Context: an optimization exercise on an open-source flow, tuned for small area. The choices shown serve that exercise and are no tape-out recipe. At most, simulation tests tie the RTL to the original design; equivalence was not proved. The series may have gaps, and a smaller design here may also do less where the tests do not look. Function not checked in runs 2, 3 and 10: the RTL went through the layout flow alone. In runs 12 and 13 the design's own scripts or RTL, not TritonCTS, make the clock network. The flow treats the clock pin as an ideal source. Dropping or thinning the clock tree relies on that and would not hold on a real chip.

run_1/met3.png
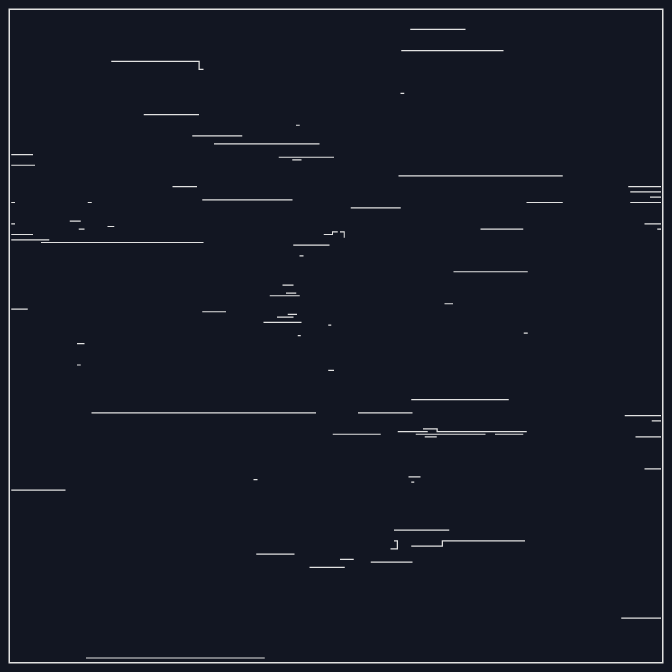
run_1/met1.png
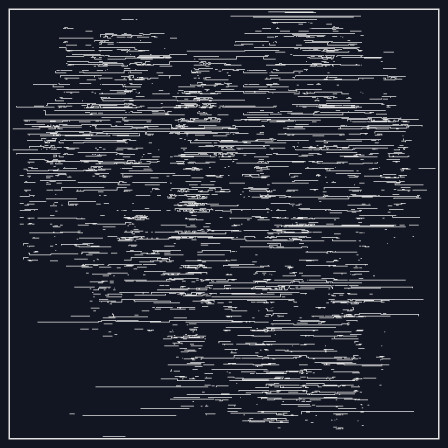
run_1/final_all.png
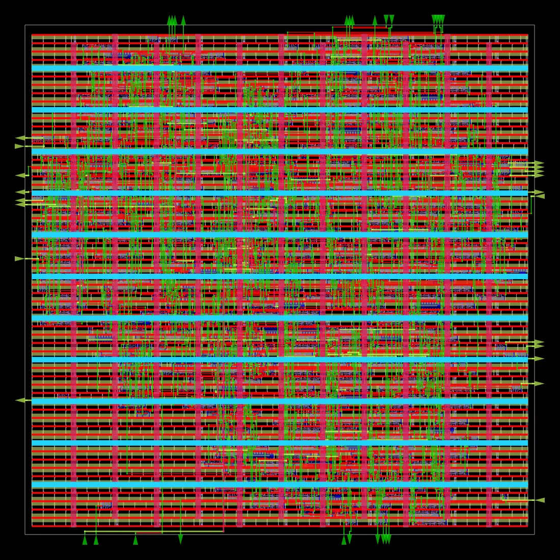
**flow/run.sh**
```bash
#!/bin/bash
# synth_recipe.tcl (not shown) runs the flow's synth.tcl, then flattens the netlist and writes it again
# the make line also repeats each setting of config.mk as NAME=value (left out here)
make -C /OpenROAD-flow-scripts/flow DESIGN_CONFIG=/design/flow/config.mk WORK_HOME=/design/flow/orfs CLKGATE_MAP_FILE= SYNTH_SCRIPT=/design/flow/synth_recipe.tcl finish
```
**flow/config.mk**
```make
export PLATFORM = sky130hd
export DESIGN_NAME = router
export DESIGN_NICKNAME = router
export VERILOG_FILES = /design/flow/design.v
export SDC_FILE = /design/flow/constraint.sdc
export NUM_CORES = 4
export LEC_CHECK = 0
export CAP_MARGIN = 20
export CORE_MARGIN = 2
export CORE_UTILIZATION = 40
export SLEW_MARGIN = 20
```
**flow/constraint.sdc**
```tcl
create_clock -name core_clock -period 3.2 [get_ports {clock}]
set_input_delay 0.6400 -clock core_clock [delete_from_list [all_inputs] [get_ports {clock}]]
set_output_delay 0.6400 -clock core_clock [all_outputs]
set_load 0.01 [all_outputs]
```
**flow/design.v**
```verilog
`timescale 1ns/1ps
module router(
  input         clock, input resetn,
  input         pkt_valid, input [7:0] data_in,
  input         read_enb_0, input read_enb_1, input read_enb_2,
  output [7:0]  data_out_0, output [7:0] data_out_1, output [7:0] data_out_2,
  output        vld_out_0,  output vld_out_1,  output vld_out_2,
  output        err, output busy
);
  reg [7:0] q0[0:7], q1[0:7], q2[0:7];
  reg [2:0] w0,r0, w1,r1, w2,r2;
  reg [3:0] c0,c1,c2;
  reg [1:0] dest; reg [5:0] remaining;
  reg in_pkt; reg [7:0] parity_acc; reg err_r; reg busy_r;
  assign err=err_r; assign busy=busy_r;
  wire v0 = (c0!=0), v1 = (c1!=0), v2 = (c2!=0);
  assign vld_out_0=v0; assign vld_out_1=v1; assign vld_out_2=v2;
  assign data_out_0 = v0 ? q0[r0] : 8'h00;
  assign data_out_1 = v1 ? q1[r1] : 8'h00;
  assign data_out_2 = v2 ? q2[r2] : 8'h00;
  wire pop0 = read_enb_0 && v0;
  wire pop1 = read_enb_1 && v1;
  wire pop2 = read_enb_2 && v2;
  wire store = in_pkt && pkt_valid && (remaining != 0);
  wire push0 = store && (dest == 2'd0) && (c0 != 4'd8);
  wire push1 = store && (dest == 2'd1) && (c1 != 4'd8);
  wire push2 = store && (dest[1])      && (c2 != 4'd8);
  always @(posedge clock) begin
    if(push0) q0[w0] <= data_in;
    if(push1) q1[w1] <= data_in;
    if(push2) q2[w2] <= data_in;
  end
  always @(posedge clock or negedge resetn) begin
    if(!resetn) begin
      w0<=0;w1<=0;w2<=0; r0<=0;r1<=0;r2<=0; c0<=0;c1<=0;c2<=0;
    end else begin
      if(pop0) r0<=r0+1'b1;
      if(pop1) r1<=r1+1'b1;
      if(pop2) r2<=r2+1'b1;
      if(push0) w0<=w0+1'b1;
      if(push1) w1<=w1+1'b1;
      if(push2) w2<=w2+1'b1;
      c0 <= c0 + {3'b0,push0} - {3'b0,pop0};
      c1 <= c1 + {3'b0,push1} - {3'b0,pop1};
      c2 <= c2 + {3'b0,push2} - {3'b0,pop2};
    end
  end
  always @(posedge clock) begin
    if(!in_pkt && pkt_valid) dest <= data_in[1:0];
  end
  always @(posedge clock or negedge resetn) begin
    if(!resetn) begin
      in_pkt<=1'b0; remaining<=6'd0; parity_acc<=8'h00; err_r<=1'b0; busy_r<=1'b0;
    end else begin
      err_r<=1'b0;
      if(!in_pkt && pkt_valid) begin
        remaining <= data_in[7:2];
        parity_acc <= data_in;
        in_pkt <= 1'b1;
        busy_r <= 1'b1;
      end else if(in_pkt) begin
        if(pkt_valid) begin
          parity_acc <= parity_acc ^ data_in;
          if(remaining != 0) remaining <= remaining - 1'b1;
        end else begin
          err_r <= (parity_acc != data_in);
          in_pkt <= 1'b0;
          busy_r <= 1'b0;
        end
      end
    end
  end
endmodule
```
==> impl_metrics.env, run 1 <==
export IMPL_num_nonclk_inverters=37
export IMPL_regArea_um2=7000
export IMPL_ios=43
export IMPL_crit_start="c0[2]"
export IMPL_start_kind="register"
export IMPL_met2_usage=0.289
export IMPL_synthAdderAreaFrac=0.0389
export IMPL_highest_layer="met4"
export IMPL_post_cts_buffers=0
export IMPL_wl_met3_um=761
export IMPL_synth_seq_area_share=0.663
export IMPL_critPathKind="register to output port"
export IMPL_reg_top3="q0 x64, q1 x64, q2 x64"
export IMPL_yosysTopAreaCellShare=0.552
export IMPL_ys_warn_count=1
export IMPL_n_clock_buffer=33
export IMPL_report_power_total_mw=10.6
export IMPL_cts_htree_levels=1
export IMPL_intPower_mw=7.19
export IMPL_holdCritPathClass="input pin to asynchronous set/reset pin"
export IMPL_seq_power_share=0.387
export IMPL_dr_pass1_iters=5
export IMPL_via_per_inst=5.26
export IMPL_netlist_instances=695
export IMPL_place_ws_ns=0.152
export IMPL_tightest_slew_ns=0.952
export IMPL_final_fill_count=2208
export IMPL_final_common_cell="edfxtp_1"
export IMPL_drive_above_1_share=0.147
export IMPL_synth_edf_count=194
export IMPL_clock_skew_ns=0.0280
export IMPL_synthSimpleGateAreaFrac=0.0621
export IMPL_critPathCaptureType="output port"
export IMPL_drc=0
export IMPL_busiest_layer="met2"
export IMPL_design_seq_count=241
export IMPL_endpoint="data_out_0[7]"
export IMPL_synthFlopType="edfxtp_1"
export IMPL_dieHeight_um=166
export IMPL_synthTopCellsByArea="edfxtp_1 (55%), dfrtp_1 (11%), mux2i_1 (9.6%), a22oi_1 (3.4%), ha_1 (3.3%)"
export IMPL_maxCapViolations=0
export IMPL_row_count=59
export IMPL_crit_path_top_delay_cell="or3b_2"
export IMPL_detail_route_wl_per_cell_um=19.9
export IMPL_buf_share=0.0630
export IMPL_drv_slew=0
export IMPL_antenna_found_initial=0
export IMPL_die_area_um2=27700
export IMPL_p_leak_nw=4.68
export IMPL_met1Wirelength_mm=9.74
export IMPL_synthXorXnorAreaFrac=0.0216
export IMPL_fin_crit_ns=3.07
export IMPL_hold_viol_final=0
export IMPL_antenna_cells=0
export IMPL_synth_top_family_by_area="multiplexers"
export IMPL_fin_crit_sh=0.959
export IMPL_nWellTaps=335
export IMPL_multi_input_area_share=0.262
export IMPL_combPwrFrac=0.343
export IMPL_r2r_start="remaining[0]"
export IMPL_fin_nets=820
export IMPL_cts_buffers=27
export IMPL_powerComb_mw=3.64
export IMPL_path_clk_slew_ns=0.06
export IMPL_port_buffers=42
export IMPL_place_hpwl_mm=14.7
export IMPL_max_vdd_ir_drop_mv=0.665
export IMPL_critPathTopFamily="simple AND/OR/NAND/NOR gates"
export IMPL_yosys_register_bits=241
export IMPL_core_um2=26000
export IMPL_ctsResizeCount=0
export IMPL_wl_met2_mm=11.5
export IMPL_crit_cells=5
export IMPL_clock_power_mw=2.86
export IMPL_syn_cell_area_um2=10600
export IMPL_buffers=86
export IMPL_drtIter0Drc=431
export IMPL_worst_slack_ns=0.130
export IMPL_ctsLongestPathBuffers=3
export IMPL_cp_arrival_ns=2.43
export IMPL_synth_common_cells="edfxtp_1 (194), mux2i_1 (101), a22oi_1 (48)"
export IMPL_root_buffer="clkbuf_16"
export IMPL_grt_setup_unrepaired="no"
export IMPL_synth_net_count=740
export IMPL_hold_buffers=0
export IMPL_finalSetupViolations=0
export IMPL_top_area_cell_class="registers"
export IMPL_required_ns=2.56
export IMPL_initial_core_util=0.406
export IMPL_pg_seq_mw=4.10
export IMPL_synth_area_mux_share=0.104
export IMPL_critPathMaxFanout=11
export IMPL_fmax_mhz=326
export IMPL_switching_share=0.322
export IMPL_grt_pass1_wl_mm=35.0
export IMPL_die_w_um=166
export IMPL_synthDistinctLibCells=52
export IMPL_yosys_area_top_type="edfxtp_1"
export IMPL_hold_ws_ns=0.0926
export IMPL_gr_usage_all_layers=0.161
export IMPL_place_gp_congestion=0.759
export IMPL_path_buf_inv=2
export IMPL_area_growth_syn_to_layout_pct=17.8
export IMPL_power_leader="sequential cells"
export IMPL_status="finished clean"
export IMPL_max_stage_delay_ns=0.59
export IMPL_most_common_layout_cells="edfxtp_1 (194), mux2i_1 (101), a22oi_1 (48)"
export IMPL_ant_nets=0
## Picture notes: met3.png
longest straight run = 57.0 um
nets with wire on the layer = 49
wire length on this layer = 762 um
share of all routed wire = 3.4%
final WL: 22.5 mm
met3 Usage GRT: 0.0216

## Picture notes: met1.png
longest straight run = 54.0 um
wire length on this layer = 9740 um
main direction = horizontal
share of all routed wire = 43%
GR Util met1: 0.204
via count: 5951

## Picture notes: final_all.png
Core Util, Final: 0.479
post-route cell area: 12400 um^2
final non-filler cell total: 1131

run_1/gate_families.png
Bar = 50 um.
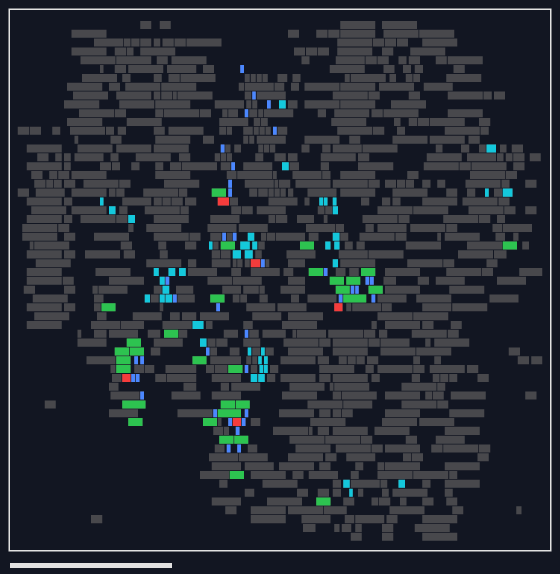

--- run 2 (diff from run 1) ---
==> flow/design.v (replaced) <==
`timescale 1ns/1ps
module router_fifo(
  input        clock, input resetn,
  input        push_req, input read_enb, input [7:0] data_in,
  output [7:0] data_out, output vld
);
  reg [7:0] q[0:7];
  reg [3:0] s;
  assign vld = s[3];
  wire full = (s == 4'b1000);
  wire push = push_req && !full;
  wire pop  = read_enb && vld;
  wire [7:0] sel;
  genvar k;
  generate for (k = 0; k < 8; k = k + 1) begin : g_sel
    assign sel[k] = vld && (s[2:0] == ~k[2:0]);
  end endgenerate
  assign data_out = ({8{sel[0]}} & q[0]) | ({8{sel[1]}} & q[1]) |
                    ({8{sel[2]}} & q[2]) | ({8{sel[3]}} & q[3]) |
                    ({8{sel[4]}} & q[4]) | ({8{sel[5]}} & q[5]) |
                    ({8{sel[6]}} & q[6]) | ({8{sel[7]}} & q[7]);
  integer i;
  always @(posedge clock) begin
    if (push) begin
      q[0] <= data_in;
      for (i = 1; i < 8; i = i + 1) q[i] <= q[i-1];
    end
  end
  always @(posedge clock or negedge resetn) begin
    if (!resetn) s <= 4'd0;
    else s <= s - {3'b0, push} + {3'b0, pop};
  end
endmodule
module router(
  input         clock, input resetn,
  input         pkt_valid, input [7:0] data_in,
  input         read_enb_0, input read_enb_1, input read_enb_2,
  output [7:0]  data_out_0, output [7:0] data_out_1, output [7:0] data_out_2,
  output        vld_out_0,  output vld_out_1,  output vld_out_2,
  output        err, output busy
);
  reg       in_pkt, err_r;
  reg [1:0] dest;
  reg [5:0] remaining;
  reg [7:0] parity_acc;
  assign busy = in_pkt;
  assign err  = err_r;
  wire [7:0] px = parity_acc ^ data_in;
  wire store = in_pkt && pkt_valid && (remaining != 6'd0);
  always @(posedge clock) begin
    parity_acc <= in_pkt ? px : data_in;
    remaining  <= in_pkt ? (remaining - {5'b0, remaining != 6'd0}) : data_in[7:2];
    if (!in_pkt) dest <= data_in[1:0];
  end
  always @(posedge clock or negedge resetn) begin
    if (!resetn) begin
      in_pkt <= 1'b0; err_r <= 1'b0;
    end else begin
      in_pkt <= in_pkt ? pkt_valid : pkt_valid;
      err_r  <= in_pkt && !pkt_valid && (px != 8'h00);
    end
  end
  router_fifo f0(.clock(clock), .resetn(resetn), .push_req(store && dest == 2'd0),
    .read_enb(read_enb_0), .data_in(data_in), .data_out(data_out_0), .vld(vld_out_0));
  router_fifo f1(.clock(clock), .resetn(resetn), .push_req(store && dest == 2'd1),
    .read_enb(read_enb_1), .data_in(data_in), .data_out(data_out_1), .vld(vld_out_1));
  router_fifo f2(.clock(clock), .resetn(resetn), .push_req(store && dest[1]),
    .read_enb(read_enb_2), .data_in(data_in), .data_out(data_out_2), .vld(vld_out_2));
endmodule
--- a/flow/config.mk
+++ b/flow/config.mk
@@ -7,5 +7,7 @@
 export LEC_CHECK = 0
 export CAP_MARGIN = 20
 export CORE_MARGIN = 2
-export CORE_UTILIZATION = 40
+export CORE_UTILIZATION = 60
+export CTS_BUF_LIST = sky130_fd_sc_hd__clkbuf_4 sky130_fd_sc_hd__clkbuf_8
+export PLACE_DENSITY = 0.7
 export SLEW_MARGIN = 20
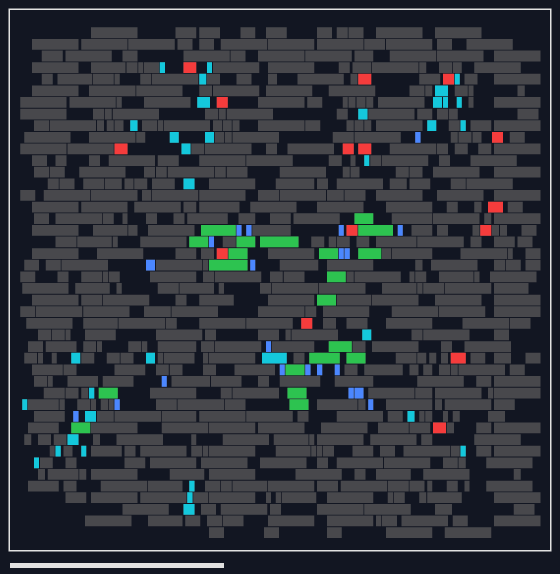
run_2/gate_families.png
Bar = 50 um.
NOR gates -> cyan  # cells 34, most used nor2_1, where all over the die
adder and majority cells -> green  # cells 20, most used ha_1, where middle
AND-OR and OR-AND gates -> red  # cells 15, most used o21a_1
inverters -> blue  # cells 21, most used inv_1
fraction of area in multi-input gates: 0.229
commonest non-fill, non-tap cell in the layout: edfxtp_1
final non-filler cell total: 838

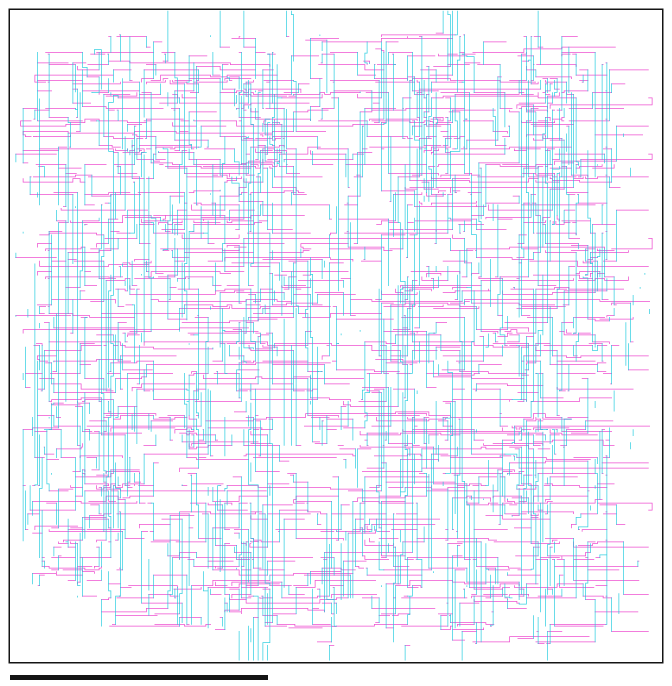
run_2/metal_stack.png
Bar = 50 um. Two of the layers only.
met1 -> magenta  # wire length 7870 um
met2 -> cyan  # wire length 7750 um
Avg WL per Cell: 20.4 um
final WL: 17.1 mm
GR Util All Layers: 0.222

==> impl_metrics.env, run 2 <==
export IMPL_status="finished clean"
export IMPL_cp_arrival_ns=2.44
export IMPL_stdcell_area_um2=10600
export IMPL_clock_skew_ns=0.0363
export IMPL_place_gp_congestion=0.763
export IMPL_intPower_mw=6.35
export IMPL_synthSimpleGateAreaFrac=0.0584
export IMPL_synth_area_mux_share=0.0807
export IMPL_port_buffers=42
export IMPL_via_per_inst=5.87
export IMPL_synth_net_count=576
export IMPL_tightest_slew_ns=0.801
export IMPL_critPathKind="register to output port"
export IMPL_root_buffer="clkbuf_8"
export IMPL_nMultiInputCombCells=278
export IMPL_netlist_instances=542
export IMPL_core_um2=14600
export IMPL_critPathMaxFanout=10
export IMPL_ant_nets=0
export IMPL_ctsResizeCount=4
export IMPL_max_vdd_ir_drop_mv=0.522
export IMPL_critPathCaptureType="output port"
export IMPL_cts_htree_levels=2
export IMPL_place_hpwl_mm=10.6
export IMPL_wl_met2_mm=7.75
export IMPL_busiest_layer="met1"
export IMPL_switching_share=0.310
export IMPL_fin_crit_ns=3.08
export IMPL_clock_power_mw=2.56
export IMPL_final_fill_count=927
export IMPL_hold_buffers=0
export IMPL_num_nonclk_inverters=21
export IMPL_cts_buffers=37
export IMPL_drc=0
export IMPL_synth_common_cells="edfxtp_1 (194), nand2_1 (42), mux4_2 (22)"
export IMPL_power_leader="sequential cells"
export IMPL_use_met1=0.335
export IMPL_yosysTopAreaCellShare=0.649
export IMPL_clk_latency_ns=0.54
export IMPL_synth_edf_count=194
export IMPL_r2r_start="remaining[3]"
export IMPL_n_clock_buffer=56
export IMPL_antenna_cells=0
export IMPL_synthTopCellsByArea="edfxtp_1 (65%), mux4_2 (5.5%), dfrtp_1 (3.9%), dfxtp_1 (3.1%), ha_1 (2.4%)"
export IMPL_endpoint="data_out_2[1]"
export IMPL_wl_met3_mm=1.03
export IMPL_final_core_util=0.726
export IMPL_hold_ws_ns=0.440
export IMPL_drv_slew=0
export IMPL_ctsLongestPathBuffers=3
export IMPL_crit_path_top_delay_cell="clkdlybuf4s50_1"
export IMPL_met2_usage=0.325
export IMPL_highest_layer="met4"
export IMPL_seq_power_share=0.396
export IMPL_row_count=44
export IMPL_place_ws_ns=0.244
export IMPL_ios=43
export IMPL_drive_above_1_share=0.225
export IMPL_required_ns=2.56
export IMPL_combPwrFrac=0.326
export IMPL_finalSetupViolations=0
export IMPL_synthFlopType="edfxtp_1"
export IMPL_reg_top3="f0.q x64, f1.q x64, f2.q x64"
export IMPL_drtIter0Drc=470
export IMPL_yosys_register_bits=222
export IMPL_fin_crit_sh=0.963
export IMPL_max_stage_delay_ns=0.58
export IMPL_holdCritPathClass="register to register"
export IMPL_die_area_um2=16000
export IMPL_most_common_layout_cells="edfxtp_1 (194), nand2_1 (42), clkbuf_8 (42)"
export IMPL_synthXorXnorAreaFrac=0.0254
export IMPL_vias=4918
export IMPL_synth_top_family_by_area="multiplexers"
export IMPL_top_area_cell_class="registers"
export IMPL_grt_pass1_wl_mm=27.3
export IMPL_path_buf_inv=2
export IMPL_synth_seq_area_share=0.719
export IMPL_regArea_um2=6460
export IMPL_die_w_um=126
export IMPL_critPathTopFamily="buffers and inverters"
export IMPL_path_clk_slew_ns=0.06
export IMPL_crit_start="f2.s[1]"
export IMPL_min_from="f2.q[4][3]"
export IMPL_initial_core_util=0.616
export IMPL_met3_usage=0.0523
export IMPL_post_cts_buffers=0
export IMPL_dieHeight_um=126
export IMPL_start_kind="register"
export IMPL_synthAdderAreaFrac=0.0304
export IMPL_p_leak_nw=3.73
export IMPL_met1Wirelength_mm=7.87
export IMPL_hold_viol_final=0
export IMPL_ys_warn_count=3
export IMPL_synthDistinctLibCells=52
export IMPL_design_seq_count=222
export IMPL_nWellTaps=184
export IMPL_maxCapViolations=0
export IMPL_area_growth_syn_to_layout_pct=18.0
export IMPL_syn_cell_area_um2=8980
export IMPL_buf_share=0.0585
export IMPL_powerComb_mw=3.00
export IMPL_fin_nets=660
export IMPL_antenna_found_initial=0
export IMPL_fmax_mhz=324
export IMPL_crit_cells=5
export IMPL_worst_slack_ns=0.117
export IMPL_report_power_total_mw=9.21
export IMPL_dr_pass1_iters=5
export IMPL_grt_setup_unrepaired="yes"
export IMPL_pg_seq_mw=3.64
export IMPL_buffers=66
export IMPL_yosys_area_top_type="edfxtp_1"
run_2/final_all.png
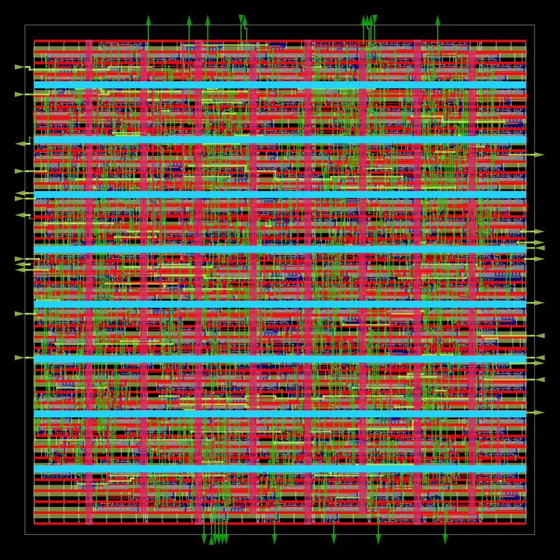

--- run 3 (diff from run 2) ---
--- a/flow/config.mk
+++ b/flow/config.mk
@@ -7,7 +7,7 @@
 export LEC_CHECK = 0
 export CAP_MARGIN = 20
 export CORE_MARGIN = 2
-export CORE_UTILIZATION = 60
-export CTS_BUF_LIST = sky130_fd_sc_hd__clkbuf_4 sky130_fd_sc_hd__clkbuf_8
-export PLACE_DENSITY = 0.7
+export CORE_UTILIZATION = 70
+export CTS_BUF_LIST = sky130_fd_sc_hd__clkbuf_8
+export CTS_CLUSTER_SIZE = 30
 export SLEW_MARGIN = 20
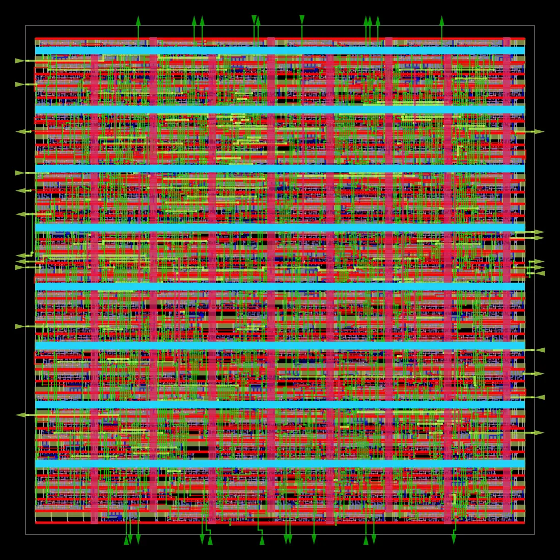
run_3/final_all.png
final WL: 17.3 mm
Core Util, Final: 0.838
die height: 117 um

==> impl_metrics.env, run 3 <==
export IMPL_critPathMaxFanout=15
export IMPL_synth_common_cells="edfxtp_1 (194), nand2_1 (42), mux4_2 (22)"
export IMPL_area_growth_syn_to_layout_pct=17.3
export IMPL_critPathTopFamily="buffers and inverters"
export IMPL_yosysTopAreaCellShare=0.649
export IMPL_final_common_cell="edfxtp_1"
export IMPL_path_clk_slew_ns=0.06
export IMPL_tightest_slew_ns=0.793
export IMPL_power_leader="sequential cells"
export IMPL_yosys_area_top_type="edfxtp_1"
export IMPL_r2r_start="remaining[2]"
export IMPL_ys_warn_count=3
export IMPL_drc=0
export IMPL_highest_layer="met4"
export IMPL_design_seq_count=222
export IMPL_pg_seq_mw=3.63
export IMPL_met1Wirelength_mm=7.40
export IMPL_synth_area_mux_share=0.0807
export IMPL_path_buf_inv=2
export IMPL_drtIter0Drc=802
export IMPL_fin_crit_ns=3.13
export IMPL_place_ws_ns=0.287
export IMPL_synthXorXnorAreaFrac=0.0254
export IMPL_synth_seq_area_share=0.719
export IMPL_p_leak_nw=3.72
export IMPL_die_area_um2=13800
export IMPL_clock_power_mw=2.39
export IMPL_cts_htree_levels=2
export IMPL_synth_edf_count=194
export IMPL_cts_buffers=36
export IMPL_status="finished clean"
export IMPL_start_kind="register"
export IMPL_ant_nets=0
export IMPL_dr_pass1_iters=6
export IMPL_holdCritPathClass="register to register"
export IMPL_synthTopCellsByArea="edfxtp_1 (65%), mux4_2 (5.5%), dfrtp_1 (3.9%), dfxtp_1 (3.1%), ha_1 (2.4%)"
export IMPL_hold_buffers=0
export IMPL_synthFlopType="edfxtp_1"
export IMPL_port_buffers=42
export IMPL_drive_above_1_share=0.209
export IMPL_netlist_instances=542
export IMPL_crit_start="f2.s[1]"
export IMPL_syn_cell_area_um2=8980
export IMPL_busiest_layer="met2"
export IMPL_max_stage_delay_ns=0.56
export IMPL_required_ns=2.56
export IMPL_synthAdderAreaFrac=0.0304
export IMPL_ctsResizeCount=5
export IMPL_switching_share=0.315
export IMPL_grt_setup_unrepaired="no"
export IMPL_cp_arrival_ns=2.49
export IMPL_drv_slew=0
export IMPL_report_power_total_mw=9.10
export IMPL_maxCapViolations=0
export IMPL_worst_slack_ns=0.0724
export IMPL_fin_nets=660
export IMPL_synthSimpleGateAreaFrac=0.0584
export IMPL_row_count=41
export IMPL_met3_usage=0.0659
export IMPL_detail_route_wl_per_cell_um=21.0
export IMPL_synth_net_count=576
export IMPL_die_w_um=117
export IMPL_buf_share=0.0593
export IMPL_hold_viol_final=0
export IMPL_nMultiInputCombCells=278
export IMPL_buffers=67
export IMPL_ios=43
export IMPL_use_met1=0.363
export IMPL_crit_cells=5
export IMPL_hold_ws_ns=0.437
export IMPL_critPathKind="register to output port"
export IMPL_synth_top_family_by_area="multiplexers"
export IMPL_stdcell_area_um2=10500
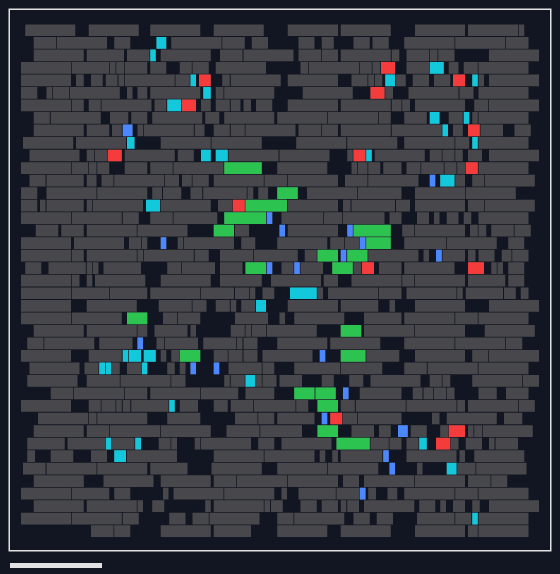
run_3/gate_families.png
Bar = 20 um.
inverters -> blue  # cells 21, most used inv_1
adder and majority cells -> green  # cells 20, most used ha_1, where middle
NOR gates -> cyan  # cells 34, most used nor2_1, where all over the die
AND-OR and OR-AND gates -> red  # cells 15, most used o21a_1
final non-filler cell total: 824
fraction of area in multi-input gates: 0.231

run_3/met3.png
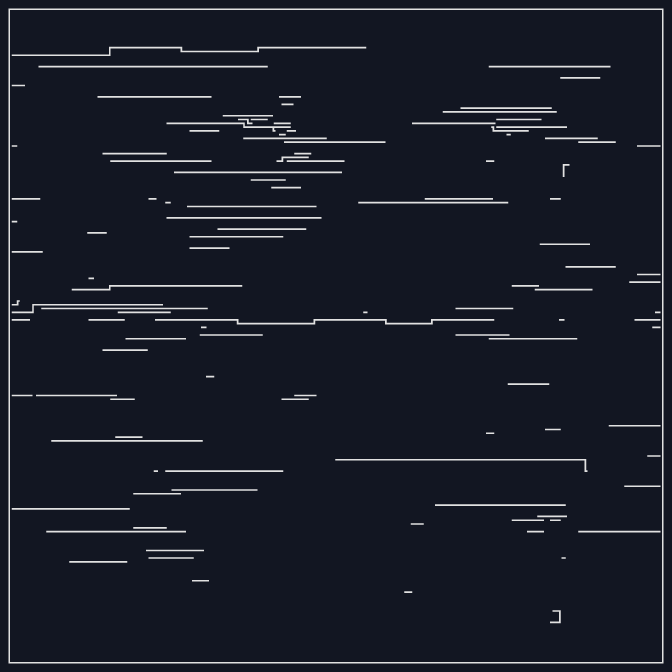

--- run 4 (diff from run 3) ---
--- a/flow/design.v
+++ b/flow/design.v
@@ -10,15 +10,8 @@
   wire full = (s == 4'b1000);
   wire push = push_req && !full;
   wire pop  = read_enb && vld;
-  wire [7:0] sel;
-  genvar k;
-  generate for (k = 0; k < 8; k = k + 1) begin : g_sel
-    assign sel[k] = vld && (s[2:0] == ~k[2:0]);
-  end endgenerate
-  assign data_out = ({8{sel[0]}} & q[0]) | ({8{sel[1]}} & q[1]) |
-                    ({8{sel[2]}} & q[2]) | ({8{sel[3]}} & q[3]) |
-                    ({8{sel[4]}} & q[4]) | ({8{sel[5]}} & q[5]) |
-                    ({8{sel[6]}} & q[6]) | ({8{sel[7]}} & q[7]);
+  wire [2:0] idx = ~s[2:0];
+  assign data_out = vld ? q[idx] : 8'h00;
   integer i;
   always @(posedge clock) begin
     if (push) begin
--- a/flow/config.mk
+++ b/flow/config.mk
@@ -7,7 +7,5 @@
 export LEC_CHECK = 0
 export CAP_MARGIN = 20
 export CORE_MARGIN = 2
-export CORE_UTILIZATION = 70
-export CTS_BUF_LIST = sky130_fd_sc_hd__clkbuf_8
-export CTS_CLUSTER_SIZE = 30
+export CORE_UTILIZATION = 40
 export SLEW_MARGIN = 20
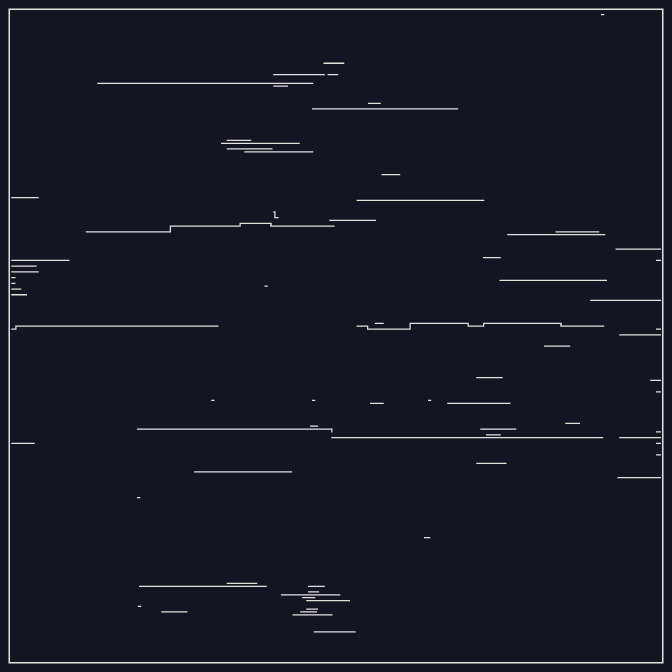
run_4/met3.png
nets with wire on the layer = 53
wire length on this layer = 845 um
share of all routed wire = 4.6%
main direction = horizontal
final WL: 18.4 mm
via count: 5074
met3 Usage GRT: 0.0256

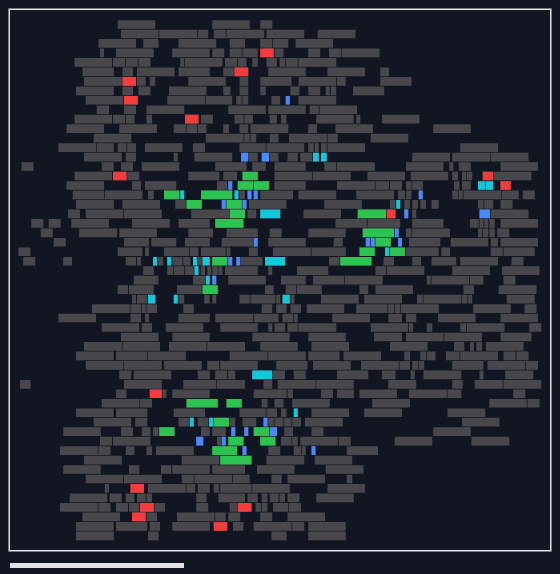
run_4/gate_families.png
Bar = 50 um.
NOR gates -> cyan  # cells 23, most used nor2_1
adder and majority cells -> green  # cells 26, most used ha_1
inverters -> blue  # cells 27, most used inv_1
AND-OR and OR-AND gates -> red  # cells 15, most used o221a_2
fraction of area in multi-input gates: 0.236
final non-filler cell total: 953

==> impl_metrics.env, run 4 <==
export IMPL_path_buf_inv=1
export IMPL_use_met1=0.222
export IMPL_core_um2=22500
export IMPL_place_hpwl_mm=11.6
export IMPL_r2r_start="f0.s[2]"
export IMPL_detail_route_wl_per_cell_um=19.3
export IMPL_yosys_area_top_type="edfxtp_1"
export IMPL_critPathCaptureType="output port"
export IMPL_ant_nets=0
export IMPL_antenna_found_initial=0
export IMPL_met2_usage=0.244
export IMPL_ys_warn_count=3
export IMPL_die_w_um=155
export IMPL_num_nonclk_inverters=27
export IMPL_buf_share=0.0606
export IMPL_clock_skew_ns=0.00837
export IMPL_finalSetupViolations=0
export IMPL_drv_slew=0
export IMPL_hold_viol_final=0
export IMPL_seq_power_share=0.355
export IMPL_nWellTaps=285
export IMPL_tightest_slew_ns=0.905
export IMPL_synthXorXnorAreaFrac=0.0240
export IMPL_synthTopCellsByArea="edfxtp_1 (64%), mux2i_1 (5.1%), dfrtp_1 (3.8%), ha_1 (3.1%), dfxtp_1 (3.1%)"
export IMPL_start_kind="register"
export IMPL_syn_cell_area_um2=9140
export IMPL_most_common_layout_cells="edfxtp_1 (194), mux2i_1 (47), nand2_1 (32)"
export IMPL_combPwrFrac=0.357
export IMPL_wl_met2_mm=8.66
export IMPL_area_growth_syn_to_layout_pct=21.4
export IMPL_ctsLongestPathBuffers=3
export IMPL_hold_ws_ns=0.443
export IMPL_switching_share=0.319
export IMPL_synth_area_mux_share=0.0737
export IMPL_clock_power_mw=2.95
export IMPL_met1Wirelength_mm=8.59
export IMPL_nMultiInputCombCells=303
export IMPL_ctsResizeCount=24
export IMPL_hold_buffers=0
export IMPL_cp_arrival_ns=2.45
export IMPL_synth_seq_area_share=0.707
export IMPL_drive_above_1_share=0.193
export IMPL_synth_top_family_by_area="compound AO/OA/AOI/OAI gates"
export IMPL_crit_cells=5
export IMPL_critPathMaxFanout=10
export IMPL_maxCapViolations=0
export IMPL_dieHeight_um=155
export IMPL_path_clk_slew_ns=0.06
export IMPL_buffers=71
export IMPL_worst_slack_ns=0.108
export IMPL_intPower_mw=6.97
export IMPL_cts_buffers=25
export IMPL_crit_path_top_delay_cell="clkdlybuf4s50_1"
export IMPL_synth_edf_count=194
export IMPL_p_leak_nw=3.97
export IMPL_final_common_cell="edfxtp_1"
export IMPL_reg_top3="f0.q x64, f1.q x64, f2.q x64"
export IMPL_fmax_mhz=323
export IMPL_fin_crit_ns=3.09
export IMPL_status="finished clean"
export IMPL_fin_crit_sh=0.966
export IMPL_synth_common_cells="edfxtp_1 (194), mux2i_1 (47), a21oi_1 (32), nand2_1 (32), o21ai_0 (25)"
export IMPL_report_power_total_mw=10.2
export IMPL_netlist_instances=578
export IMPL_synthSimpleGateAreaFrac=0.0386
export IMPL_highest_layer="met4"
export IMPL_crit_start="f0.s[2]"
export IMPL_required_ns=2.56
export IMPL_grt_setup_unrepaired="no"
run_4/final_all.png
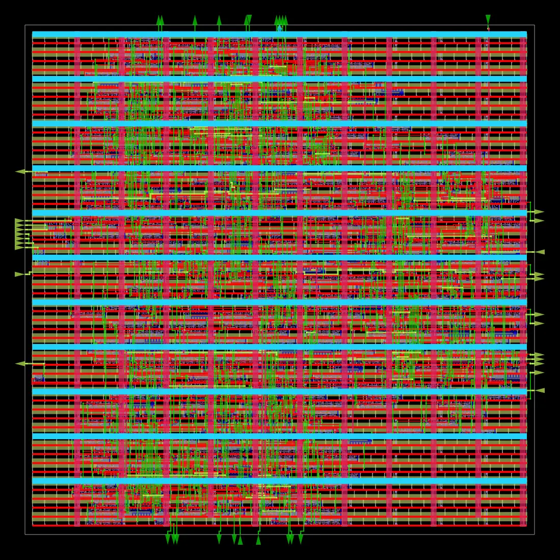

--- run 5 (diff from run 4) ---
--- a/flow/design.v
+++ b/flow/design.v
@@ -1,4 +1,13 @@
 `timescale 1ns/1ps
+module router_aomux(input [7:0] sel, input [63:0] d, output [7:0] y);
+  genvar b;
+  generate for (b = 0; b < 8; b = b + 1) begin : g_bit
+    assign y[b] = (sel[0] & d[b])      | (sel[1] & d[8+b])  |
+                  (sel[2] & d[16+b])   | (sel[3] & d[24+b]) |
+                  (sel[4] & d[32+b])   | (sel[5] & d[40+b]) |
+                  (sel[6] & d[48+b])   | (sel[7] & d[56+b]);
+  end endgenerate
+endmodule
 module router_fifo(
   input        clock, input resetn,
   input        push_req, input read_enb, input [7:0] data_in,
@@ -10,8 +19,13 @@
   wire full = (s == 4'b1000);
   wire push = push_req && !full;
   wire pop  = read_enb && vld;
-  wire [2:0] idx = ~s[2:0];
-  assign data_out = vld ? q[idx] : 8'h00;
+  wire [7:0] sel;
+  genvar k;
+  generate for (k = 0; k < 8; k = k + 1) begin : g_sel
+    assign sel[k] = vld && (s[2:0] == ~k[2:0]);
+  end endgenerate
+  router_aomux mux(.sel(sel),
+    .d({q[7], q[6], q[5], q[4], q[3], q[2], q[1], q[0]}), .y(data_out));
   integer i;
   always @(posedge clock) begin
     if (push) begin
==> flow/flow/run.sh (new file) <==
#!/bin/bash
# Standard ORFS layout with a leaner clock tree and small port buffers.
export BUFFER_PORTS_ARGS="-buffer_cell sky130_fd_sc_hd__buf_1"
export CTS_ARGS="-sink_clustering_enable -repair_clock_nets -dont_use_dummy_load -buf_list sky130_fd_sc_hd__clkbuf_16 -sink_clustering_size 30 -sink_clustering_max_diameter 200"
bash standard.sh > standard.log 2>&1
==> flow/standard.sh (new file) <==
#!/bin/bash
# synth_recipe.tcl (not shown) runs the flow's synth.tcl, then flattens the netlist and writes it again
# the make line also repeats each setting of config.mk as NAME=value (left out here)
make -C /OpenROAD-flow-scripts/flow DESIGN_CONFIG=/design/flow/config.mk WORK_HOME=/design/flow/orfs CLKGATE_MAP_FILE= SYNTH_SCRIPT=/design/flow/synth_recipe.tcl "${@:-finish}"
--- a/flow/config.mk
+++ b/flow/config.mk
@@ -7,5 +7,8 @@
 export LEC_CHECK = 0
 export CAP_MARGIN = 20
 export CORE_MARGIN = 2
-export CORE_UTILIZATION = 40
+export CORE_UTILIZATION = 60
+export PLACE_DENSITY = 0.7
 export SLEW_MARGIN = 20
+export SYNTH_HIERARCHICAL = 1
+export SYNTH_MINIMUM_KEEP_SIZE = 0
removed: flow/run.sh
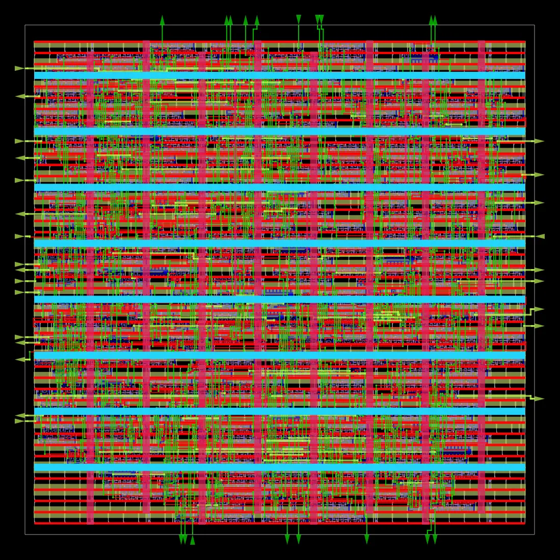
run_5/final_all.png
io pins: 43
final non-filler cell total: 737

==> impl_metrics.env, run 5 <==
export IMPL_clock_skew_ns=0.0540
export IMPL_detail_route_wl_per_cell_um=20.4
export IMPL_port_buffers=42
export IMPL_yosys_area_top_type="edfxtp_1"
export IMPL_most_common_layout_cells="edfxtp_1 (194), a22oi_1 (87), buf_1 (42)"
export IMPL_required_ns=2.56
export IMPL_status="finished clean"
export IMPL_buffers=56
export IMPL_p_leak_nw=3.00
export IMPL_ant_nets=0
export IMPL_grt_setup_unrepaired="no"
export IMPL_synth_common_cells="edfxtp_1 (194), a22oi_1 (87), nand2_1 (27)"
export IMPL_rrSetupSlack_ns=0.79
export IMPL_combPwrFrac=0.268
export IMPL_crit_path_top_delay_cell="nor2_1"
export IMPL_place_ws_ns=0.706
export IMPL_yosysTopAreaCellShare=0.677
export IMPL_place_gp_congestion=0.790
export IMPL_critPathTopFamily="simple AND/OR/NAND/NOR gates"
export IMPL_start_kind="register"
export IMPL_die_w_um=124
export IMPL_final_core_util=0.660
export IMPL_cts_buffers=11
export IMPL_synth_seq_area_share=0.750
export IMPL_path_buf_inv=1
export IMPL_path_cells="nand2_1, nor2_1, a22oi_1, nand4_1, buf_1"
export IMPL_place_hpwl_mm=9.78
export IMPL_synthFlopType="edfxtp_1"
export IMPL_hold_buffers=0
export IMPL_met3_usage=0.0302
export IMPL_finalSetupViolations=0
export IMPL_row_count=43
export IMPL_drv_slew=0
export IMPL_syn_cell_area_um2=8610
export IMPL_report_power_total_mw=6.77
export IMPL_stdcell_area_um2=9200
export IMPL_met1Wirelength_mm=6.75
export IMPL_area_growth_syn_to_layout_pct=6.92
export IMPL_worst_slack_ns=0.291
export IMPL_endpoint="data_out_0[6]"
export IMPL_cts_htree_levels=1
export IMPL_clock_power_mw=1.43
export IMPL_grt_pass1_wl_mm=23.9
export IMPL_synthDistinctLibCells=33
export IMPL_num_nonclk_inverters=15
export IMPL_drc=0
export IMPL_crit_cells=5
export IMPL_synthAdderAreaFrac=0.0317
export IMPL_fin_crit_sh=0.909
export IMPL_reg_top3="f0.q x64, f1.q x64, f2.q x64"
export IMPL_wl_met3_um=942
export IMPL_dr_pass1_iters=5
export IMPL_max_stage_delay_ns=0.65
export IMPL_nMultiInputCombCells=253
export IMPL_crit_start="f0.s[0]"
export IMPL_initial_core_util=0.618
export IMPL_antenna_found_initial=0
export IMPL_synthSimpleGateAreaFrac=0.0551
export IMPL_clk_latency_ns=0.47
export IMPL_powerComb_mw=1.82
export IMPL_nWellTaps=180
export IMPL_drtIter0Drc=462
export IMPL_gr_usage_all_layers=0.204
export IMPL_die_area_um2=15300
export IMPL_intPower_mw=4.67
export IMPL_yosys_register_bits=222
export IMPL_fmax_mhz=344
export IMPL_drive_above_1_share=0.0880
export IMPL_dieHeight_um=124
export IMPL_critPathMaxFanout=8
export IMPL_power_leader="sequential cells"
export IMPL_synthXorXnorAreaFrac=0.0254
export IMPL_netlist_instances=516
export IMPL_critPathCaptureType="output port"
export IMPL_synth_net_count=550
export IMPL_fin_crit_ns=2.91
export IMPL_hold_ws_ns=0.268
export IMPL_pg_seq_mw=3.52
export IMPL_buf_share=0.0286
export IMPL_grt_max_degree=65
export IMPL_path_clk_slew_ns=0.12
export IMPL_busiest_layer="met2"
export IMPL_met2_usage=0.319
export IMPL_n_clock_buffer=11
export IMPL_synthTopCellsByArea="edfxtp_1 (68%), a22oi_1 (7.6%), dfrtp_1 (4.1%), dfxtp_1 (3.3%), ha_1 (2.5%)"
export IMPL_synth_area_mux_share=0
export IMPL_multi_input_area_share=0.209
export IMPL_r2r_start="in_pkt"
export IMPL_cp_arrival_ns=2.27
export IMPL_core_um2=13900
export IMPL_top_area_cell_class="registers"
export IMPL_ctsResizeCount=0
export IMPL_wl_met2_mm=7.13
export IMPL_maxCapViolations=0
export IMPL_hold_viol_final=0
export IMPL_root_buffer="clkbuf_16"
export IMPL_holdCritPathClass="input pin to asynchronous set/reset pin"
export IMPL_tightest_slew_ns=0.916
export IMPL_switching_share=0.310
export IMPL_fin_nets=593
export IMPL_post_cts_buffers=0
export IMPL_synth_edf_count=194
export IMPL_antenna_cells=0
export IMPL_final_common_cell="edfxtp_1"
export IMPL_max_vdd_ir_drop_mv=0.568
export IMPL_via_per_inst=6.20
export IMPL_ctsLongestPathBuffers=3
export IMPL_ys_warn_count=9
export IMPL_synth_top_family_by_area="compound AO/OA/AOI/OAI gates"
export IMPL_design_seq_count=222
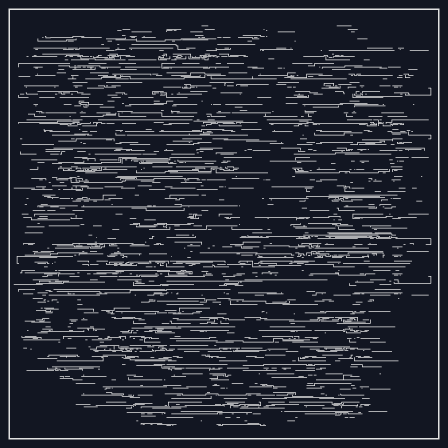
run_5/met1.png
main direction = horizontal
share of all routed wire = 45%
wire length on this layer = 6750 um
longest straight run = 35.0 um
GR Util met1: 0.311
final WL: 15.0 mm
via count: 4571

run_5/gate_families.png
Bar = 20 um.
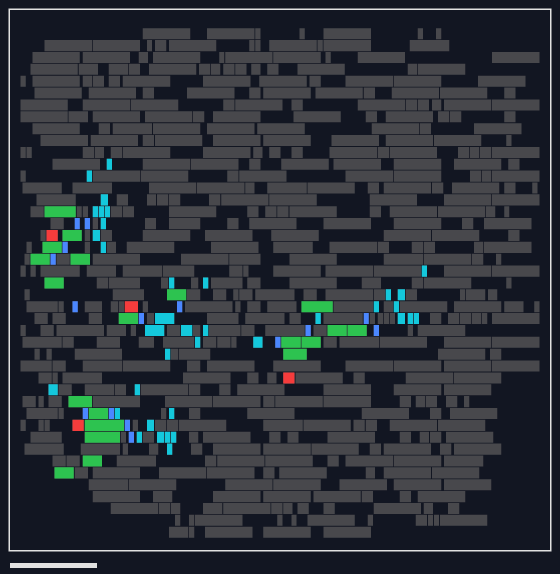

--- run 6 (diff from run 5) ---
==> flow/flow/run.sh (replaced) <==
#!/bin/bash
# Standard ORFS layout with a leaner clock tree and small port buffers.
export BUFFER_PORTS_ARGS="-buffer_cell sky130_fd_sc_hd__buf_1"
export CTS_ARGS="-sink_clustering_enable -repair_clock_nets -dont_use_dummy_load -buf_list sky130_fd_sc_hd__clkbuf_8 -sink_clustering_size 18 -sink_clustering_max_diameter 100"
bash standard.sh > standard.log 2>&1
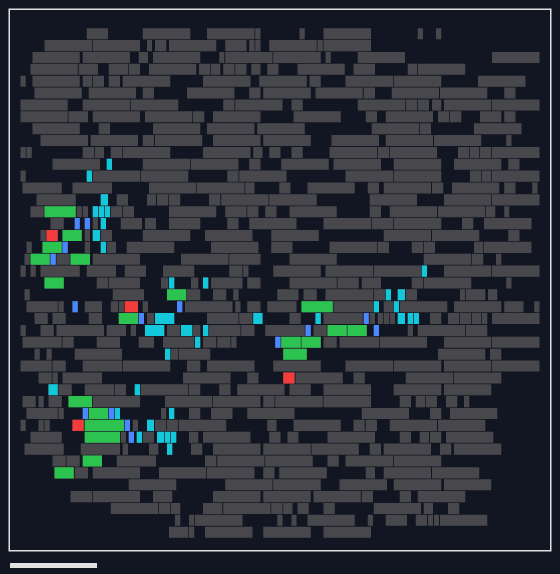
run_6/gate_families.png
Bar = 20 um.
AND-OR and OR-AND gates -> red  # cells 4, most used a21o_1
NOR gates -> cyan  # cells 37, most used nor2_1
inverters -> blue  # cells 15, most used inv_1
adder and majority cells -> green  # cells 20, most used ha_1
fraction of area in multi-input gates: 0.211
final non-filler cell total: 742

==> impl_metrics.env, run 6 <==
export IMPL_multi_input_area_um2=1930
export IMPL_area_growth_syn_to_layout_pct=6.28
export IMPL_crit_path_top_delay_cell="nor2_1"
export IMPL_synthFlopType="edfxtp_1"
export IMPL_ctsLongestPathBuffers=3
export IMPL_p_leak_nw=2.98
export IMPL_cts_num_sinks=222
export IMPL_powerComb_mw=1.81
export IMPL_synthXorXnorAreaFrac=0.0254
export IMPL_rrSetupSlack_ns=0.71
export IMPL_max_stage_delay_ns=0.58
export IMPL_ios=43
export IMPL_dr_pass1_iters=5
export IMPL_highest_layer="met4"
export IMPL_holdCritPathClass="input pin to asynchronous set/reset pin"
export IMPL_reg2reg_depth=4
export IMPL_drc=0
export IMPL_worst_slack_ns=0.241
export IMPL_fin_nets=598
export IMPL_grt_pass1_vias=4580
export IMPL_buffers=56
export IMPL_intPower_mw=4.50
export IMPL_use_met1=0.311
export IMPL_maxCapViolations=0
export IMPL_seq_power_share=0.533
export IMPL_vias=4571
export IMPL_drtIter0Drc=423
export IMPL_crit_cells=6
export IMPL_final_common_cell="edfxtp_1"
export IMPL_cts_tree="built"
export IMPL_gr_usage_all_layers=0.205
export IMPL_top_area_cell_class="registers"
export IMPL_antenna_found_initial=0
export IMPL_clk_latency_ns=0.51
export IMPL_die_w_um=124
export IMPL_yosys_area_top_type="edfxtp_1"
export IMPL_ant_nets=0
export IMPL_place_hpwl_mm=9.78
export IMPL_yosysTopAreaCellShare=0.677
export IMPL_wl_mm=15.1
export IMPL_reg_top3="f0.q x64, f1.q x64, f2.q x64"
export IMPL_busiest_layer="met2"
export IMPL_timing_rr_end="f0.q[1][0]"
export IMPL_synth_seq_area_share=0.750
export IMPL_most_common_layout_cells="edfxtp_1 (194), a22oi_1 (87), buf_1 (42)"
export IMPL_r2r_start="in_pkt"
export IMPL_path_clk_slew_ns=0.11
export IMPL_switching_share=0.318
export IMPL_nMultiInputCombCells=253
export IMPL_design_seq_count=222
export IMPL_ys_async_sr_fraction=0.0631
export IMPL_met1Wirelength_mm=6.96
export IMPL_met2_usage=0.319
export IMPL_buf_share=0.0287
export IMPL_drv_slew=0
export IMPL_post_dp_cell_area_um2=8930
export IMPL_cts_htree_levels=1
export IMPL_ctsResizeCount=0
export IMPL_yosys_register_bits=222
export IMPL_clock_power_mw=1.27
export IMPL_status="finished clean"
export IMPL_tightest_slew_ns=0.905
export IMPL_overflow=0
export IMPL_combPwrFrac=0.275
export IMPL_netlist_instances=516
export IMPL_sh_seq_area=0.706
export IMPL_critPathKind="register to output port"
export IMPL_grt_setup_unrepaired="no"
export IMPL_report_power_total_mw=6.60
export IMPL_cp_arrival_ns=2.32
export IMPL_post_cts_buffers=0
export IMPL_regArea_um2=6460
export IMPL_synth_common_cells="edfxtp_1 (194), a22oi_1 (87), nand2_1 (27)"
export IMPL_crit_start="f2.s[1]"
export IMPL_port_buffers=42
export IMPL_p_per_area_nw_per_um2=722
export IMPL_required_ns=2.56
export IMPL_power_frac_clock=0.192
export IMPL_max_vdd_ir_drop_mv=0.535
export IMPL_start_kind="register"
export IMPL_place_inst=726
export IMPL_clock_skew_ns=0.0526
export IMPL_path_buf_inv=2
export IMPL_tns_ns=0
export IMPL_wl_met3_um=797
export IMPL_critPathCaptureType="output port"
export IMPL_num_nonclk_inverters=15
export IMPL_root_buffer="clkbuf_8"
export IMPL_synthTopCellsByArea="edfxtp_1 (68%), a22oi_1 (7.6%), dfrtp_1 (4.1%), dfxtp_1 (3.3%), ha_1 (2.5%)"
export IMPL_place_gp_congestion=0.790
export IMPL_path_cells="inv_1, nand2_1, nor2_1, a22oi_1, nand4_1, buf_1"
export IMPL_synthAdderAreaFrac=0.0317
export IMPL_nWellTaps=180
export IMPL_via_per_inst=6.16
export IMPL_synth_edf_count=194
export IMPL_synth_most_common_cell="edfxtp_1"
export IMPL_synthSimpleGateAreaFrac=0.0551
export IMPL_initial_core_util=0.618
export IMPL_synth_top_family_by_area="compound AO/OA/AOI/OAI gates"
export IMPL_place_ws_ns=0.706
export IMPL_synth_net_count=550
export IMPL_core_um2=13900
export IMPL_syn_cell_area_um2=8610
export IMPL_pg_seq_mw=3.52
export IMPL_n_clock_buffer=16
export IMPL_max_slew_margin=0.397
export IMPL_met3_usage=0.0307
export IMPL_detail_route_wl_per_cell_um=20.4
export IMPL_syn_avg_cell_area_um2=16.7
export IMPL_hold_buffers=0
export IMPL_fmax_mhz=338
export IMPL_finalSetupViolations=0
export IMPL_grt_pass1_wl_mm=24.1
export IMPL_fin_crit_ns=2.96
export IMPL_critPathMaxFanout=8
export IMPL_row_count=43
export IMPL_hold_viol_final=0
export IMPL_p_switching_mw=2.10
export IMPL_hold_ws_ns=0.222
export IMPL_cts_buffers=16
export IMPL_power_leader="sequential cells"
export IMPL_die_area_um2=15300
export IMPL_grt_max_degree=65
export IMPL_drive_above_1_share=0.0961
export IMPL_fin_crit_sh=0.925
export IMPL_clk_share=0.0241
export IMPL_ys_warn_count=9
export IMPL_antenna_cells=0
export IMPL_critPathTopFamily="simple AND/OR/NAND/NOR gates"
export IMPL_wl_met2_mm=7.04
export IMPL_synth_area_mux_share=0
export IMPL_final_fill_count=961
export IMPL_synthDistinctLibCells=33
export IMPL_synth_compound_area_frac=0.104
export IMPL_endpoint="data_out_2[3]"
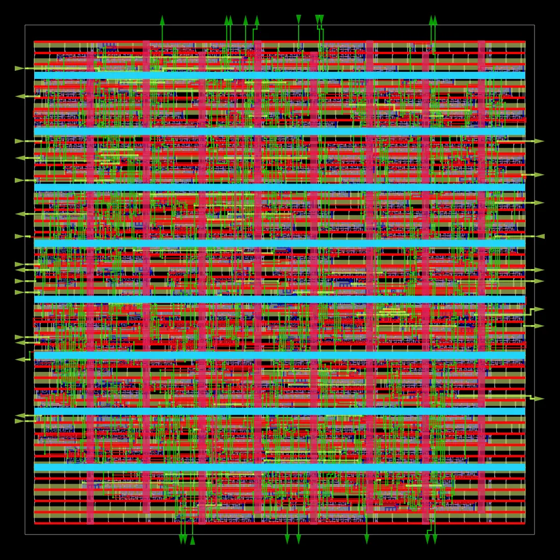
run_6/final_all.png
Core Util, Final: 0.656
die height: 124 um
post-route cell area: 9150 um^2

run_6/met3.png
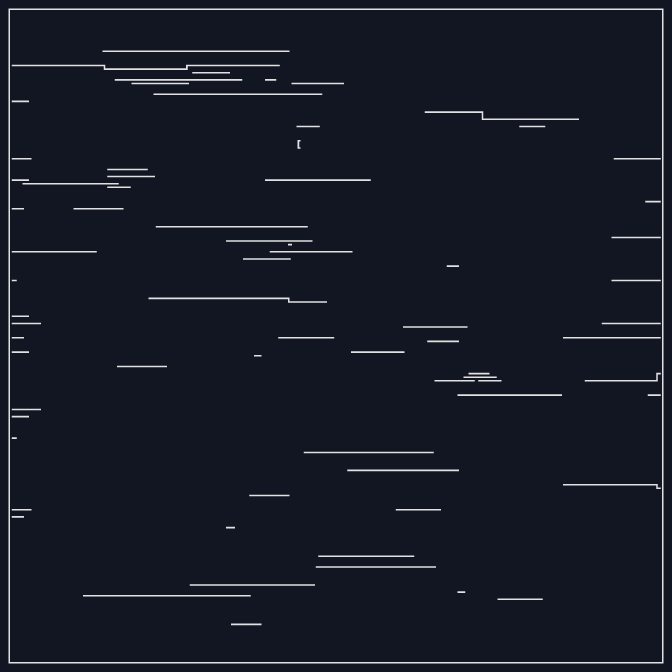

--- run 7 (diff from run 6) ---
==> flow/flow/run.sh (replaced) <==
#!/bin/bash
# ORFS layout through standard.sh, with three changes:
#  - synthesis maps logic with an area-oriented ABC script (flow/abc_area.script);
#    flip-flop mapping, flattening and naming are untouched, so the registers are
#    exactly the standard synthesis's;
#  - port buffers use the smallest buffer cell;
#  - a lean clock tree: fewer, mid-size clock buffers and no dummy loads.
set -euo pipefail
here=$(pwd)
rm -rf "$here/scripts_area"
cp -r "$FLOW_HOME/scripts" "$here/scripts_area"
cp "$here/flow/abc_area.script" "$here/scripts_area/abc_speed.script"
bash standard.sh SCRIPTS_DIR="$here/scripts_area" synth > synth.log 2>&1
export BUFFER_PORTS_ARGS="-buffer_cell sky130_fd_sc_hd__buf_1"
export CTS_ARGS="-sink_clustering_enable -repair_clock_nets -dont_use_dummy_load -buf_list sky130_fd_sc_hd__clkbuf_8 -sink_clustering_size 18 -sink_clustering_max_diameter 100"
bash standard.sh > standard.log 2>&1
==> flow/flow/abc_area.script (new file) <==
strash
dch -f
map -a
topo
==> flow/config.mk (replaced) <==
export PLATFORM = sky130hd
export DESIGN_NAME = router
export DESIGN_NICKNAME = router
export VERILOG_FILES = /design/flow/design.v
export SDC_FILE = /design/flow/constraint.sdc
export NUM_CORES = 4
export LEC_CHECK = 0
export CAP_MARGIN = 0
export CORE_MARGIN = 2
export CORE_UTILIZATION = 80
export PLACE_DENSITY = 0.85
export SLEW_MARGIN = 0
export SYNTH_HIERARCHICAL = 1
export SYNTH_MINIMUM_KEEP_SIZE = 0
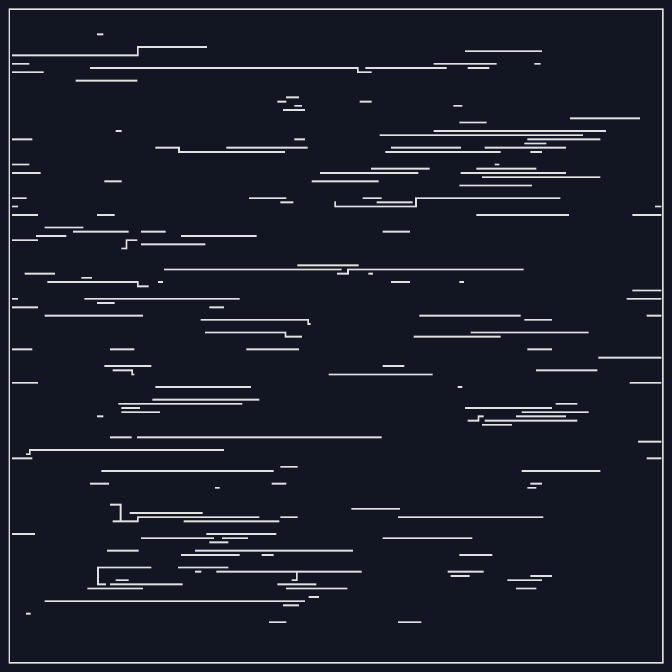
run_7/met3.png
wire length on this layer = 1470 um
share of all routed wire = 9.1%
main direction = horizontal
longest straight run = 43.2 um
nets with wire on the layer = 111
via count: 4811
final WL: 16.2 mm
met3 Usage GRT: 0.0495

==> impl_metrics.env, run 7 <==
export IMPL_final_fill_count=443
export IMPL_maxCapViolations=0
export IMPL_pg_seq_mw=3.51
export IMPL_syn_cell_area_um2=8260
export IMPL_power_leader="sequential cells"
export IMPL_yosys_area_top_type="edfxtp_1"
export IMPL_overflow=0
export IMPL_sh_seq_area=0.725
export IMPL_design_seq_count=222
export IMPL_crit_cells=6
export IMPL_most_common_layout_cells="edfxtp_1 (194), a22oi_1 (96), buf_1 (42)"
export IMPL_place_hpwl_mm=11.0
export IMPL_cts_num_sinks=222
export IMPL_drv_slew=0
export IMPL_place_ws_ns=0.632
export IMPL_ctsResizeCount=0
export IMPL_row_count=37
export IMPL_rrSetupSlack_ns=0.79
export IMPL_critPathCaptureType="output port"
export IMPL_num_nonclk_inverters=23
export IMPL_synth_common_cells="edfxtp_1 (194), a22oi_1 (96), nor2_1 (35)"
export IMPL_cts_htree_levels=1
export IMPL_fin_crit_sh=0.980
export IMPL_nWellTaps=136
export IMPL_wl_met2_mm=7.96
export IMPL_max_slew_margin=0.426
export IMPL_synthDistinctLibCells=19
export IMPL_via_per_inst=6.88
export IMPL_seq_power_share=0.534
export IMPL_regArea_um2=6460
export IMPL_root_buffer="clkbuf_8"
export IMPL_drive_above_1_share=0.0639
export IMPL_crit_start="f1.s[1]"
export IMPL_critPathMaxFanout=8
export IMPL_path_cells="nor2_1, clkinv_1, nor2_1, a22oi_1, nand4_1, buf_1"
export IMPL_fmax_mhz=319
export IMPL_buffers=45
export IMPL_ys_async_sr_fraction=0.0631
export IMPL_dr_pass1_iters=5
export IMPL_stdcell_area_um2=8910
export IMPL_ios=43
export IMPL_clock_power_mw=1.24
export IMPL_reg2reg_depth=10
export IMPL_synth_edf_count=194
export IMPL_antenna_cells=0
export IMPL_tightest_slew_ns=0.861
export IMPL_synth_area_mux_share=0
export IMPL_powerComb_mw=1.83
export IMPL_power_frac_clock=0.188
export IMPL_synthSimpleGateAreaFrac=0.0570
export IMPL_critPathKind="register to output port"
export IMPL_p_per_area_nw_per_um2=739
export IMPL_path_buf_inv=2
export IMPL_reg_top3="f0.q x64, f1.q x64, f2.q x64"
export IMPL_combPwrFrac=0.278
export IMPL_fin_nets=599
export IMPL_use_met1=0.434
export IMPL_report_power_total_mw=6.58
export IMPL_multi_input_area_um2=1790
export IMPL_synth_compound_area_frac=0.102
export IMPL_grt_pass1_wl_mm=25.3
export IMPL_place_gp_congestion=0.844
export IMPL_wl_met3_mm=1.47
export IMPL_post_cts_buffers=0
export IMPL_synth_net_count=536
export IMPL_buf_share=0.0202
export IMPL_ys_warn_count=9
export IMPL_critPathTopFamily="simple AND/OR/NAND/NOR gates"
export IMPL_grt_max_degree=65
export IMPL_synth_top_family_by_area="compound AO/OA/AOI/OAI gates"
export IMPL_r2r_start="remaining[2]"
export IMPL_hold_buffers=0
export IMPL_required_ns=2.56
export IMPL_initial_core_util=0.811
export IMPL_post_dp_cell_area_um2=8670
export IMPL_area_growth_syn_to_layout_pct=7.82
export IMPL_p_switching_mw=2.15
export IMPL_detail_route_wl_per_cell_um=23.1
export IMPL_max_vdd_ir_drop_mv=0.624
export IMPL_p_leak_nw=2.84
export IMPL_port_buffers=42
export IMPL_worst_slack_ns=0.0650
export IMPL_max_stage_delay_ns=0.57
export IMPL_cts_buffers=16
export IMPL_synth_most_common_cell="edfxtp_1"
export IMPL_nMultiInputCombCells=257
export IMPL_endpoint="data_out_1[1]"
export IMPL_switching_share=0.327
export IMPL_drc=0
export IMPL_timing_rr_end="f2.s[2]"
export IMPL_crit_path_top_delay_cell="nor2_1"
export IMPL_busiest_layer="met2"
export IMPL_synth_seq_area_share=0.782
export IMPL_grt_pass1_vias=4711
export IMPL_status="finished clean"
export IMPL_yosysTopAreaCellShare=0.705
export IMPL_netlist_instances=502
export IMPL_yosys_register_bits=222
export IMPL_path_clk_slew_ns=0.11
export IMPL_synthTopCellsByArea="edfxtp_1 (71%), a22oi_1 (8.7%), dfrtp_1 (4.2%), dfxtp_1 (3.4%), ha_1 (2.6%)"
export IMPL_finalSetupViolations=0
export IMPL_clock_skew_ns=0.0550
export IMPL_gr_usage_all_layers=0.302
export IMPL_antenna_found_initial=0
export IMPL_n_clock_buffer=16
export IMPL_clk_share=0.0247
export IMPL_drtIter0Drc=534
export IMPL_hold_ws_ns=0.224
export IMPL_cts_tree="built"
export IMPL_fin_crit_ns=3.13
export IMPL_synthXorXnorAreaFrac=0.0159
export IMPL_syn_avg_cell_area_um2=16.5
export IMPL_grt_setup_unrepaired="yes"
export IMPL_hold_viol_final=0
export IMPL_start_kind="register"
export IMPL_met1Wirelength_mm=6.26
export IMPL_met2_usage=0.491
export IMPL_final_common_cell="edfxtp_1"
export IMPL_ctsLongestPathBuffers=3
export IMPL_cp_arrival_ns=2.49
export IMPL_place_inst=683
export IMPL_tns_ns=0
export IMPL_synthAdderAreaFrac=0.0330
export IMPL_core_um2=10200
export IMPL_intPower_mw=4.43
export IMPL_clk_latency_ns=0.49
export IMPL_synthFlopType="edfxtp_1"
export IMPL_holdCritPathClass="input pin to asynchronous set/reset pin"
export IMPL_top_area_cell_class="registers"
export IMPL_ant_nets=0
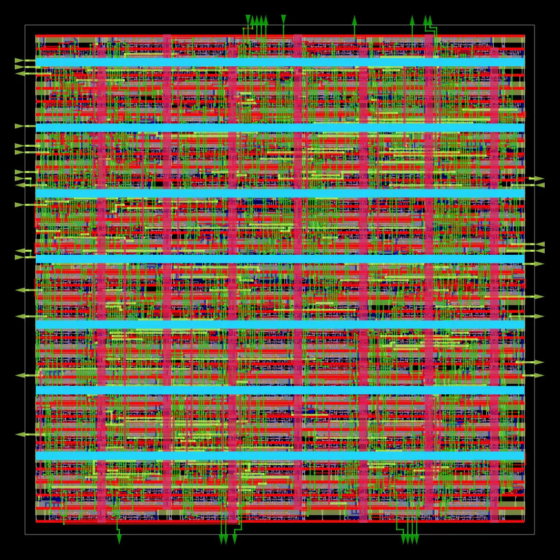
run_7/final_all.png
Core Util, Final: 0.874
final non-filler cell total: 699
die footprint: 11200 um^2
die width: 106 um

run_7/gate_families.png
Bar = 20 um.
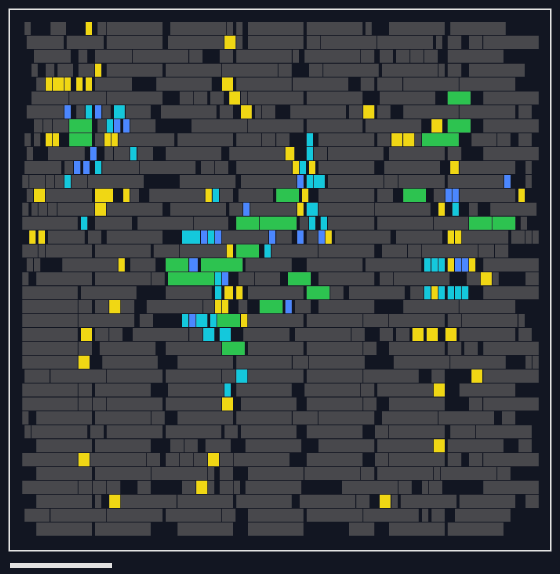

--- run 8 (diff from run 7) ---
--- a/flow/flow/run.sh
+++ b/flow/flow/run.sh
@@ -12,5 +12,5 @@
 cp "$here/flow/abc_area.script" "$here/scripts_area/abc_speed.script"
 bash standard.sh SCRIPTS_DIR="$here/scripts_area" synth > synth.log 2>&1
 export BUFFER_PORTS_ARGS="-buffer_cell sky130_fd_sc_hd__buf_1"
-export CTS_ARGS="-sink_clustering_enable -repair_clock_nets -dont_use_dummy_load -buf_list sky130_fd_sc_hd__clkbuf_8 -sink_clustering_size 18 -sink_clustering_max_diameter 100"
+export CTS_ARGS="-sink_clustering_enable -repair_clock_nets -dont_use_dummy_load -root_buf sky130_fd_sc_hd__clkbuf_16 -buf_list sky130_fd_sc_hd__clkbuf_8 -sink_clustering_size 20 -sink_clustering_max_diameter 60"
 bash standard.sh > standard.log 2>&1
--- a/flow/config.mk
+++ b/flow/config.mk
@@ -9,6 +9,7 @@
 export CORE_MARGIN = 2
 export CORE_UTILIZATION = 80
 export PLACE_DENSITY = 0.85
+export SETUP_SLACK_MARGIN = 0.08
 export SLEW_MARGIN = 0
 export SYNTH_HIERARCHICAL = 1
 export SYNTH_MINIMUM_KEEP_SIZE = 0
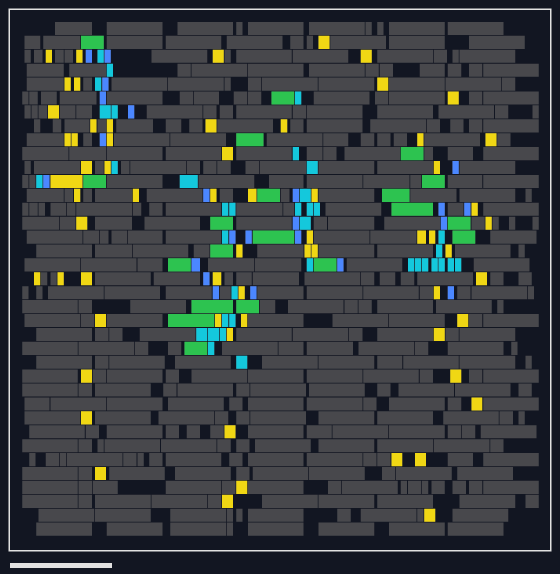
run_8/gate_families.png
Bar = 20 um.
adder and majority cells -> green  # cells 20, most used ha_1
NAND gates -> yellow  # cells 63, most used nand2_1, where all over the die
NOR gates -> cyan  # cells 37, most used nor2_1
inverters -> blue  # cells 23, most used clkinv_1
fraction of area in multi-input gates: 0.202

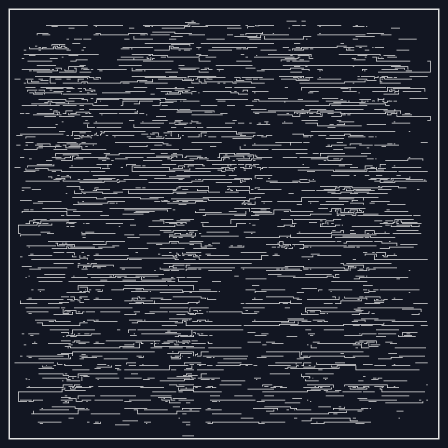
run_8/met1.png
wire length on this layer = 6280 um
main direction = horizontal
share of all routed wire = 40%
GR Util met1: 0.437
final WL: 15.9 mm

==> impl_metrics.env, run 8 <==
export IMPL_status="finished clean"
export IMPL_initial_core_util=0.811
export IMPL_nMultiInputCombCells=257
export IMPL_syn_avg_cell_area_um2=16.5
export IMPL_p_switching_mw=2.14
export IMPL_die_area_um2=11200
export IMPL_antenna_found_initial=0
export IMPL_grt_pass1_vias=4712
export IMPL_fmax_mhz=329
export IMPL_drc=0
export IMPL_intPower_mw=4.49
export IMPL_clk_latency_ns=0.46
export IMPL_drive_above_1_share=0.0710
export IMPL_tightest_slew_ns=0.927
export IMPL_via_per_inst=6.90
export IMPL_hold_buffers=0
export IMPL_power_leader="sequential cells"
export IMPL_n_clock_buffer=15
export IMPL_grt_setup_unrepaired="no"
export IMPL_reg_top3="f0.q x64, f1.q x64, f2.q x64"
export IMPL_place_gp_congestion=0.823
export IMPL_design_seq_count=222
export IMPL_busiest_layer="met2"
export IMPL_hold_viol_final=0
export IMPL_maxCapViolations=0
export IMPL_max_vdd_ir_drop_mv=0.503
export IMPL_buffers=46
export IMPL_max_slew_margin=0.382
export IMPL_reg2reg_depth=10
export IMPL_stdcell_area_um2=8950
export IMPL_required_ns=2.56
export IMPL_yosysTopAreaCellShare=0.705
export IMPL_tns_ns=0
export IMPL_regArea_um2=6460
export IMPL_yosys_area_top_type="edfxtp_1"
export IMPL_synth_top_family_by_area="compound AO/OA/AOI/OAI gates"
export IMPL_ys_async_sr_fraction=0.0631
export IMPL_path_clk_slew_ns=0.12
export IMPL_switching_share=0.323
export IMPL_grt_pass1_wl_mm=24.8
export IMPL_top_area_cell_class="registers"
export IMPL_max_stage_delay_ns=0.50
export IMPL_place_ws_ns=0.674
export IMPL_p_leak_nw=2.85
export IMPL_met3_usage=0.0458
export IMPL_overflow=0
export IMPL_cts_tree="built"
export IMPL_synth_seq_area_share=0.782
export IMPL_power_frac_clock=0.195
export IMPL_timing_rr_end="f1.s[2]"
export IMPL_port_buffers=42
export IMPL_holdCritPathClass="input pin to asynchronous set/reset pin"
export IMPL_rrSetupSlack_ns=0.88
export IMPL_synthXorXnorAreaFrac=0.0159
export IMPL_cts_num_sinks=222
export IMPL_crit_cells=6
export IMPL_vias=4821
export IMPL_synth_compound_area_frac=0.102
export IMPL_synth_edf_count=194
export IMPL_clock_skew_ns=0.0362
export IMPL_buf_share=0.0210
export IMPL_final_cells=699
export IMPL_worst_slack_ns=0.159
export IMPL_post_dp_cell_area_um2=8700
export IMPL_netlist_instances=502
export IMPL_place_hpwl_mm=10.2
export IMPL_ctsResizeCount=0
export IMPL_highest_layer="met4"
export IMPL_ios=43
export IMPL_critPathKind="register to output port"
export IMPL_multi_input_area_um2=1810
export IMPL_pg_seq_mw=3.51
export IMPL_crit_start="f0.s[0]"
export IMPL_place_inst=684
export IMPL_report_power_total_mw=6.63
export IMPL_synthSimpleGateAreaFrac=0.0570
export IMPL_met1Wirelength_mm=6.28
export IMPL_finalSetupViolations=0
export IMPL_row_count=37
export IMPL_path_buf_inv=2
export IMPL_dieHeight_um=106
export IMPL_critPathTopFamily="simple AND/OR/NAND/NOR gates"
export IMPL_synth_most_common_cell="edfxtp_1"
export IMPL_fin_crit_sh=0.950
export IMPL_ctsLongestPathBuffers=3
export IMPL_die_w_um=106
export IMPL_root_buffer="clkbuf_16"
export IMPL_detail_route_wl_per_cell_um=22.7
export IMPL_ant_nets=0
export IMPL_synthTopCellsByArea="edfxtp_1 (71%), a22oi_1 (8.7%), dfrtp_1 (4.2%), dfxtp_1 (3.4%), ha_1 (2.6%)"
export IMPL_clock_power_mw=1.29
export IMPL_met2_usage=0.464
export IMPL_cts_buffers=15
export IMPL_crit_path_top_delay_cell="nor2_1"
export IMPL_grt_max_degree=65
export IMPL_synth_net_count=536
export IMPL_synth_area_mux_share=0
export IMPL_syn_cell_area_um2=8260
export IMPL_synthDistinctLibCells=19
export IMPL_powerComb_mw=1.83
export IMPL_cts_htree_levels=1
export IMPL_seq_power_share=0.529
export IMPL_combPwrFrac=0.276
export IMPL_cpMostUsedCell="nor2_1"
export IMPL_drtIter0Drc=652
export IMPL_sh_seq_area=0.721
export IMPL_final_core_util=0.879
export IMPL_core_um2=10200
export IMPL_drv_slew=0
export IMPL_dr_pass1_iters=5
export IMPL_ys_warn_count=9
export IMPL_critPathMaxFanout=8
export IMPL_final_fill_count=418
export IMPL_area_growth_syn_to_layout_pct=8.36
export IMPL_clk_share=0.0268
export IMPL_antenna_cells=0
export IMPL_endpoint="data_out_0[4]"
export IMPL_r2r_start="remaining[2]"
export IMPL_gr_usage_all_layers=0.290
export IMPL_wl_met2_mm=7.73
export IMPL_path_cells="nor2_1, clkinv_1, nor2_1, a22oi_1, nand4_1, buf_1"
export IMPL_fin_crit_ns=3.04
export IMPL_hold_ws_ns=0.281
export IMPL_num_nonclk_inverters=23
export IMPL_fin_nets=599
export IMPL_yosys_register_bits=222
export IMPL_most_common_layout_cells="edfxtp_1 (194), a22oi_1 (96), buf_1 (42)"
export IMPL_p_per_area_nw_per_um2=741
export IMPL_wl_met3_mm=1.53
export IMPL_final_common_cell="edfxtp_1"
export IMPL_synthFlopType="edfxtp_1"
export IMPL_nWellTaps=136
export IMPL_post_cts_buffers=0
export IMPL_synth_common_cells="edfxtp_1 (194), a22oi_1 (96), nor2_1 (35)"
export IMPL_synthAdderAreaFrac=0.0330
export IMPL_cp_arrival_ns=2.40
export IMPL_critPathCaptureType="output port"
export IMPL_start_kind="register"
run_8/final_all.png
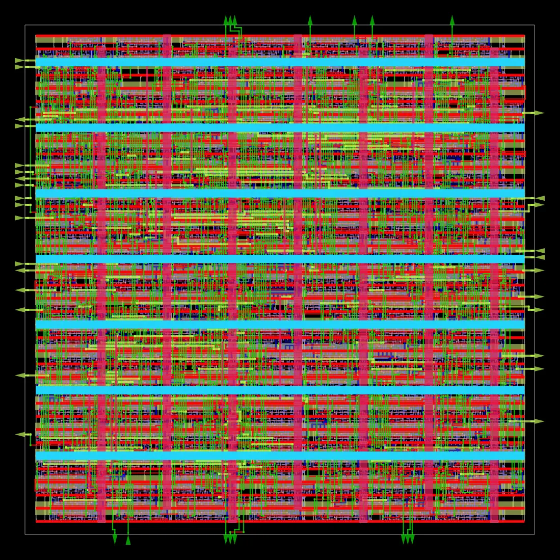

--- run 9 (diff from run 8) ---
--- a/flow/flow/run.sh
+++ b/flow/flow/run.sh
@@ -12,5 +12,5 @@
 cp "$here/flow/abc_area.script" "$here/scripts_area/abc_speed.script"
 bash standard.sh SCRIPTS_DIR="$here/scripts_area" synth > synth.log 2>&1
 export BUFFER_PORTS_ARGS="-buffer_cell sky130_fd_sc_hd__buf_1"
-export CTS_ARGS="-sink_clustering_enable -repair_clock_nets -dont_use_dummy_load -root_buf sky130_fd_sc_hd__clkbuf_16 -buf_list sky130_fd_sc_hd__clkbuf_8 -sink_clustering_size 20 -sink_clustering_max_diameter 60"
+export CTS_ARGS="-sink_clustering_enable -repair_clock_nets -dont_use_dummy_load -buf_list sky130_fd_sc_hd__clkbuf_4 -sink_clustering_size 10 -sink_clustering_max_diameter 50"
 bash standard.sh > standard.log 2>&1
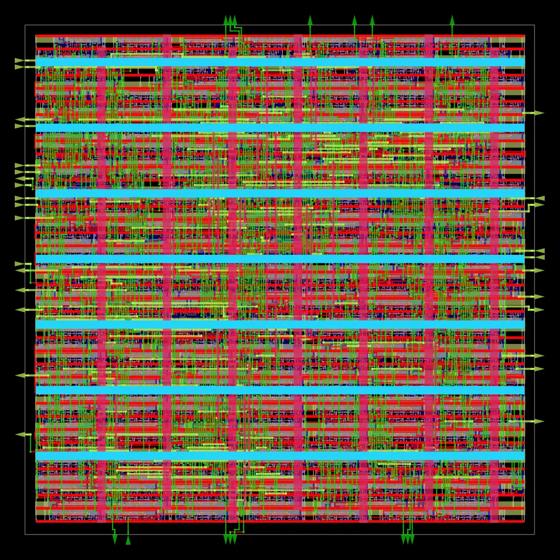
run_9/final_all.png
final non-filler cell total: 711
Core Rows: 37

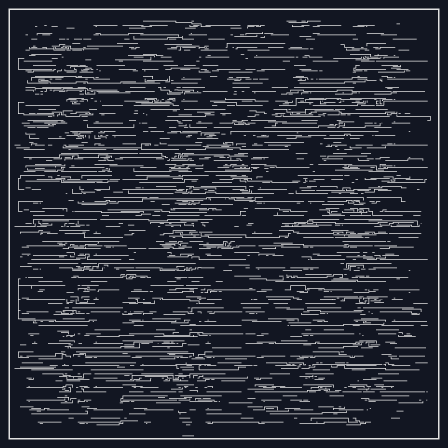
run_9/met1.png
wire length on this layer = 6450 um
nets with wire on the layer = 571
GR Util met1: 0.442
via count: 4869

==> impl_metrics.env, run 9 <==
export IMPL_p_switching_mw=2.25
export IMPL_most_common_layout_cells="edfxtp_1 (194), a22oi_1 (96), buf_1 (42)"
export IMPL_path_buf_inv=2
export IMPL_crit_start="f1.s[0]"
export IMPL_power_leader="sequential cells"
export IMPL_critPathTopFamily="simple AND/OR/NAND/NOR gates"
export IMPL_multi_input_area_share=0.210
export IMPL_synth_area_mux_share=0
export IMPL_synthFlopType="edfxtp_1"
export IMPL_start_kind="register"
export IMPL_crit_cells=6
export IMPL_ant_nets=0
export IMPL_synth_edf_count=194
export IMPL_drc=0
export IMPL_via_per_inst=6.85
export IMPL_path_cells="nor2_1, clkinv_1, nor2_4, a22oi_1, nand4_1, buf_1"
export IMPL_crit_path_top_delay_cell="dfrtp_1"
export IMPL_num_nonclk_inverters=23
export IMPL_critPathKind="register to output port"
export IMPL_grt_pass1_vias=4770
export IMPL_ctsLongestPathBuffers=3
export IMPL_status="finished clean"
export IMPL_design_seq_count=222
export IMPL_initial_core_util=0.811
export IMPL_die_w_um=106
export IMPL_max_stage_delay_ns=0.46
export IMPL_grt_setup_unrepaired="no"
export IMPL_combPwrFrac=0.290
export IMPL_clock_power_mw=1.20
export IMPL_switching_share=0.339
export IMPL_yosys_register_bits=222
export IMPL_report_power_total_mw=6.63
export IMPL_n_clock_buffer=26
export IMPL_met2_usage=0.449
export IMPL_top_area_cell_class="registers"
export IMPL_tns_ns=0
export IMPL_max_vdd_ir_drop_mv=0.487
export IMPL_gr_usage_all_layers=0.294
export IMPL_clk_share=0.0217
export IMPL_wl_met2_mm=7.64
export IMPL_hold_buffers=0
export IMPL_hold_viol_final=0
export IMPL_grt_max_degree=65
export IMPL_final_fill_count=408
export IMPL_tightest_slew_ns=0.869
export IMPL_dr_pass1_iters=5
export IMPL_intPower_mw=4.38
export IMPL_met3_usage=0.0513
export IMPL_cts_tree="built"
export IMPL_yosysTopAreaCellShare=0.705
export IMPL_netlist_instances=502
export IMPL_place_inst=684
export IMPL_reg2reg_depth=10
export IMPL_nWellTaps=136
export IMPL_fin_crit_ns=3.04
export IMPL_detail_route_wl_per_cell_um=22.5
export IMPL_die_area_um2=11200
export IMPL_endpoint="data_out_1[0]"
export IMPL_ios=43
export IMPL_area_growth_syn_to_layout_pct=8.72
export IMPL_synth_most_common_cell="edfxtp_1"
export IMPL_syn_cell_area_um2=8260
export IMPL_grt_pass1_wl_mm=24.8
export IMPL_root_buffer="clkbuf_4"
export IMPL_syn_avg_cell_area_um2=16.5
export IMPL_synth_seq_area_share=0.782
export IMPL_port_buffers=42
export IMPL_multi_input_area_um2=1880
export IMPL_seq_power_share=0.529
export IMPL_synthAdderAreaFrac=0.0330
export IMPL_synth_net_count=536
export IMPL_clk_latency_ns=0.63
export IMPL_final_common_cell="edfxtp_1"
export IMPL_p_per_area_nw_per_um2=738
export IMPL_reg_top3="f0.q x64, f1.q x64, f2.q x64"
export IMPL_maxCapViolations=0
export IMPL_synth_common_cells="edfxtp_1 (194), a22oi_1 (96), nor2_1 (35)"
export IMPL_holdCritPathClass="input pin to asynchronous set/reset pin"
export IMPL_antenna_found_initial=1
export IMPL_wl_met3_mm=1.49
export IMPL_required_ns=2.56
export IMPL_final_core_util=0.882
export IMPL_wl_mm=16.0
export IMPL_path_clk_slew_ns=0.11
export IMPL_nMultiInputCombCells=257
export IMPL_synthDistinctLibCells=19
export IMPL_antenna_cells=1
export IMPL_rrSetupSlack_ns=0.90
export IMPL_synth_compound_area_frac=0.102
export IMPL_drtIter0Drc=576
export IMPL_clock_skew_ns=0.0623
export IMPL_post_cts_buffers=0
export IMPL_cts_num_sinks=222
export IMPL_hold_ws_ns=0.0834
export IMPL_fin_crit_sh=0.950
export IMPL_core_um2=10200
export IMPL_critPathCaptureType="output port"
export IMPL_place_gp_congestion=0.823
export IMPL_synth_top_family_by_area="compound AO/OA/AOI/OAI gates"
export IMPL_drv_slew=0
export IMPL_yosys_area_top_type="edfxtp_1"
export IMPL_drive_above_1_share=0.111
export IMPL_critPathMaxFanout=8
export IMPL_overflow=0
export IMPL_sh_seq_area=0.719
export IMPL_stdcell_area_um2=8980
export IMPL_timing_rr_end="f2.s[2]"
export IMPL_post_dp_cell_area_um2=8700
export IMPL_fmax_mhz=329
export IMPL_max_slew_margin=0.421
export IMPL_cts_buffers=26
export IMPL_synthSimpleGateAreaFrac=0.0570
export IMPL_buf_share=0.0209
export IMPL_ys_warn_count=9
export IMPL_ctsResizeCount=9
export IMPL_powerComb_mw=1.92
export IMPL_synthXorXnorAreaFrac=0.0159
export IMPL_busiest_layer="met2"
run_9/gate_families.png
Bar = 20 um.
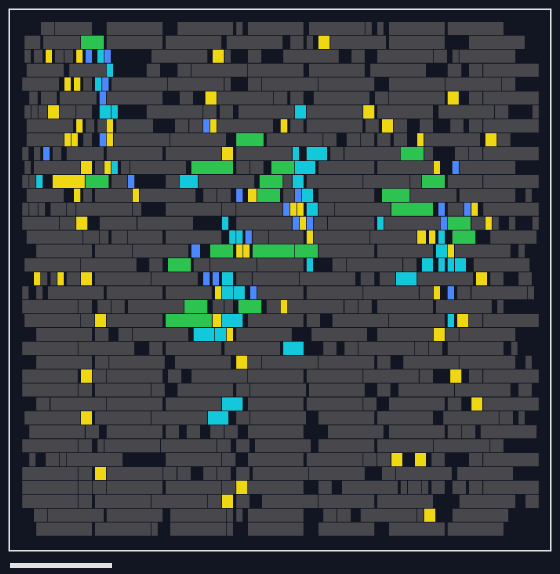

--- run 10 (diff from run 9) ---
==> flow/design.v (replaced) <==
`timescale 1ns/1ps
module router_fifo_ctl(
  input        clock, input resetn,
  input        push_req, input read_enb,
  output       push, output vld, output [7:0] sel
);
  reg [3:0] s;
  assign vld = s[3];
  wire full = s[3] & ~s[2] & ~s[1] & ~s[0];
  assign push = push_req & ~full;
  wire pop  = read_enb & s[3];
  wire [3:0] lo = {~s[1] & ~s[0], ~s[1] & s[0], s[1] & ~s[0], s[1] & s[0]};
  wire [1:0] hi = {s[3] & ~s[2], s[3] & s[2]};
  genvar k;
  generate for (k = 0; k < 8; k = k + 1) begin : g_sel
    assign sel[k] = hi[k >> 2] & lo[k & 3];
  end endgenerate
  wire ch = push ^ pop;    
  wire dn = push & ~pop;   
  wire [3:0] t;
  assign t[0] = ch;
  assign t[1] = ch   & (dn ? ~s[0] : s[0]);
  assign t[2] = t[1] & (dn ? ~s[1] : s[1]);
  assign t[3] = t[2] & (dn ? ~s[2] : s[2]);
  always @(posedge clock or negedge resetn)
    if (!resetn) s <= 4'd0;
    else s <= s ^ t;
endmodule
module router_aomux(input [7:0] sel, input [63:0] d, output [7:0] y);
  genvar b;
  generate for (b = 0; b < 8; b = b + 1) begin : g_bit
    assign y[b] = (sel[0] & d[b])      | (sel[1] & d[8+b])  |
                  (sel[2] & d[16+b])   | (sel[3] & d[24+b]) |
                  (sel[4] & d[32+b])   | (sel[5] & d[40+b]) |
                  (sel[6] & d[48+b])   | (sel[7] & d[56+b]);
  end endgenerate
endmodule
module router_fifo(
  input        clock, input resetn,
  input        push_req, input read_enb, input [7:0] data_in,
  output [7:0] data_out, output vld
);
  reg [7:0] q[0:7];
  wire push;
  wire [7:0] sel;
  router_fifo_ctl ctl(.clock(clock), .resetn(resetn), .push_req(push_req),
    .read_enb(read_enb), .push(push), .vld(vld), .sel(sel));
  integer i;
  always @(posedge clock) begin
    if (push) begin
      q[0] <= data_in;
      for (i = 1; i < 8; i = i + 1) q[i] <= q[i-1];
    end
  end
  router_aomux mux(.sel(sel),
    .d({q[7], q[6], q[5], q[4], q[3], q[2], q[1], q[0]}), .y(data_out));
endmodule
module router(
  input         clock, input resetn,
  input         pkt_valid, input [7:0] data_in,
  input         read_enb_0, input read_enb_1, input read_enb_2,
  output [7:0]  data_out_0, output [7:0] data_out_1, output [7:0] data_out_2,
  output        vld_out_0,  output vld_out_1,  output vld_out_2,
  output        err, output busy
);
  reg       in_pkt, err_r;
  reg [1:0] dest;
  reg [5:0] remaining;
  reg [7:0] parity_acc;
  assign busy = in_pkt;
  assign err  = err_r;
  wire [7:0] pn = data_in ^ (parity_acc & {8{in_pkt}});
  wire nz = |remaining;
  wire store = in_pkt & pkt_valid & nz;
  wire [5:0] bt;
  assign bt[0] = nz;
  assign bt[1] = bt[0] & ~remaining[0];
  assign bt[2] = bt[1] & ~remaining[1];
  assign bt[3] = bt[2] & ~remaining[2];
  assign bt[4] = bt[3] & ~remaining[3];
  assign bt[5] = bt[4] & ~remaining[4];
  always @(posedge clock) begin
    parity_acc <= pn;
    remaining  <= in_pkt ? (remaining ^ bt) : data_in[7:2];
    if (!in_pkt) dest <= data_in[1:0];
  end
  always @(posedge clock or negedge resetn) begin
    if (!resetn) begin
      in_pkt <= 1'b0; err_r <= 1'b0;
    end else begin
      in_pkt <= pkt_valid;
      err_r  <= in_pkt & ~pkt_valid & (|pn);
    end
  end
  router_fifo f0(.clock(clock), .resetn(resetn), .push_req(store & ~dest[1] & ~dest[0]),
    .read_enb(read_enb_0), .data_in(data_in), .data_out(data_out_0), .vld(vld_out_0));
  router_fifo f1(.clock(clock), .resetn(resetn), .push_req(store & ~dest[1] & dest[0]),
    .read_enb(read_enb_1), .data_in(data_in), .data_out(data_out_1), .vld(vld_out_1));
  router_fifo f2(.clock(clock), .resetn(resetn), .push_req(store & dest[1]),
    .read_enb(read_enb_2), .data_in(data_in), .data_out(data_out_2), .vld(vld_out_2));
endmodule
--- a/flow/flow/run.sh
+++ b/flow/flow/run.sh
@@ -12,5 +12,5 @@
 cp "$here/flow/abc_area.script" "$here/scripts_area/abc_speed.script"
 bash standard.sh SCRIPTS_DIR="$here/scripts_area" synth > synth.log 2>&1
 export BUFFER_PORTS_ARGS="-buffer_cell sky130_fd_sc_hd__buf_1"
-export CTS_ARGS="-sink_clustering_enable -repair_clock_nets -dont_use_dummy_load -buf_list sky130_fd_sc_hd__clkbuf_4 -sink_clustering_size 10 -sink_clustering_max_diameter 50"
+export CTS_ARGS="-sink_clustering_enable -repair_clock_nets -dont_use_dummy_load -root_buf sky130_fd_sc_hd__clkbuf_16 -buf_list sky130_fd_sc_hd__clkbuf_8 -sink_clustering_size 20 -sink_clustering_max_diameter 60"
 bash standard.sh > standard.log 2>&1
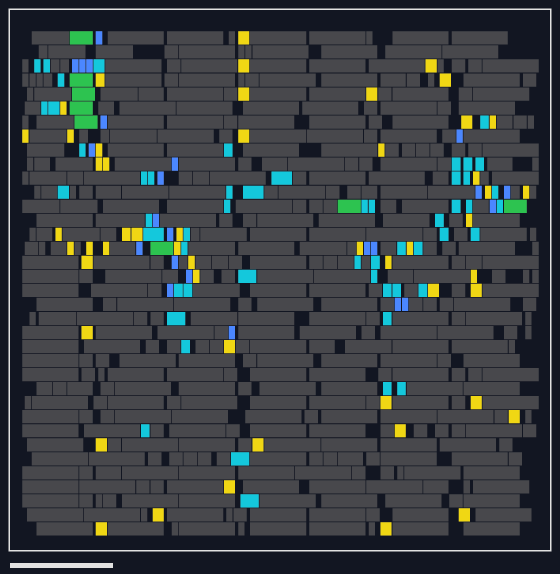
run_10/gate_families.png
Bar = 20 um.
adder and majority cells -> green  # cells 8, most used ha_1
inverters -> blue  # cells 23, most used clkinv_1
NOR gates -> cyan  # cells 53, most used nor3_1
NAND gates -> yellow  # cells 51, most used nand4_1, where all over the die
fraction of area in multi-input gates: 0.180
final non-filler cell total: 707

==> impl_metrics.env, run 10 <==
export IMPL_status="finished clean"
export IMPL_row_count=36
export IMPL_rrSetupSlack_ns=0.57
export IMPL_post_dp_cell_area_um2=8680
export IMPL_antenna_found_initial=0
export IMPL_fin_nets=598
export IMPL_timing_rr_end="f2.ctl.s[3]"
export IMPL_p_per_area_nw_per_um2=701
export IMPL_hold_ws_ns=0.230
export IMPL_max_stage_delay_ns=0.60
export IMPL_critPathKind="register to output port"
export IMPL_pg_seq_mw=3.53
export IMPL_yosysTopAreaCellShare=0.718
export IMPL_fmax_mhz=323
export IMPL_multi_input_area_um2=1610
export IMPL_wl_met2_mm=8.69
export IMPL_yosys_area_top_type="edfxtp_1"
export IMPL_synthXorXnorAreaFrac=0.0227
export IMPL_num_nonclk_inverters=23
export IMPL_report_power_total_mw=6.27
export IMPL_gr_usage_all_layers=0.319
export IMPL_syn_cell_area_um2=8110
export IMPL_ios=43
export IMPL_crit_start="f0.ctl.s[1]"
export IMPL_clock_skew_ns=0.0601
export IMPL_maxCapViolations=0
export IMPL_synth_compound_area_frac=0.0972
export IMPL_ys_warn_count=10
export IMPL_core_um2=9820
export IMPL_met3_usage=0.0418
export IMPL_final_core_util=0.911
export IMPL_place_inst=692
export IMPL_reg2reg_depth=12
export IMPL_synthAdderAreaFrac=0.0123
export IMPL_grt_pass1_wl_mm=26.6
export IMPL_yosys_register_bits=222
export IMPL_highest_layer="met4"
export IMPL_met2_usage=0.547
export IMPL_critPathTopFamily="buffers and inverters"
export IMPL_cts_num_sinks=222
export IMPL_seq_power_share=0.563
export IMPL_endpoint="data_out_0[6]"
export IMPL_most_common_layout_cells="edfxtp_1 (194), a22oi_1 (96), buf_1 (42)"
export IMPL_ctsResizeCount=3
export IMPL_dieHeight_um=105
export IMPL_synth_common_cells="edfxtp_1 (194), a22oi_1 (96), nor3_1 (27)"
export IMPL_place_gp_congestion=0.836
export IMPL_synth_area_mux_share=0
export IMPL_max_vdd_ir_drop_mv=0.499
export IMPL_holdCritPathClass="input pin to asynchronous set/reset pin"
export IMPL_path_cells="clkinv_1, nor3_2, buf_4, a22oi_1, nand4_1, buf_1"
export IMPL_root_buffer="clkbuf_16"
export IMPL_synthDistinctLibCells=17
export IMPL_place_ws_ns=0.589
export IMPL_antenna_cells=0
export IMPL_netlist_instances=487
export IMPL_syn_avg_cell_area_um2=16.7
export IMPL_r2r_start="f2.ctl.s[2]"
export IMPL_powerComb_mw=1.44
export IMPL_buf_share=0.0428
export IMPL_post_cts_buffers=0
export IMPL_worst_slack_ns=0.109
export IMPL_drive_above_1_share=0.0923
export IMPL_cts_tree="built"
export IMPL_final_fill_count=358
export IMPL_stdcell_area_um2=8940
export IMPL_drv_slew=0
export IMPL_nMultiInputCombCells=242
export IMPL_synth_edf_count=194
export IMPL_cts_htree_levels=1
export IMPL_synth_seq_area_share=0.796
export IMPL_critPathMaxFanout=7
export IMPL_synth_top_family_by_area="compound AO/OA/AOI/OAI gates"
export IMPL_die_area_um2=11000
export IMPL_design_seq_count=222
export IMPL_crit_path_top_delay_cell="dfrtp_1"
export IMPL_ctsLongestPathBuffers=3
export IMPL_detail_route_wl_per_cell_um=24.2
export IMPL_combPwrFrac=0.229
export IMPL_grt_setup_unrepaired="yes"
export IMPL_die_w_um=105
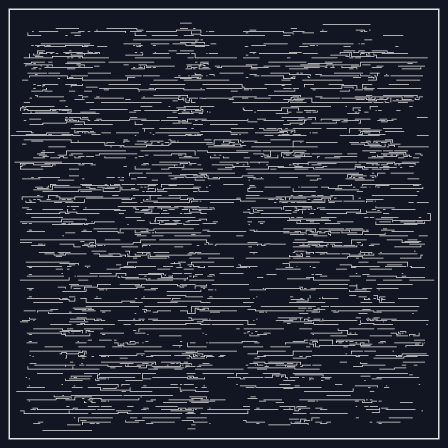
run_10/met1.png
main direction = horizontal
wire length on this layer = 6330 um
longest straight run = 28.1 um
nets with wire on the layer = 558
final WL: 17.1 mm
via count: 4986
GR Util met1: 0.451

run_10/metal_stack.png
Bar = 20 um. Two of the layers only.
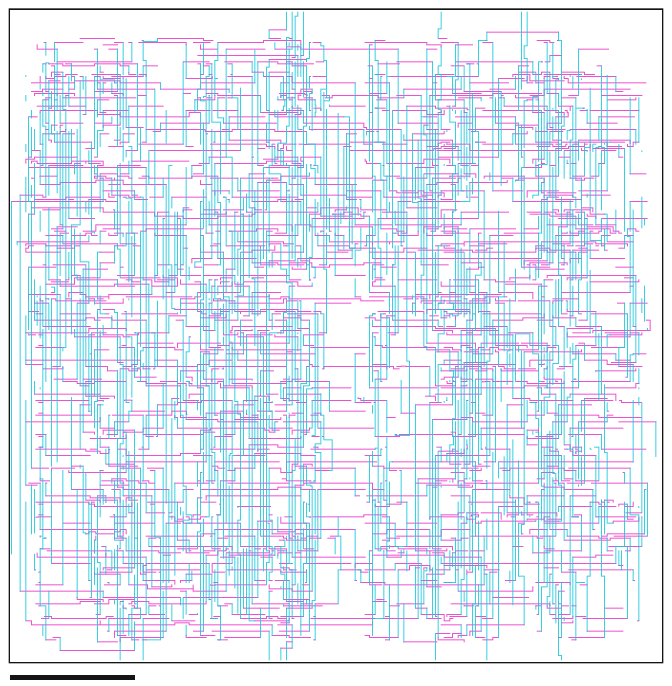

--- run 11 (diff from run 10) ---
--- a/flow/design.v
+++ b/flow/design.v
@@ -29,10 +29,10 @@
 module router_aomux(input [7:0] sel, input [63:0] d, output [7:0] y);
   genvar b;
   generate for (b = 0; b < 8; b = b + 1) begin : g_bit
-    assign y[b] = (sel[0] & d[b])      | (sel[1] & d[8+b])  |
-                  (sel[2] & d[16+b])   | (sel[3] & d[24+b]) |
-                  (sel[4] & d[32+b])   | (sel[5] & d[40+b]) |
-                  (sel[6] & d[48+b])   | (sel[7] & d[56+b]);
+    wire g0 = (sel[0] & d[b])    | (sel[1] & d[8+b])  | (sel[2] & d[16+b]);
+    wire g1 = (sel[3] & d[24+b]) | (sel[4] & d[32+b]) | (sel[5] & d[40+b]);
+    wire g2 = (sel[6] & d[48+b]) | (sel[7] & d[56+b]);
+    assign y[b] = g0 | g1 | g2;
   end endgenerate
 endmodule
 module router_fifo(
==> flow/flow/abc_area.script (replaced) <==
&get -n
&st
&dch
&nf -a
&put
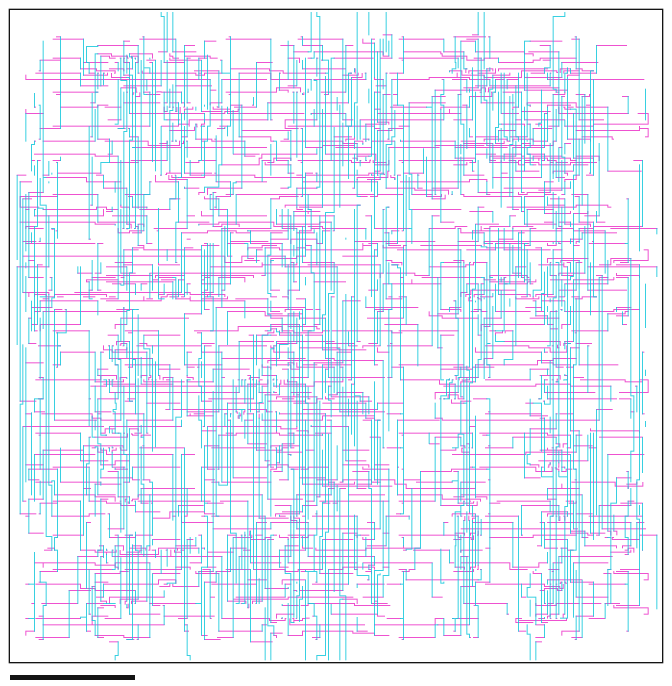
run_11/metal_stack.png
Bar = 20 um. Two of the layers only.
met2 -> cyan  # wire length 7500 um
met1 -> magenta  # wire length 5790 um
via count: 4523
final WL: 15.2 mm
Avg WL per Cell: 23.6 um
GR Util All Layers: 0.283

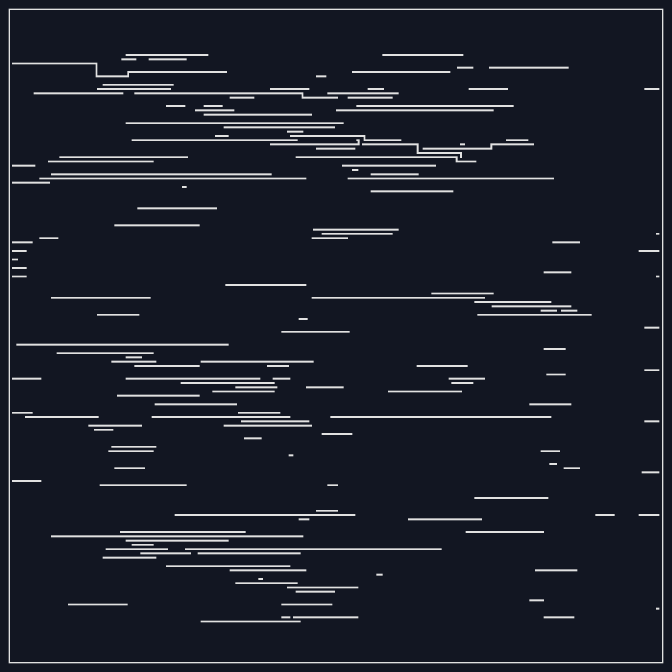
run_11/met3.png
wire length on this layer = 1620 um
main direction = horizontal
longest straight run = 42.3 um
met3 Usage GRT: 0.0526

==> impl_metrics.env, run 11 <==
export IMPL_port_buffers=42
export IMPL_pg_seq_mw=3.49
export IMPL_power_frac_clock=0.225
export IMPL_most_common_layout_cells="edfxtp_1 (194), a222oi_1 (48), buf_1 (42)"
export IMPL_seq_power_share=0.612
export IMPL_rrSetupSlack_ns=0.72
export IMPL_ctsResizeCount=0
export IMPL_busiest_layer="met2"
export IMPL_ctsLongestPathBuffers=3
export IMPL_cts_htree_levels=1
export IMPL_switching_share=0.269
export IMPL_overflow=0
export IMPL_dieHeight_um=104
export IMPL_hold_buffers=0
export IMPL_hold_ws_ns=0.292
export IMPL_endpoint="data_out_1[1]"
export IMPL_synthDistinctLibCells=19
export IMPL_critPathCaptureType="output port"
export IMPL_top_area_cell_class="registers"
export IMPL_grt_pass1_wl_mm=23.7
export IMPL_drtIter0Drc=783
export IMPL_n_clock_buffer=15
export IMPL_row_count=36
export IMPL_synthTopCellsByArea="edfxtp_1 (73%), a222oi_1 (6.0%), dfrtp_1 (4.4%), dfxtp_1 (3.5%), xnor2_1 (2.3%)"
export IMPL_core_um2=9730
export IMPL_worst_slack_ns=0.151
export IMPL_cp_arrival_ns=2.41
export IMPL_power_leader="sequential cells"
export IMPL_die_w_um=104
export IMPL_status="finished clean"
export IMPL_p_switching_mw=1.54
export IMPL_place_inst=630
export IMPL_clk_share=0.0277
export IMPL_multi_input_area_share=0.179
export IMPL_buffers=51
export IMPL_final_core_util=0.891
export IMPL_final_common_cell="edfxtp_1"
export IMPL_root_buffer="clkbuf_16"
export IMPL_drv_slew=0
export IMPL_maxCapViolations=0
export IMPL_max_slew_margin=0.365
export IMPL_use_met1=0.407
export IMPL_synth_common_cells="edfxtp_1 (194), a222oi_1 (48), nor2_1 (28)"
export IMPL_reg2reg_depth=7
export IMPL_tns_ns=0
export IMPL_grt_setup_unrepaired="no"
export IMPL_post_cts_buffers=0
export IMPL_critPathMaxFanout=8
export IMPL_start_kind="register"
export IMPL_ys_warn_count=10
export IMPL_grt_max_degree=65
export IMPL_fmax_mhz=328
export IMPL_yosys_area_top_type="edfxtp_1"
export IMPL_cts_buffers=15
export IMPL_path_clk_slew_ns=0.12
export IMPL_via_per_inst=7.01
export IMPL_multi_input_area_um2=1550
export IMPL_die_area_um2=10800
export IMPL_max_stage_delay_ns=0.66
export IMPL_p_per_area_nw_per_um2=659
export IMPL_max_vdd_ir_drop_mv=0.628
export IMPL_clk_latency_ns=0.46
export IMPL_nMultiInputCombCells=217
export IMPL_path_buf_inv=1
export IMPL_stdcell_area_um2=8670
export IMPL_dr_pass1_iters=7
export IMPL_place_gp_congestion=0.801
export IMPL_syn_avg_cell_area_um2=18.0
export IMPL_buf_share=0.0260
export IMPL_synth_seq_area_share=0.806
export IMPL_final_fill_count=387
export IMPL_report_power_total_mw=5.71
export IMPL_final_cells=645
export IMPL_initial_core_util=0.824
export IMPL_antenna_found_initial=0
export IMPL_wl_met3_mm=1.62
export IMPL_reg_top3="f0.q x64, f1.q x64, f2.q x64"
export IMPL_synth_edf_count=194
export IMPL_drive_above_1_share=0.0547
export IMPL_met2_usage=0.460
export IMPL_drc=0
export IMPL_timing_rr_end="f1.ctl.s[3]"
export IMPL_synth_most_common_cell="edfxtp_1"
export IMPL_grt_pass1_vias=4472
export IMPL_ys_async_sr_fraction=0.0631
export IMPL_finalSetupViolations=0
export IMPL_required_ns=2.56
export IMPL_area_growth_syn_to_layout_pct=8.18
export IMPL_ant_nets=0
export IMPL_place_ws_ns=0.734
export IMPL_synthFlopType="edfxtp_1"
export IMPL_synth_net_count=468
export IMPL_nWellTaps=133
export IMPL_synthXorXnorAreaFrac=0.0328
export IMPL_met1Wirelength_mm=5.79
export IMPL_yosys_register_bits=222
export IMPL_clock_skew_ns=0.0791
export IMPL_num_nonclk_inverters=7
run_11/final_all.png
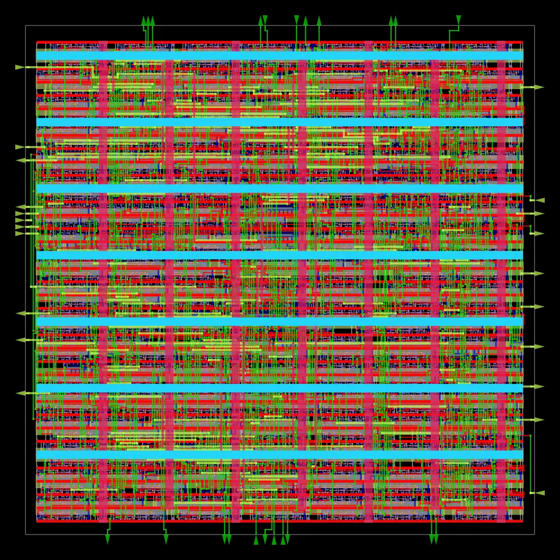

--- run 12 (diff from run 11) ---
==> flow/flow/run.sh (replaced) <==
#!/bin/bash
# ORFS layout through standard.sh, run on a copy of the ORFS scripts
# with two of them replaced:
#  - abc_speed.script: an area-oriented ABC mapping (flow/abc_area.script);
#    flip-flop mapping, flattening and naming are untouched, so the registers
#    are exactly the standard synthesis's;
#  - cts.tcl: a two-level clock tree (flow/cts.tcl) instead of TritonCTS.
# Port buffers use the smallest buffer cell.
set -euo pipefail
here=$(pwd)
rm -rf "$here/scripts_area"
cp -r "$FLOW_HOME/scripts" "$here/scripts_area"
cp "$here/flow/abc_area.script" "$here/scripts_area/abc_speed.script"
cp "$here/flow/cts.tcl" "$here/scripts_area/cts.tcl"
export BUFFER_PORTS_ARGS="-buffer_cell sky130_fd_sc_hd__buf_1"
export FLOW_CTS_MAX_SINKS=19
bash standard.sh SCRIPTS_DIR="$here/scripts_area" > standard.log 2>&1
==> flow/flow/cts.tcl (new file) <==
# ORFS's cts.tcl with clock_tree_synthesis replaced by a two-level clock tree:
# the clock port drives one root buffer, which drives one leaf buffer per
# cluster of flip-flops (k-means on the placed clock pins).
utl::set_metrics_stage "cts__{}"
source $::env(SCRIPTS_DIR)/load.tcl
source $::env(SCRIPTS_DIR)/lec_check.tcl
erase_non_stage_variables cts
load_design 3_place.odb 3_place.sdc
source_step_tcl PRE CTS

repair_clock_inverters

proc save_progress { stage } {
  puts "Run 'make gui_$stage.odb' to load progress snapshot"
  orfs_write_db $::env(RESULTS_DIR)/$stage.odb
  orfs_write_sdc $::env(RESULTS_DIR)/$stage.sdc
}

set_dont_use $::env(DONT_USE_CELLS)

proc build_clock_tree { clk_port leaf_master root_master max_sinks iters } {
  set db [ord::get_db]
  set block [ord::get_db_block]
  set bterm [$block findBTerm $clk_port]
  set clk_net [$bterm getNet]
  set sinks {}
  foreach it [$clk_net getITerms] {
    lappend sinks $it
  }
  set n [llength $sinks]
  set k [expr {int(ceil(double($n) / $max_sinks))}]
  puts "clock tree: $n sinks, $k leaf buffers"
  # sink positions
  set xs {}
  set ys {}
  foreach it $sinks {
    set bb [[$it getInst] getBBox]
    lappend xs [expr {([$bb xMin] + [$bb xMax]) / 2.0}]
    lappend ys [expr {([$bb yMin] + [$bb yMax]) / 2.0}]
  }
  # initial centres: sinks sorted by y then x, evenly picked
  set order [lsort -indices -real [lmap x $xs y $ys {expr {$y * 1e7 + $x}}]]
  set cx {}
  set cy {}
  for {set c 0} {$c < $k} {incr c} {
    set i [lindex $order [expr {int(($c + 0.5) * $n / $k)}]]
    lappend cx [lindex $xs $i]
    lappend cy [lindex $ys $i]
  }
  # capacity-limited k-means: each pass assigns sinks (nearest first) to the
  # nearest centre that still has room, then moves centres to their means
  for {set it 0} {$it < $iters} {incr it} {
    set pairs {}
    for {set i 0} {$i < $n} {incr i} {
      set x [lindex $xs $i]
      set y [lindex $ys $i]
      for {set c 0} {$c < $k} {incr c} {
        set d [expr {abs($x - [lindex $cx $c]) + abs($y - [lindex $cy $c])}]
        lappend pairs [list $d $i $c]
      }
    }
    set pairs [lsort -real -index 0 $pairs]
    set assign [lrepeat $n -1]
    set fill [lrepeat $k 0]
    foreach p $pairs {
      lassign $p d i c
      if {[lindex $assign $i] >= 0} { continue }
      if {[lindex $fill $c] >= $max_sinks} { continue }
      lset assign $i $c
      lset fill $c [expr {[lindex $fill $c] + 1}]
    }
    set sx [lrepeat $k 0.0]
    set sy [lrepeat $k 0.0]
    for {set i 0} {$i < $n} {incr i} {
      set c [lindex $assign $i]
      lset sx $c [expr {[lindex $sx $c] + [lindex $xs $i]}]
      lset sy $c [expr {[lindex $sy $c] + [lindex $ys $i]}]
    }
    for {set c 0} {$c < $k} {incr c} {
      set f [lindex $fill $c]
      if {$f > 0} {
        lset cx $c [expr {[lindex $sx $c] / $f}]
        lset cy $c [expr {[lindex $sy $c] / $f}]
      }
    }
  }
  # root buffer at the centre of the leaf buffers
  set lm [$db findMaster $leaf_master]
  set rm [$db findMaster $root_master]
  set rx 0.0
  set ry 0.0
  for {set c 0} {$c < $k} {incr c} {
    set rx [expr {$rx + [lindex $cx $c]}]
    set ry [expr {$ry + [lindex $cy $c]}]
  }
  set rx [expr {int($rx / $k)}]
  set ry [expr {int($ry / $k)}]
  set root [odb::dbInst_create $block $rm "clkbuf_root"]
  $root setLocation $rx $ry
  $root setPlacementStatus PLACED
  set root_net [odb::dbNet_create $block "clknet_root"]
  $root_net setSigType CLOCK
  [$root findITerm X] connect $root_net
  set leaves {}
  for {set c 0} {$c < $k} {incr c} {
    set leaf [odb::dbInst_create $block $lm "clkbuf_leaf_$c"]
    $leaf setLocation [expr {int([lindex $cx $c])}] [expr {int([lindex $cy $c])}]
    $leaf setPlacementStatus PLACED
    set net [odb::dbNet_create $block "clknet_leaf_$c"]
    $net setSigType CLOCK
    [$leaf findITerm X] connect $net
    [$leaf findITerm A] connect $root_net
    lappend leaves $net
  }
  for {set i 0} {$i < $n} {incr i} {
    set it [lindex $sinks $i]
    $it disconnect
    $it connect [lindex $leaves [lindex $assign $i]]
  }
  [$root findITerm A] connect $clk_net
  $clk_net setSigType CLOCK
}

build_clock_tree clock sky130_fd_sc_hd__clkbuf_8 sky130_fd_sc_hd__clkbuf_16 \
  $::env(FLOW_CTS_MAX_SINKS) 20
set_propagated_clock [all_clocks]

utl::push_metrics_stage "cts__{}__pre_repair_timing"
log_cmd estimate_parasitics -placement
if { $::env(DETAILED_METRICS) } {
  report_metrics 4 "cts pre-repair-timing"
}
utl::pop_metrics_stage

set_placement_padding -global \
  -left $::env(CELL_PAD_IN_SITES_DETAIL_PLACEMENT) \
  -right $::env(CELL_PAD_IN_SITES_DETAIL_PLACEMENT)

set result [catch { detailed_placement } msg]
if { $result != 0 } {
  save_progress 4_1_error
  error "Detailed placement failed in CTS: $msg"
}

log_cmd estimate_parasitics -placement
report_clock_skew
report_checks -path_delay max -group_path_count 1

if { !$::env(SKIP_CTS_REPAIR_TIMING) } {
  repair_timing_helper

  set result [catch { detailed_placement } msg]
  if { $result != 0 } {
    save_progress 4_1_error
    error "Detailed placement failed in CTS: $msg"
  }

  check_placement -verbose
}

report_metrics 4 "cts final"

source_step_tcl POST CTS

orfs_write_db $::env(RESULTS_DIR)/4_1_cts.odb
orfs_write_sdc $::env(RESULTS_DIR)/4_cts.sdc
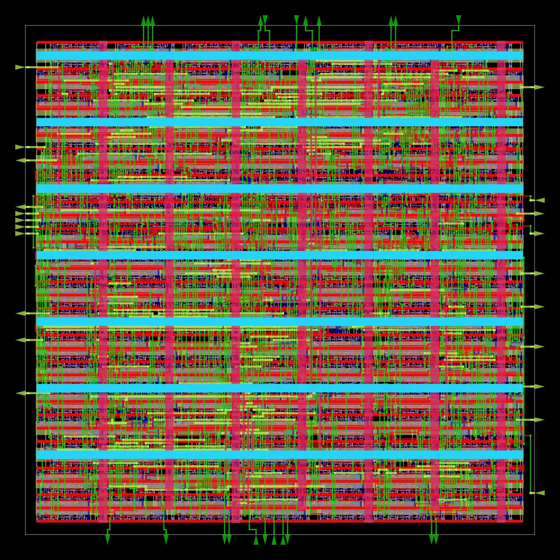
run_12/final_all.png
die footprint: 10800 um^2
die width: 104 um
die height: 104 um

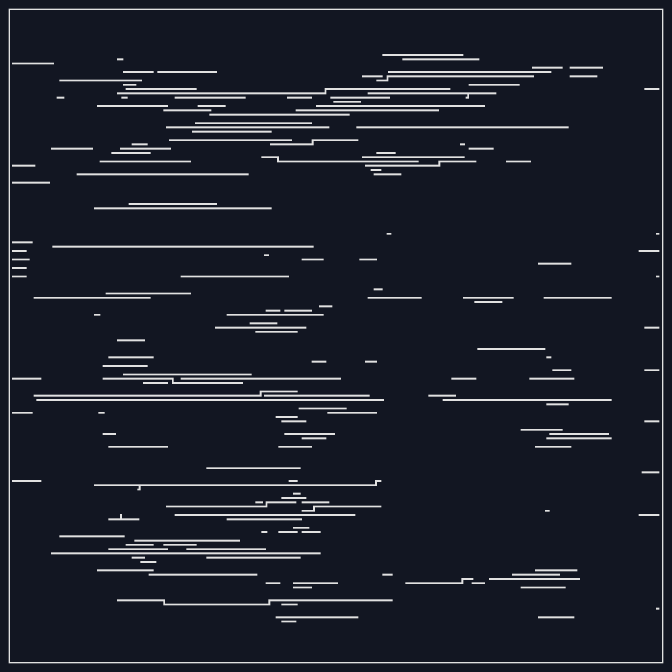
run_12/met3.png
share of all routed wire = 11%
main direction = horizontal
nets with wire on the layer = 120
via count: 4520
met3 Usage GRT: 0.0476

==> impl_metrics.env, run 12 <==
export IMPL_syn_cell_area_um2=8010
export IMPL_ant_nets=0
export IMPL_synth_common_cells="edfxtp_1 (194), a222oi_1 (48), nor2_1 (28)"
export IMPL_path_cells="nand2b_1, nor2_1, a222oi_1, nand3_1, buf_1"
export IMPL_ios=43
export IMPL_drtIter0Drc=864
export IMPL_synthSimpleGateAreaFrac=0.0586
export IMPL_critPathTopFamily="simple AND/OR/NAND/NOR gates"
export IMPL_wl_mm=15.3
export IMPL_tightest_slew_ns=0.918
export IMPL_maxCapViolations=0
export IMPL_yosys_register_bits=222
export IMPL_place_ws_ns=0.734
export IMPL_hold_viol_final=0
export IMPL_reg_top3="f0.q x64, f1.q x64, f2.q x64"
export IMPL_use_met1=0.397
export IMPL_row_count=36
export IMPL_start_kind="register"
export IMPL_synth_top_family_by_area="compound AO/OA/AOI/OAI gates"
export IMPL_final_fill_count=405
export IMPL_yosysTopAreaCellShare=0.727
export IMPL_gr_usage_all_layers=0.276
export IMPL_multi_input_area_um2=1550
export IMPL_tns_ns=0
export IMPL_grt_max_degree=65
export IMPL_holdCritPathClass="input pin to asynchronous set/reset pin"
export IMPL_finalSetupViolations=0
export IMPL_wl_met2_mm=7.64
export IMPL_synthDistinctLibCells=19
export IMPL_stdcell_area_um2=8620
export IMPL_path_clk_slew_ns=0.11
export IMPL_status="finished clean"
export IMPL_clock_power_mw=1.13
export IMPL_drc=0
export IMPL_path_buf_inv=1
export IMPL_fin_crit_ns=2.91
export IMPL_busiest_layer="met2"
export IMPL_nMultiInputCombCells=217
export IMPL_reg2reg_depth=7
export IMPL_highest_layer="met4"
export IMPL_hold_ws_ns=0.365
export IMPL_place_inst=630
export IMPL_overflow=0
export IMPL_required_ns=2.56
export IMPL_timing_rr_end="f1.ctl.s[2]"
export IMPL_hold_buffers=0
export IMPL_top_area_cell_class="registers"
export IMPL_grt_pass1_vias=4394
export IMPL_seq_power_share=0.627
export IMPL_detail_route_wl_per_cell_um=23.8
export IMPL_syn_avg_cell_area_um2=18.0
export IMPL_critPathMaxFanout=8
export IMPL_synth_seq_area_share=0.806
export IMPL_place_gp_congestion=0.801
export IMPL_crit_cells=5
export IMPL_num_nonclk_inverters=7
export IMPL_powerComb_mw=0.939
export IMPL_final_cells=643
export IMPL_switching_share=0.270
export IMPL_final_common_cell="edfxtp_1"
export IMPL_intPower_mw=4.06
export IMPL_wl_met3_mm=1.67
export IMPL_ctsResizeCount=0
export IMPL_initial_core_util=0.824
export IMPL_endpoint="data_out_1[1]"
export IMPL_synth_net_count=468
export IMPL_synthXorXnorAreaFrac=0.0328
export IMPL_synth_area_mux_share=0
export IMPL_combPwrFrac=0.169
export IMPL_fin_nets=534
export IMPL_power_frac_clock=0.204
export IMPL_fin_crit_sh=0.909
export IMPL_critPathCaptureType="output port"
export IMPL_synth_edf_count=194
export IMPL_worst_slack_ns=0.291
export IMPL_dr_pass1_iters=10
export IMPL_sh_seq_area=0.749
export IMPL_drv_slew=0
export IMPL_via_per_inst=7.03
export IMPL_met2_usage=0.462
export IMPL_synth_most_common_cell="edfxtp_1"
export IMPL_max_stage_delay_ns=0.65
export IMPL_core_um2=9730
export IMPL_netlist_instances=446
export IMPL_crit_start="f1.ctl.s[2]"
export IMPL_cp_arrival_ns=2.27
export IMPL_p_per_area_nw_per_um2=646
export IMPL_synthAdderAreaFrac=0.0125
export IMPL_final_core_util=0.886
export IMPL_place_hpwl_mm=9.72
export IMPL_report_power_total_mw=5.56
export IMPL_power_leader="sequential cells"
export IMPL_max_slew_margin=0.388
export IMPL_synthTopCellsByArea="edfxtp_1 (73%), a222oi_1 (6.0%), dfrtp_1 (4.4%), dfxtp_1 (3.5%), xnor2_1 (2.3%)"
export IMPL_synthFlopType="edfxtp_1"
export IMPL_p_switching_mw=1.50
export IMPL_area_growth_syn_to_layout_pct=7.56
export IMPL_design_seq_count=222
export IMPL_port_buffers=42
export IMPL_post_cts_buffers=0
export IMPL_most_common_layout_cells="edfxtp_1 (194), a222oi_1 (48), buf_1 (42)"
export IMPL_met1Wirelength_mm=5.66
export IMPL_regArea_um2=6460
export IMPL_yosys_area_top_type="edfxtp_1"
export IMPL_nWellTaps=133
export IMPL_max_vdd_ir_drop_mv=0.516
export IMPL_p_leak_nw=2.79
export IMPL_post_dp_cell_area_um2=8430
export IMPL_synth_compound_area_frac=0.0871
export IMPL_grt_pass1_wl_mm=23.4
export IMPL_ys_async_sr_fraction=0.0631
export IMPL_ys_warn_count=10
export IMPL_crit_path_top_delay_cell="nor2_1"
export IMPL_clock_skew_ns=0.0152
export IMPL_grt_setup_unrepaired="no"
export IMPL_clk_latency_ns=0.38
export IMPL_fmax_mhz=344
export IMPL_r2r_start="in_pkt"
export IMPL_critPathKind="register to output port"
export IMPL_rrSetupSlack_ns=0.69
export IMPL_multi_input_area_share=0.180
export IMPL_antenna_found_initial=0
export IMPL_drive_above_1_share=0.0510
export IMPL_pg_seq_mw=3.49
export IMPL_antenna_cells=0
run_12/metal_stack.png
Bar = 20 um. Two of the layers only.
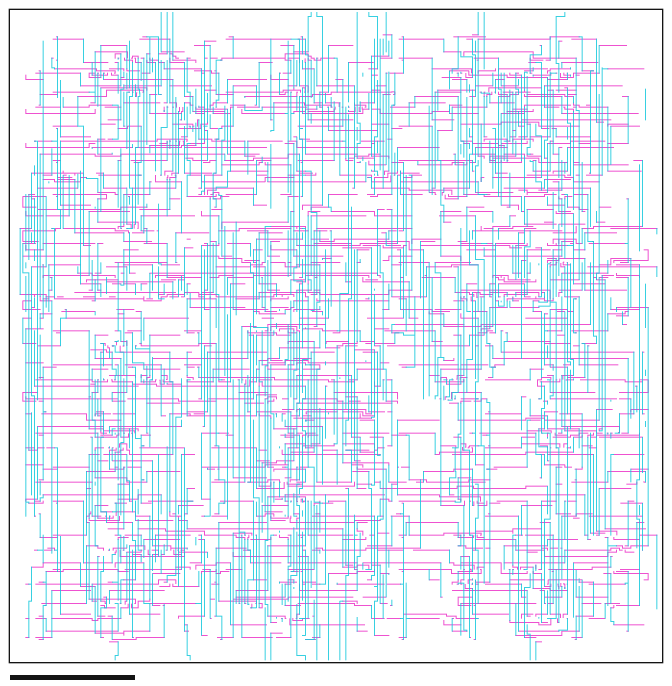

--- run 13 (diff from run 12) ---
--- a/flow/flow/cts.tcl
+++ b/flow/flow/cts.tcl
@@ -121,7 +121,7 @@
   $clk_net setSigType CLOCK
 }
 
-build_clock_tree clock sky130_fd_sc_hd__clkbuf_8 sky130_fd_sc_hd__clkbuf_16 \
+build_clock_tree clock sky130_fd_sc_hd__clkbuf_8 sky130_fd_sc_hd__clkbuf_8 \
   $::env(FLOW_CTS_MAX_SINKS) 20
 set_propagated_clock [all_clocks]
 
--- a/flow/config.mk
+++ b/flow/config.mk
@@ -8,6 +8,7 @@
 export CAP_MARGIN = 0
 export CORE_MARGIN = 2
 export CORE_UTILIZATION = 80
+export GPL_TIMING_DRIVEN = 0
 export PLACE_DENSITY = 0.85
 export SETUP_SLACK_MARGIN = 0.08
 export SLEW_MARGIN = 0
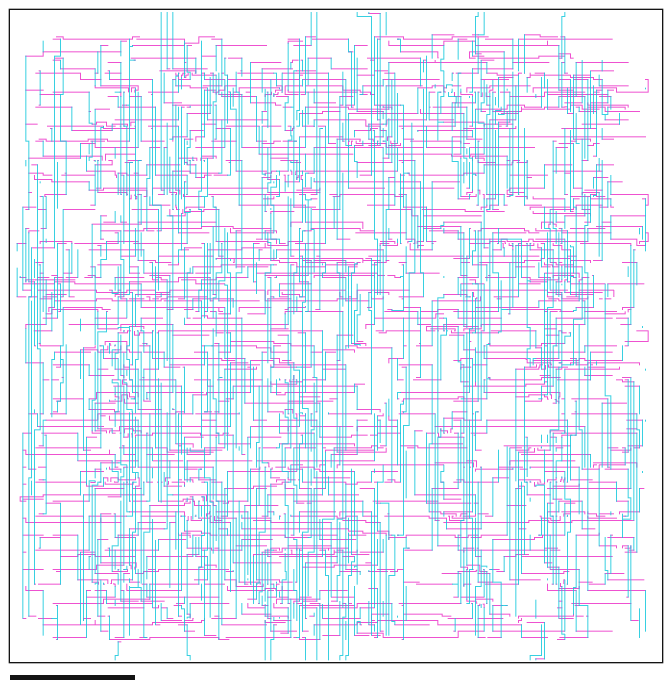
run_13/metal_stack.png
Bar = 20 um. Two of the layers only.
met1 -> magenta  # wire length 5950 um
met2 -> cyan  # wire length 7730 um
GR Util All Layers: 0.285
via count: 4572
Avg WL per Cell: 24.3 um
final WL: 15.6 mm

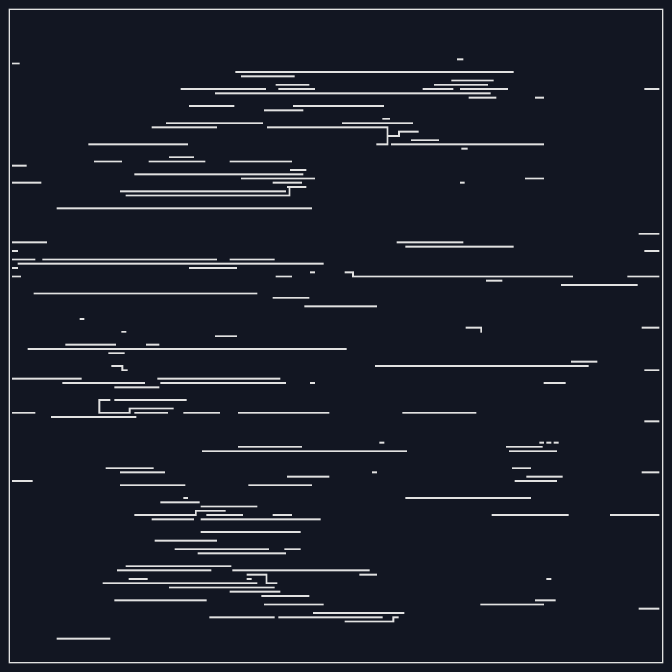
run_13/met3.png
main direction = horizontal
share of all routed wire = 9.5%
nets with wire on the layer = 105
longest straight run = 50.6 um
wire length on this layer = 1480 um
met3 Usage GRT: 0.0508

==> impl_metrics.env, run 13 <==
export IMPL_syn_cell_area_um2=8010
export IMPL_sh_seq_area=0.747
export IMPL_grt_max_degree=40
export IMPL_fin_crit_ns=3.03
export IMPL_synth_seq_area_share=0.806
export IMPL_hold_buffers=0
export IMPL_final_fill_count=383
export IMPL_synth_top_family_by_area="compound AO/OA/AOI/OAI gates"
export IMPL_drv_slew=0
export IMPL_syn_avg_cell_area_um2=18.0
export IMPL_intPower_mw=4.02
export IMPL_ios=43
export IMPL_core_um2=9730
export IMPL_top_area_cell_class="registers"
export IMPL_reg_top3="f0.q x64, f1.q x64, f2.q x64"
export IMPL_p_per_area_nw_per_um2=642
export IMPL_met1Wirelength_mm=5.95
export IMPL_finalSetupViolations=0
export IMPL_holdCritPathClass="input pin to asynchronous set/reset pin"
export IMPL_required_ns=2.56
export IMPL_ys_async_sr_fraction=0.0631
export IMPL_power_leader="sequential cells"
export IMPL_synthFlopType="edfxtp_1"
export IMPL_combPwrFrac=0.169
export IMPL_endpoint="data_out_1[7]"
export IMPL_crit_start="f1.ctl.s[0]"
export IMPL_wl_met2_mm=7.73
export IMPL_crit_cells=5
export IMPL_via_per_inst=7.15
export IMPL_nMultiInputCombCells=219
export IMPL_synth_net_count=468
export IMPL_powerComb_mw=0.940
export IMPL_wl_met3_mm=1.48
export IMPL_status="finished clean"
export IMPL_clk_latency_ns=0.46
export IMPL_ys_warn_count=10
export IMPL_ctsResizeCount=4
export IMPL_tns_ns=0
export IMPL_yosys_register_bits=222
export IMPL_final_cells=639
export IMPL_report_power_total_mw=5.56
export IMPL_antenna_found_initial=0
export IMPL_ant_nets=0
export IMPL_row_count=36
export IMPL_port_buffers=42
export IMPL_area_growth_syn_to_layout_pct=7.95
export IMPL_cp_arrival_ns=2.39
export IMPL_place_inst=624
export IMPL_fin_crit_sh=0.947
export IMPL_overflow=0
export IMPL_synth_area_mux_share=0
export IMPL_fin_nets=530
export IMPL_seq_power_share=0.631
export IMPL_fmax_mhz=330
export IMPL_critPathKind="register to output port"
export IMPL_yosys_area_top_type="edfxtp_1"
export IMPL_clock_power_mw=1.11
export IMPL_met2_usage=0.480
export IMPL_stdcell_area_um2=8650
export IMPL_synth_compound_area_frac=0.0871
export IMPL_critPathTopFamily="simple AND/OR/NAND/NOR gates"
export IMPL_hold_ws_ns=0.345
export IMPL_switching_share=0.276
export IMPL_place_gp_congestion=0.781
export IMPL_nWellTaps=133
export IMPL_synth_most_common_cell="edfxtp_1"
export IMPL_design_seq_count=222
export IMPL_worst_slack_ns=0.170
export IMPL_crit_path_top_delay_cell="nor2_1"
export IMPL_path_cells="nand2b_1, nor2_1, a222oi_1, nand3_1, buf_1"
export IMPL_start_kind="register"
export IMPL_r2r_start="in_pkt"
export IMPL_synth_edf_count=194
export IMPL_synthSimpleGateAreaFrac=0.0586
export IMPL_dieHeight_um=104
export IMPL_most_common_layout_cells="edfxtp_1 (194), a222oi_1 (48), buf_1 (42)"
export IMPL_path_buf_inv=1

-- port drivers added, routing unchanged --
The flow's constraints put no driver on any port. The routed layouts listed below were extracted and timed again, unchanged, in two steps. Step 1: set_driving_cell puts a clkbuf_16 on clock and a buf_2 on each other input, an assumption about the parent block. Step 2 adds t to the input delays and takes it off the output delays; t is the mean of the earliest and latest rising clock arrival at the registers after step 1. Input paths then give back, and output paths get back, about the clock's delay inside the block. Slacks: ideal / step 1 / step 2; pairs: ideal / step 1.
| run | shift t [ns] | slack for setup (ns) | latest minus earliest clock arrival (ns) | pins driven straight from the clock port |
|---|---|---|---|---|
| run 1 | 0.574 | 0.130 / 0.085 / 0.134 | 0.029 / 0.028 | 1 |
| run 2 | 0.561 | 0.117 / 0.078 / 0.232 | 0.038 / 0.038 | 1 |
| run 3 | 0.547 | 0.072 / 0.036 / 0.276 | 0.023 / 0.022 | 1 |
| run 4 | 0.548 | 0.108 / 0.063 / 0.269 | 0.009 / 0.009 | 1 |
| run 5 | 0.487 | 0.291 / 0.248 / 0.720 | 0.054 / 0.054 | 1 |
| run 6 | 0.520 | 0.241 / 0.203 / 0.708 | 0.053 / 0.053 | 1 |
| run 7 | 0.500 | 0.065 / 0.030 / 0.530 | 0.058 / 0.058 | 1 |
| run 8 | 0.481 | 0.159 / 0.121 / 0.602 | 0.037 / 0.036 | 1 |
| run 9 | 0.639 | 0.159 / 0.120 / 0.759 | 0.068 / 0.068 | 1 |
| run 10 | 0.486 | 0.109 / 0.070 / 0.537 | 0.060 / 0.060 | 1 |
| run 11 | 0.462 | 0.151 / 0.113 / 0.575 | 0.080 / 0.080 | 1 |
| run 12 | 0.409 | 0.291 / 0.250 / 0.569 | 0.015 / 0.016 | 1 |
| run 13 | 0.484 | 0.170 / 0.135 / 0.156 | 0.015 / 0.015 | 1 |
After both steps setup and hold are still met in every run listed. For run 13, which loses most, drivers alone change the setup slack by -0.035 ns; drivers and shift together by -0.014 ns.
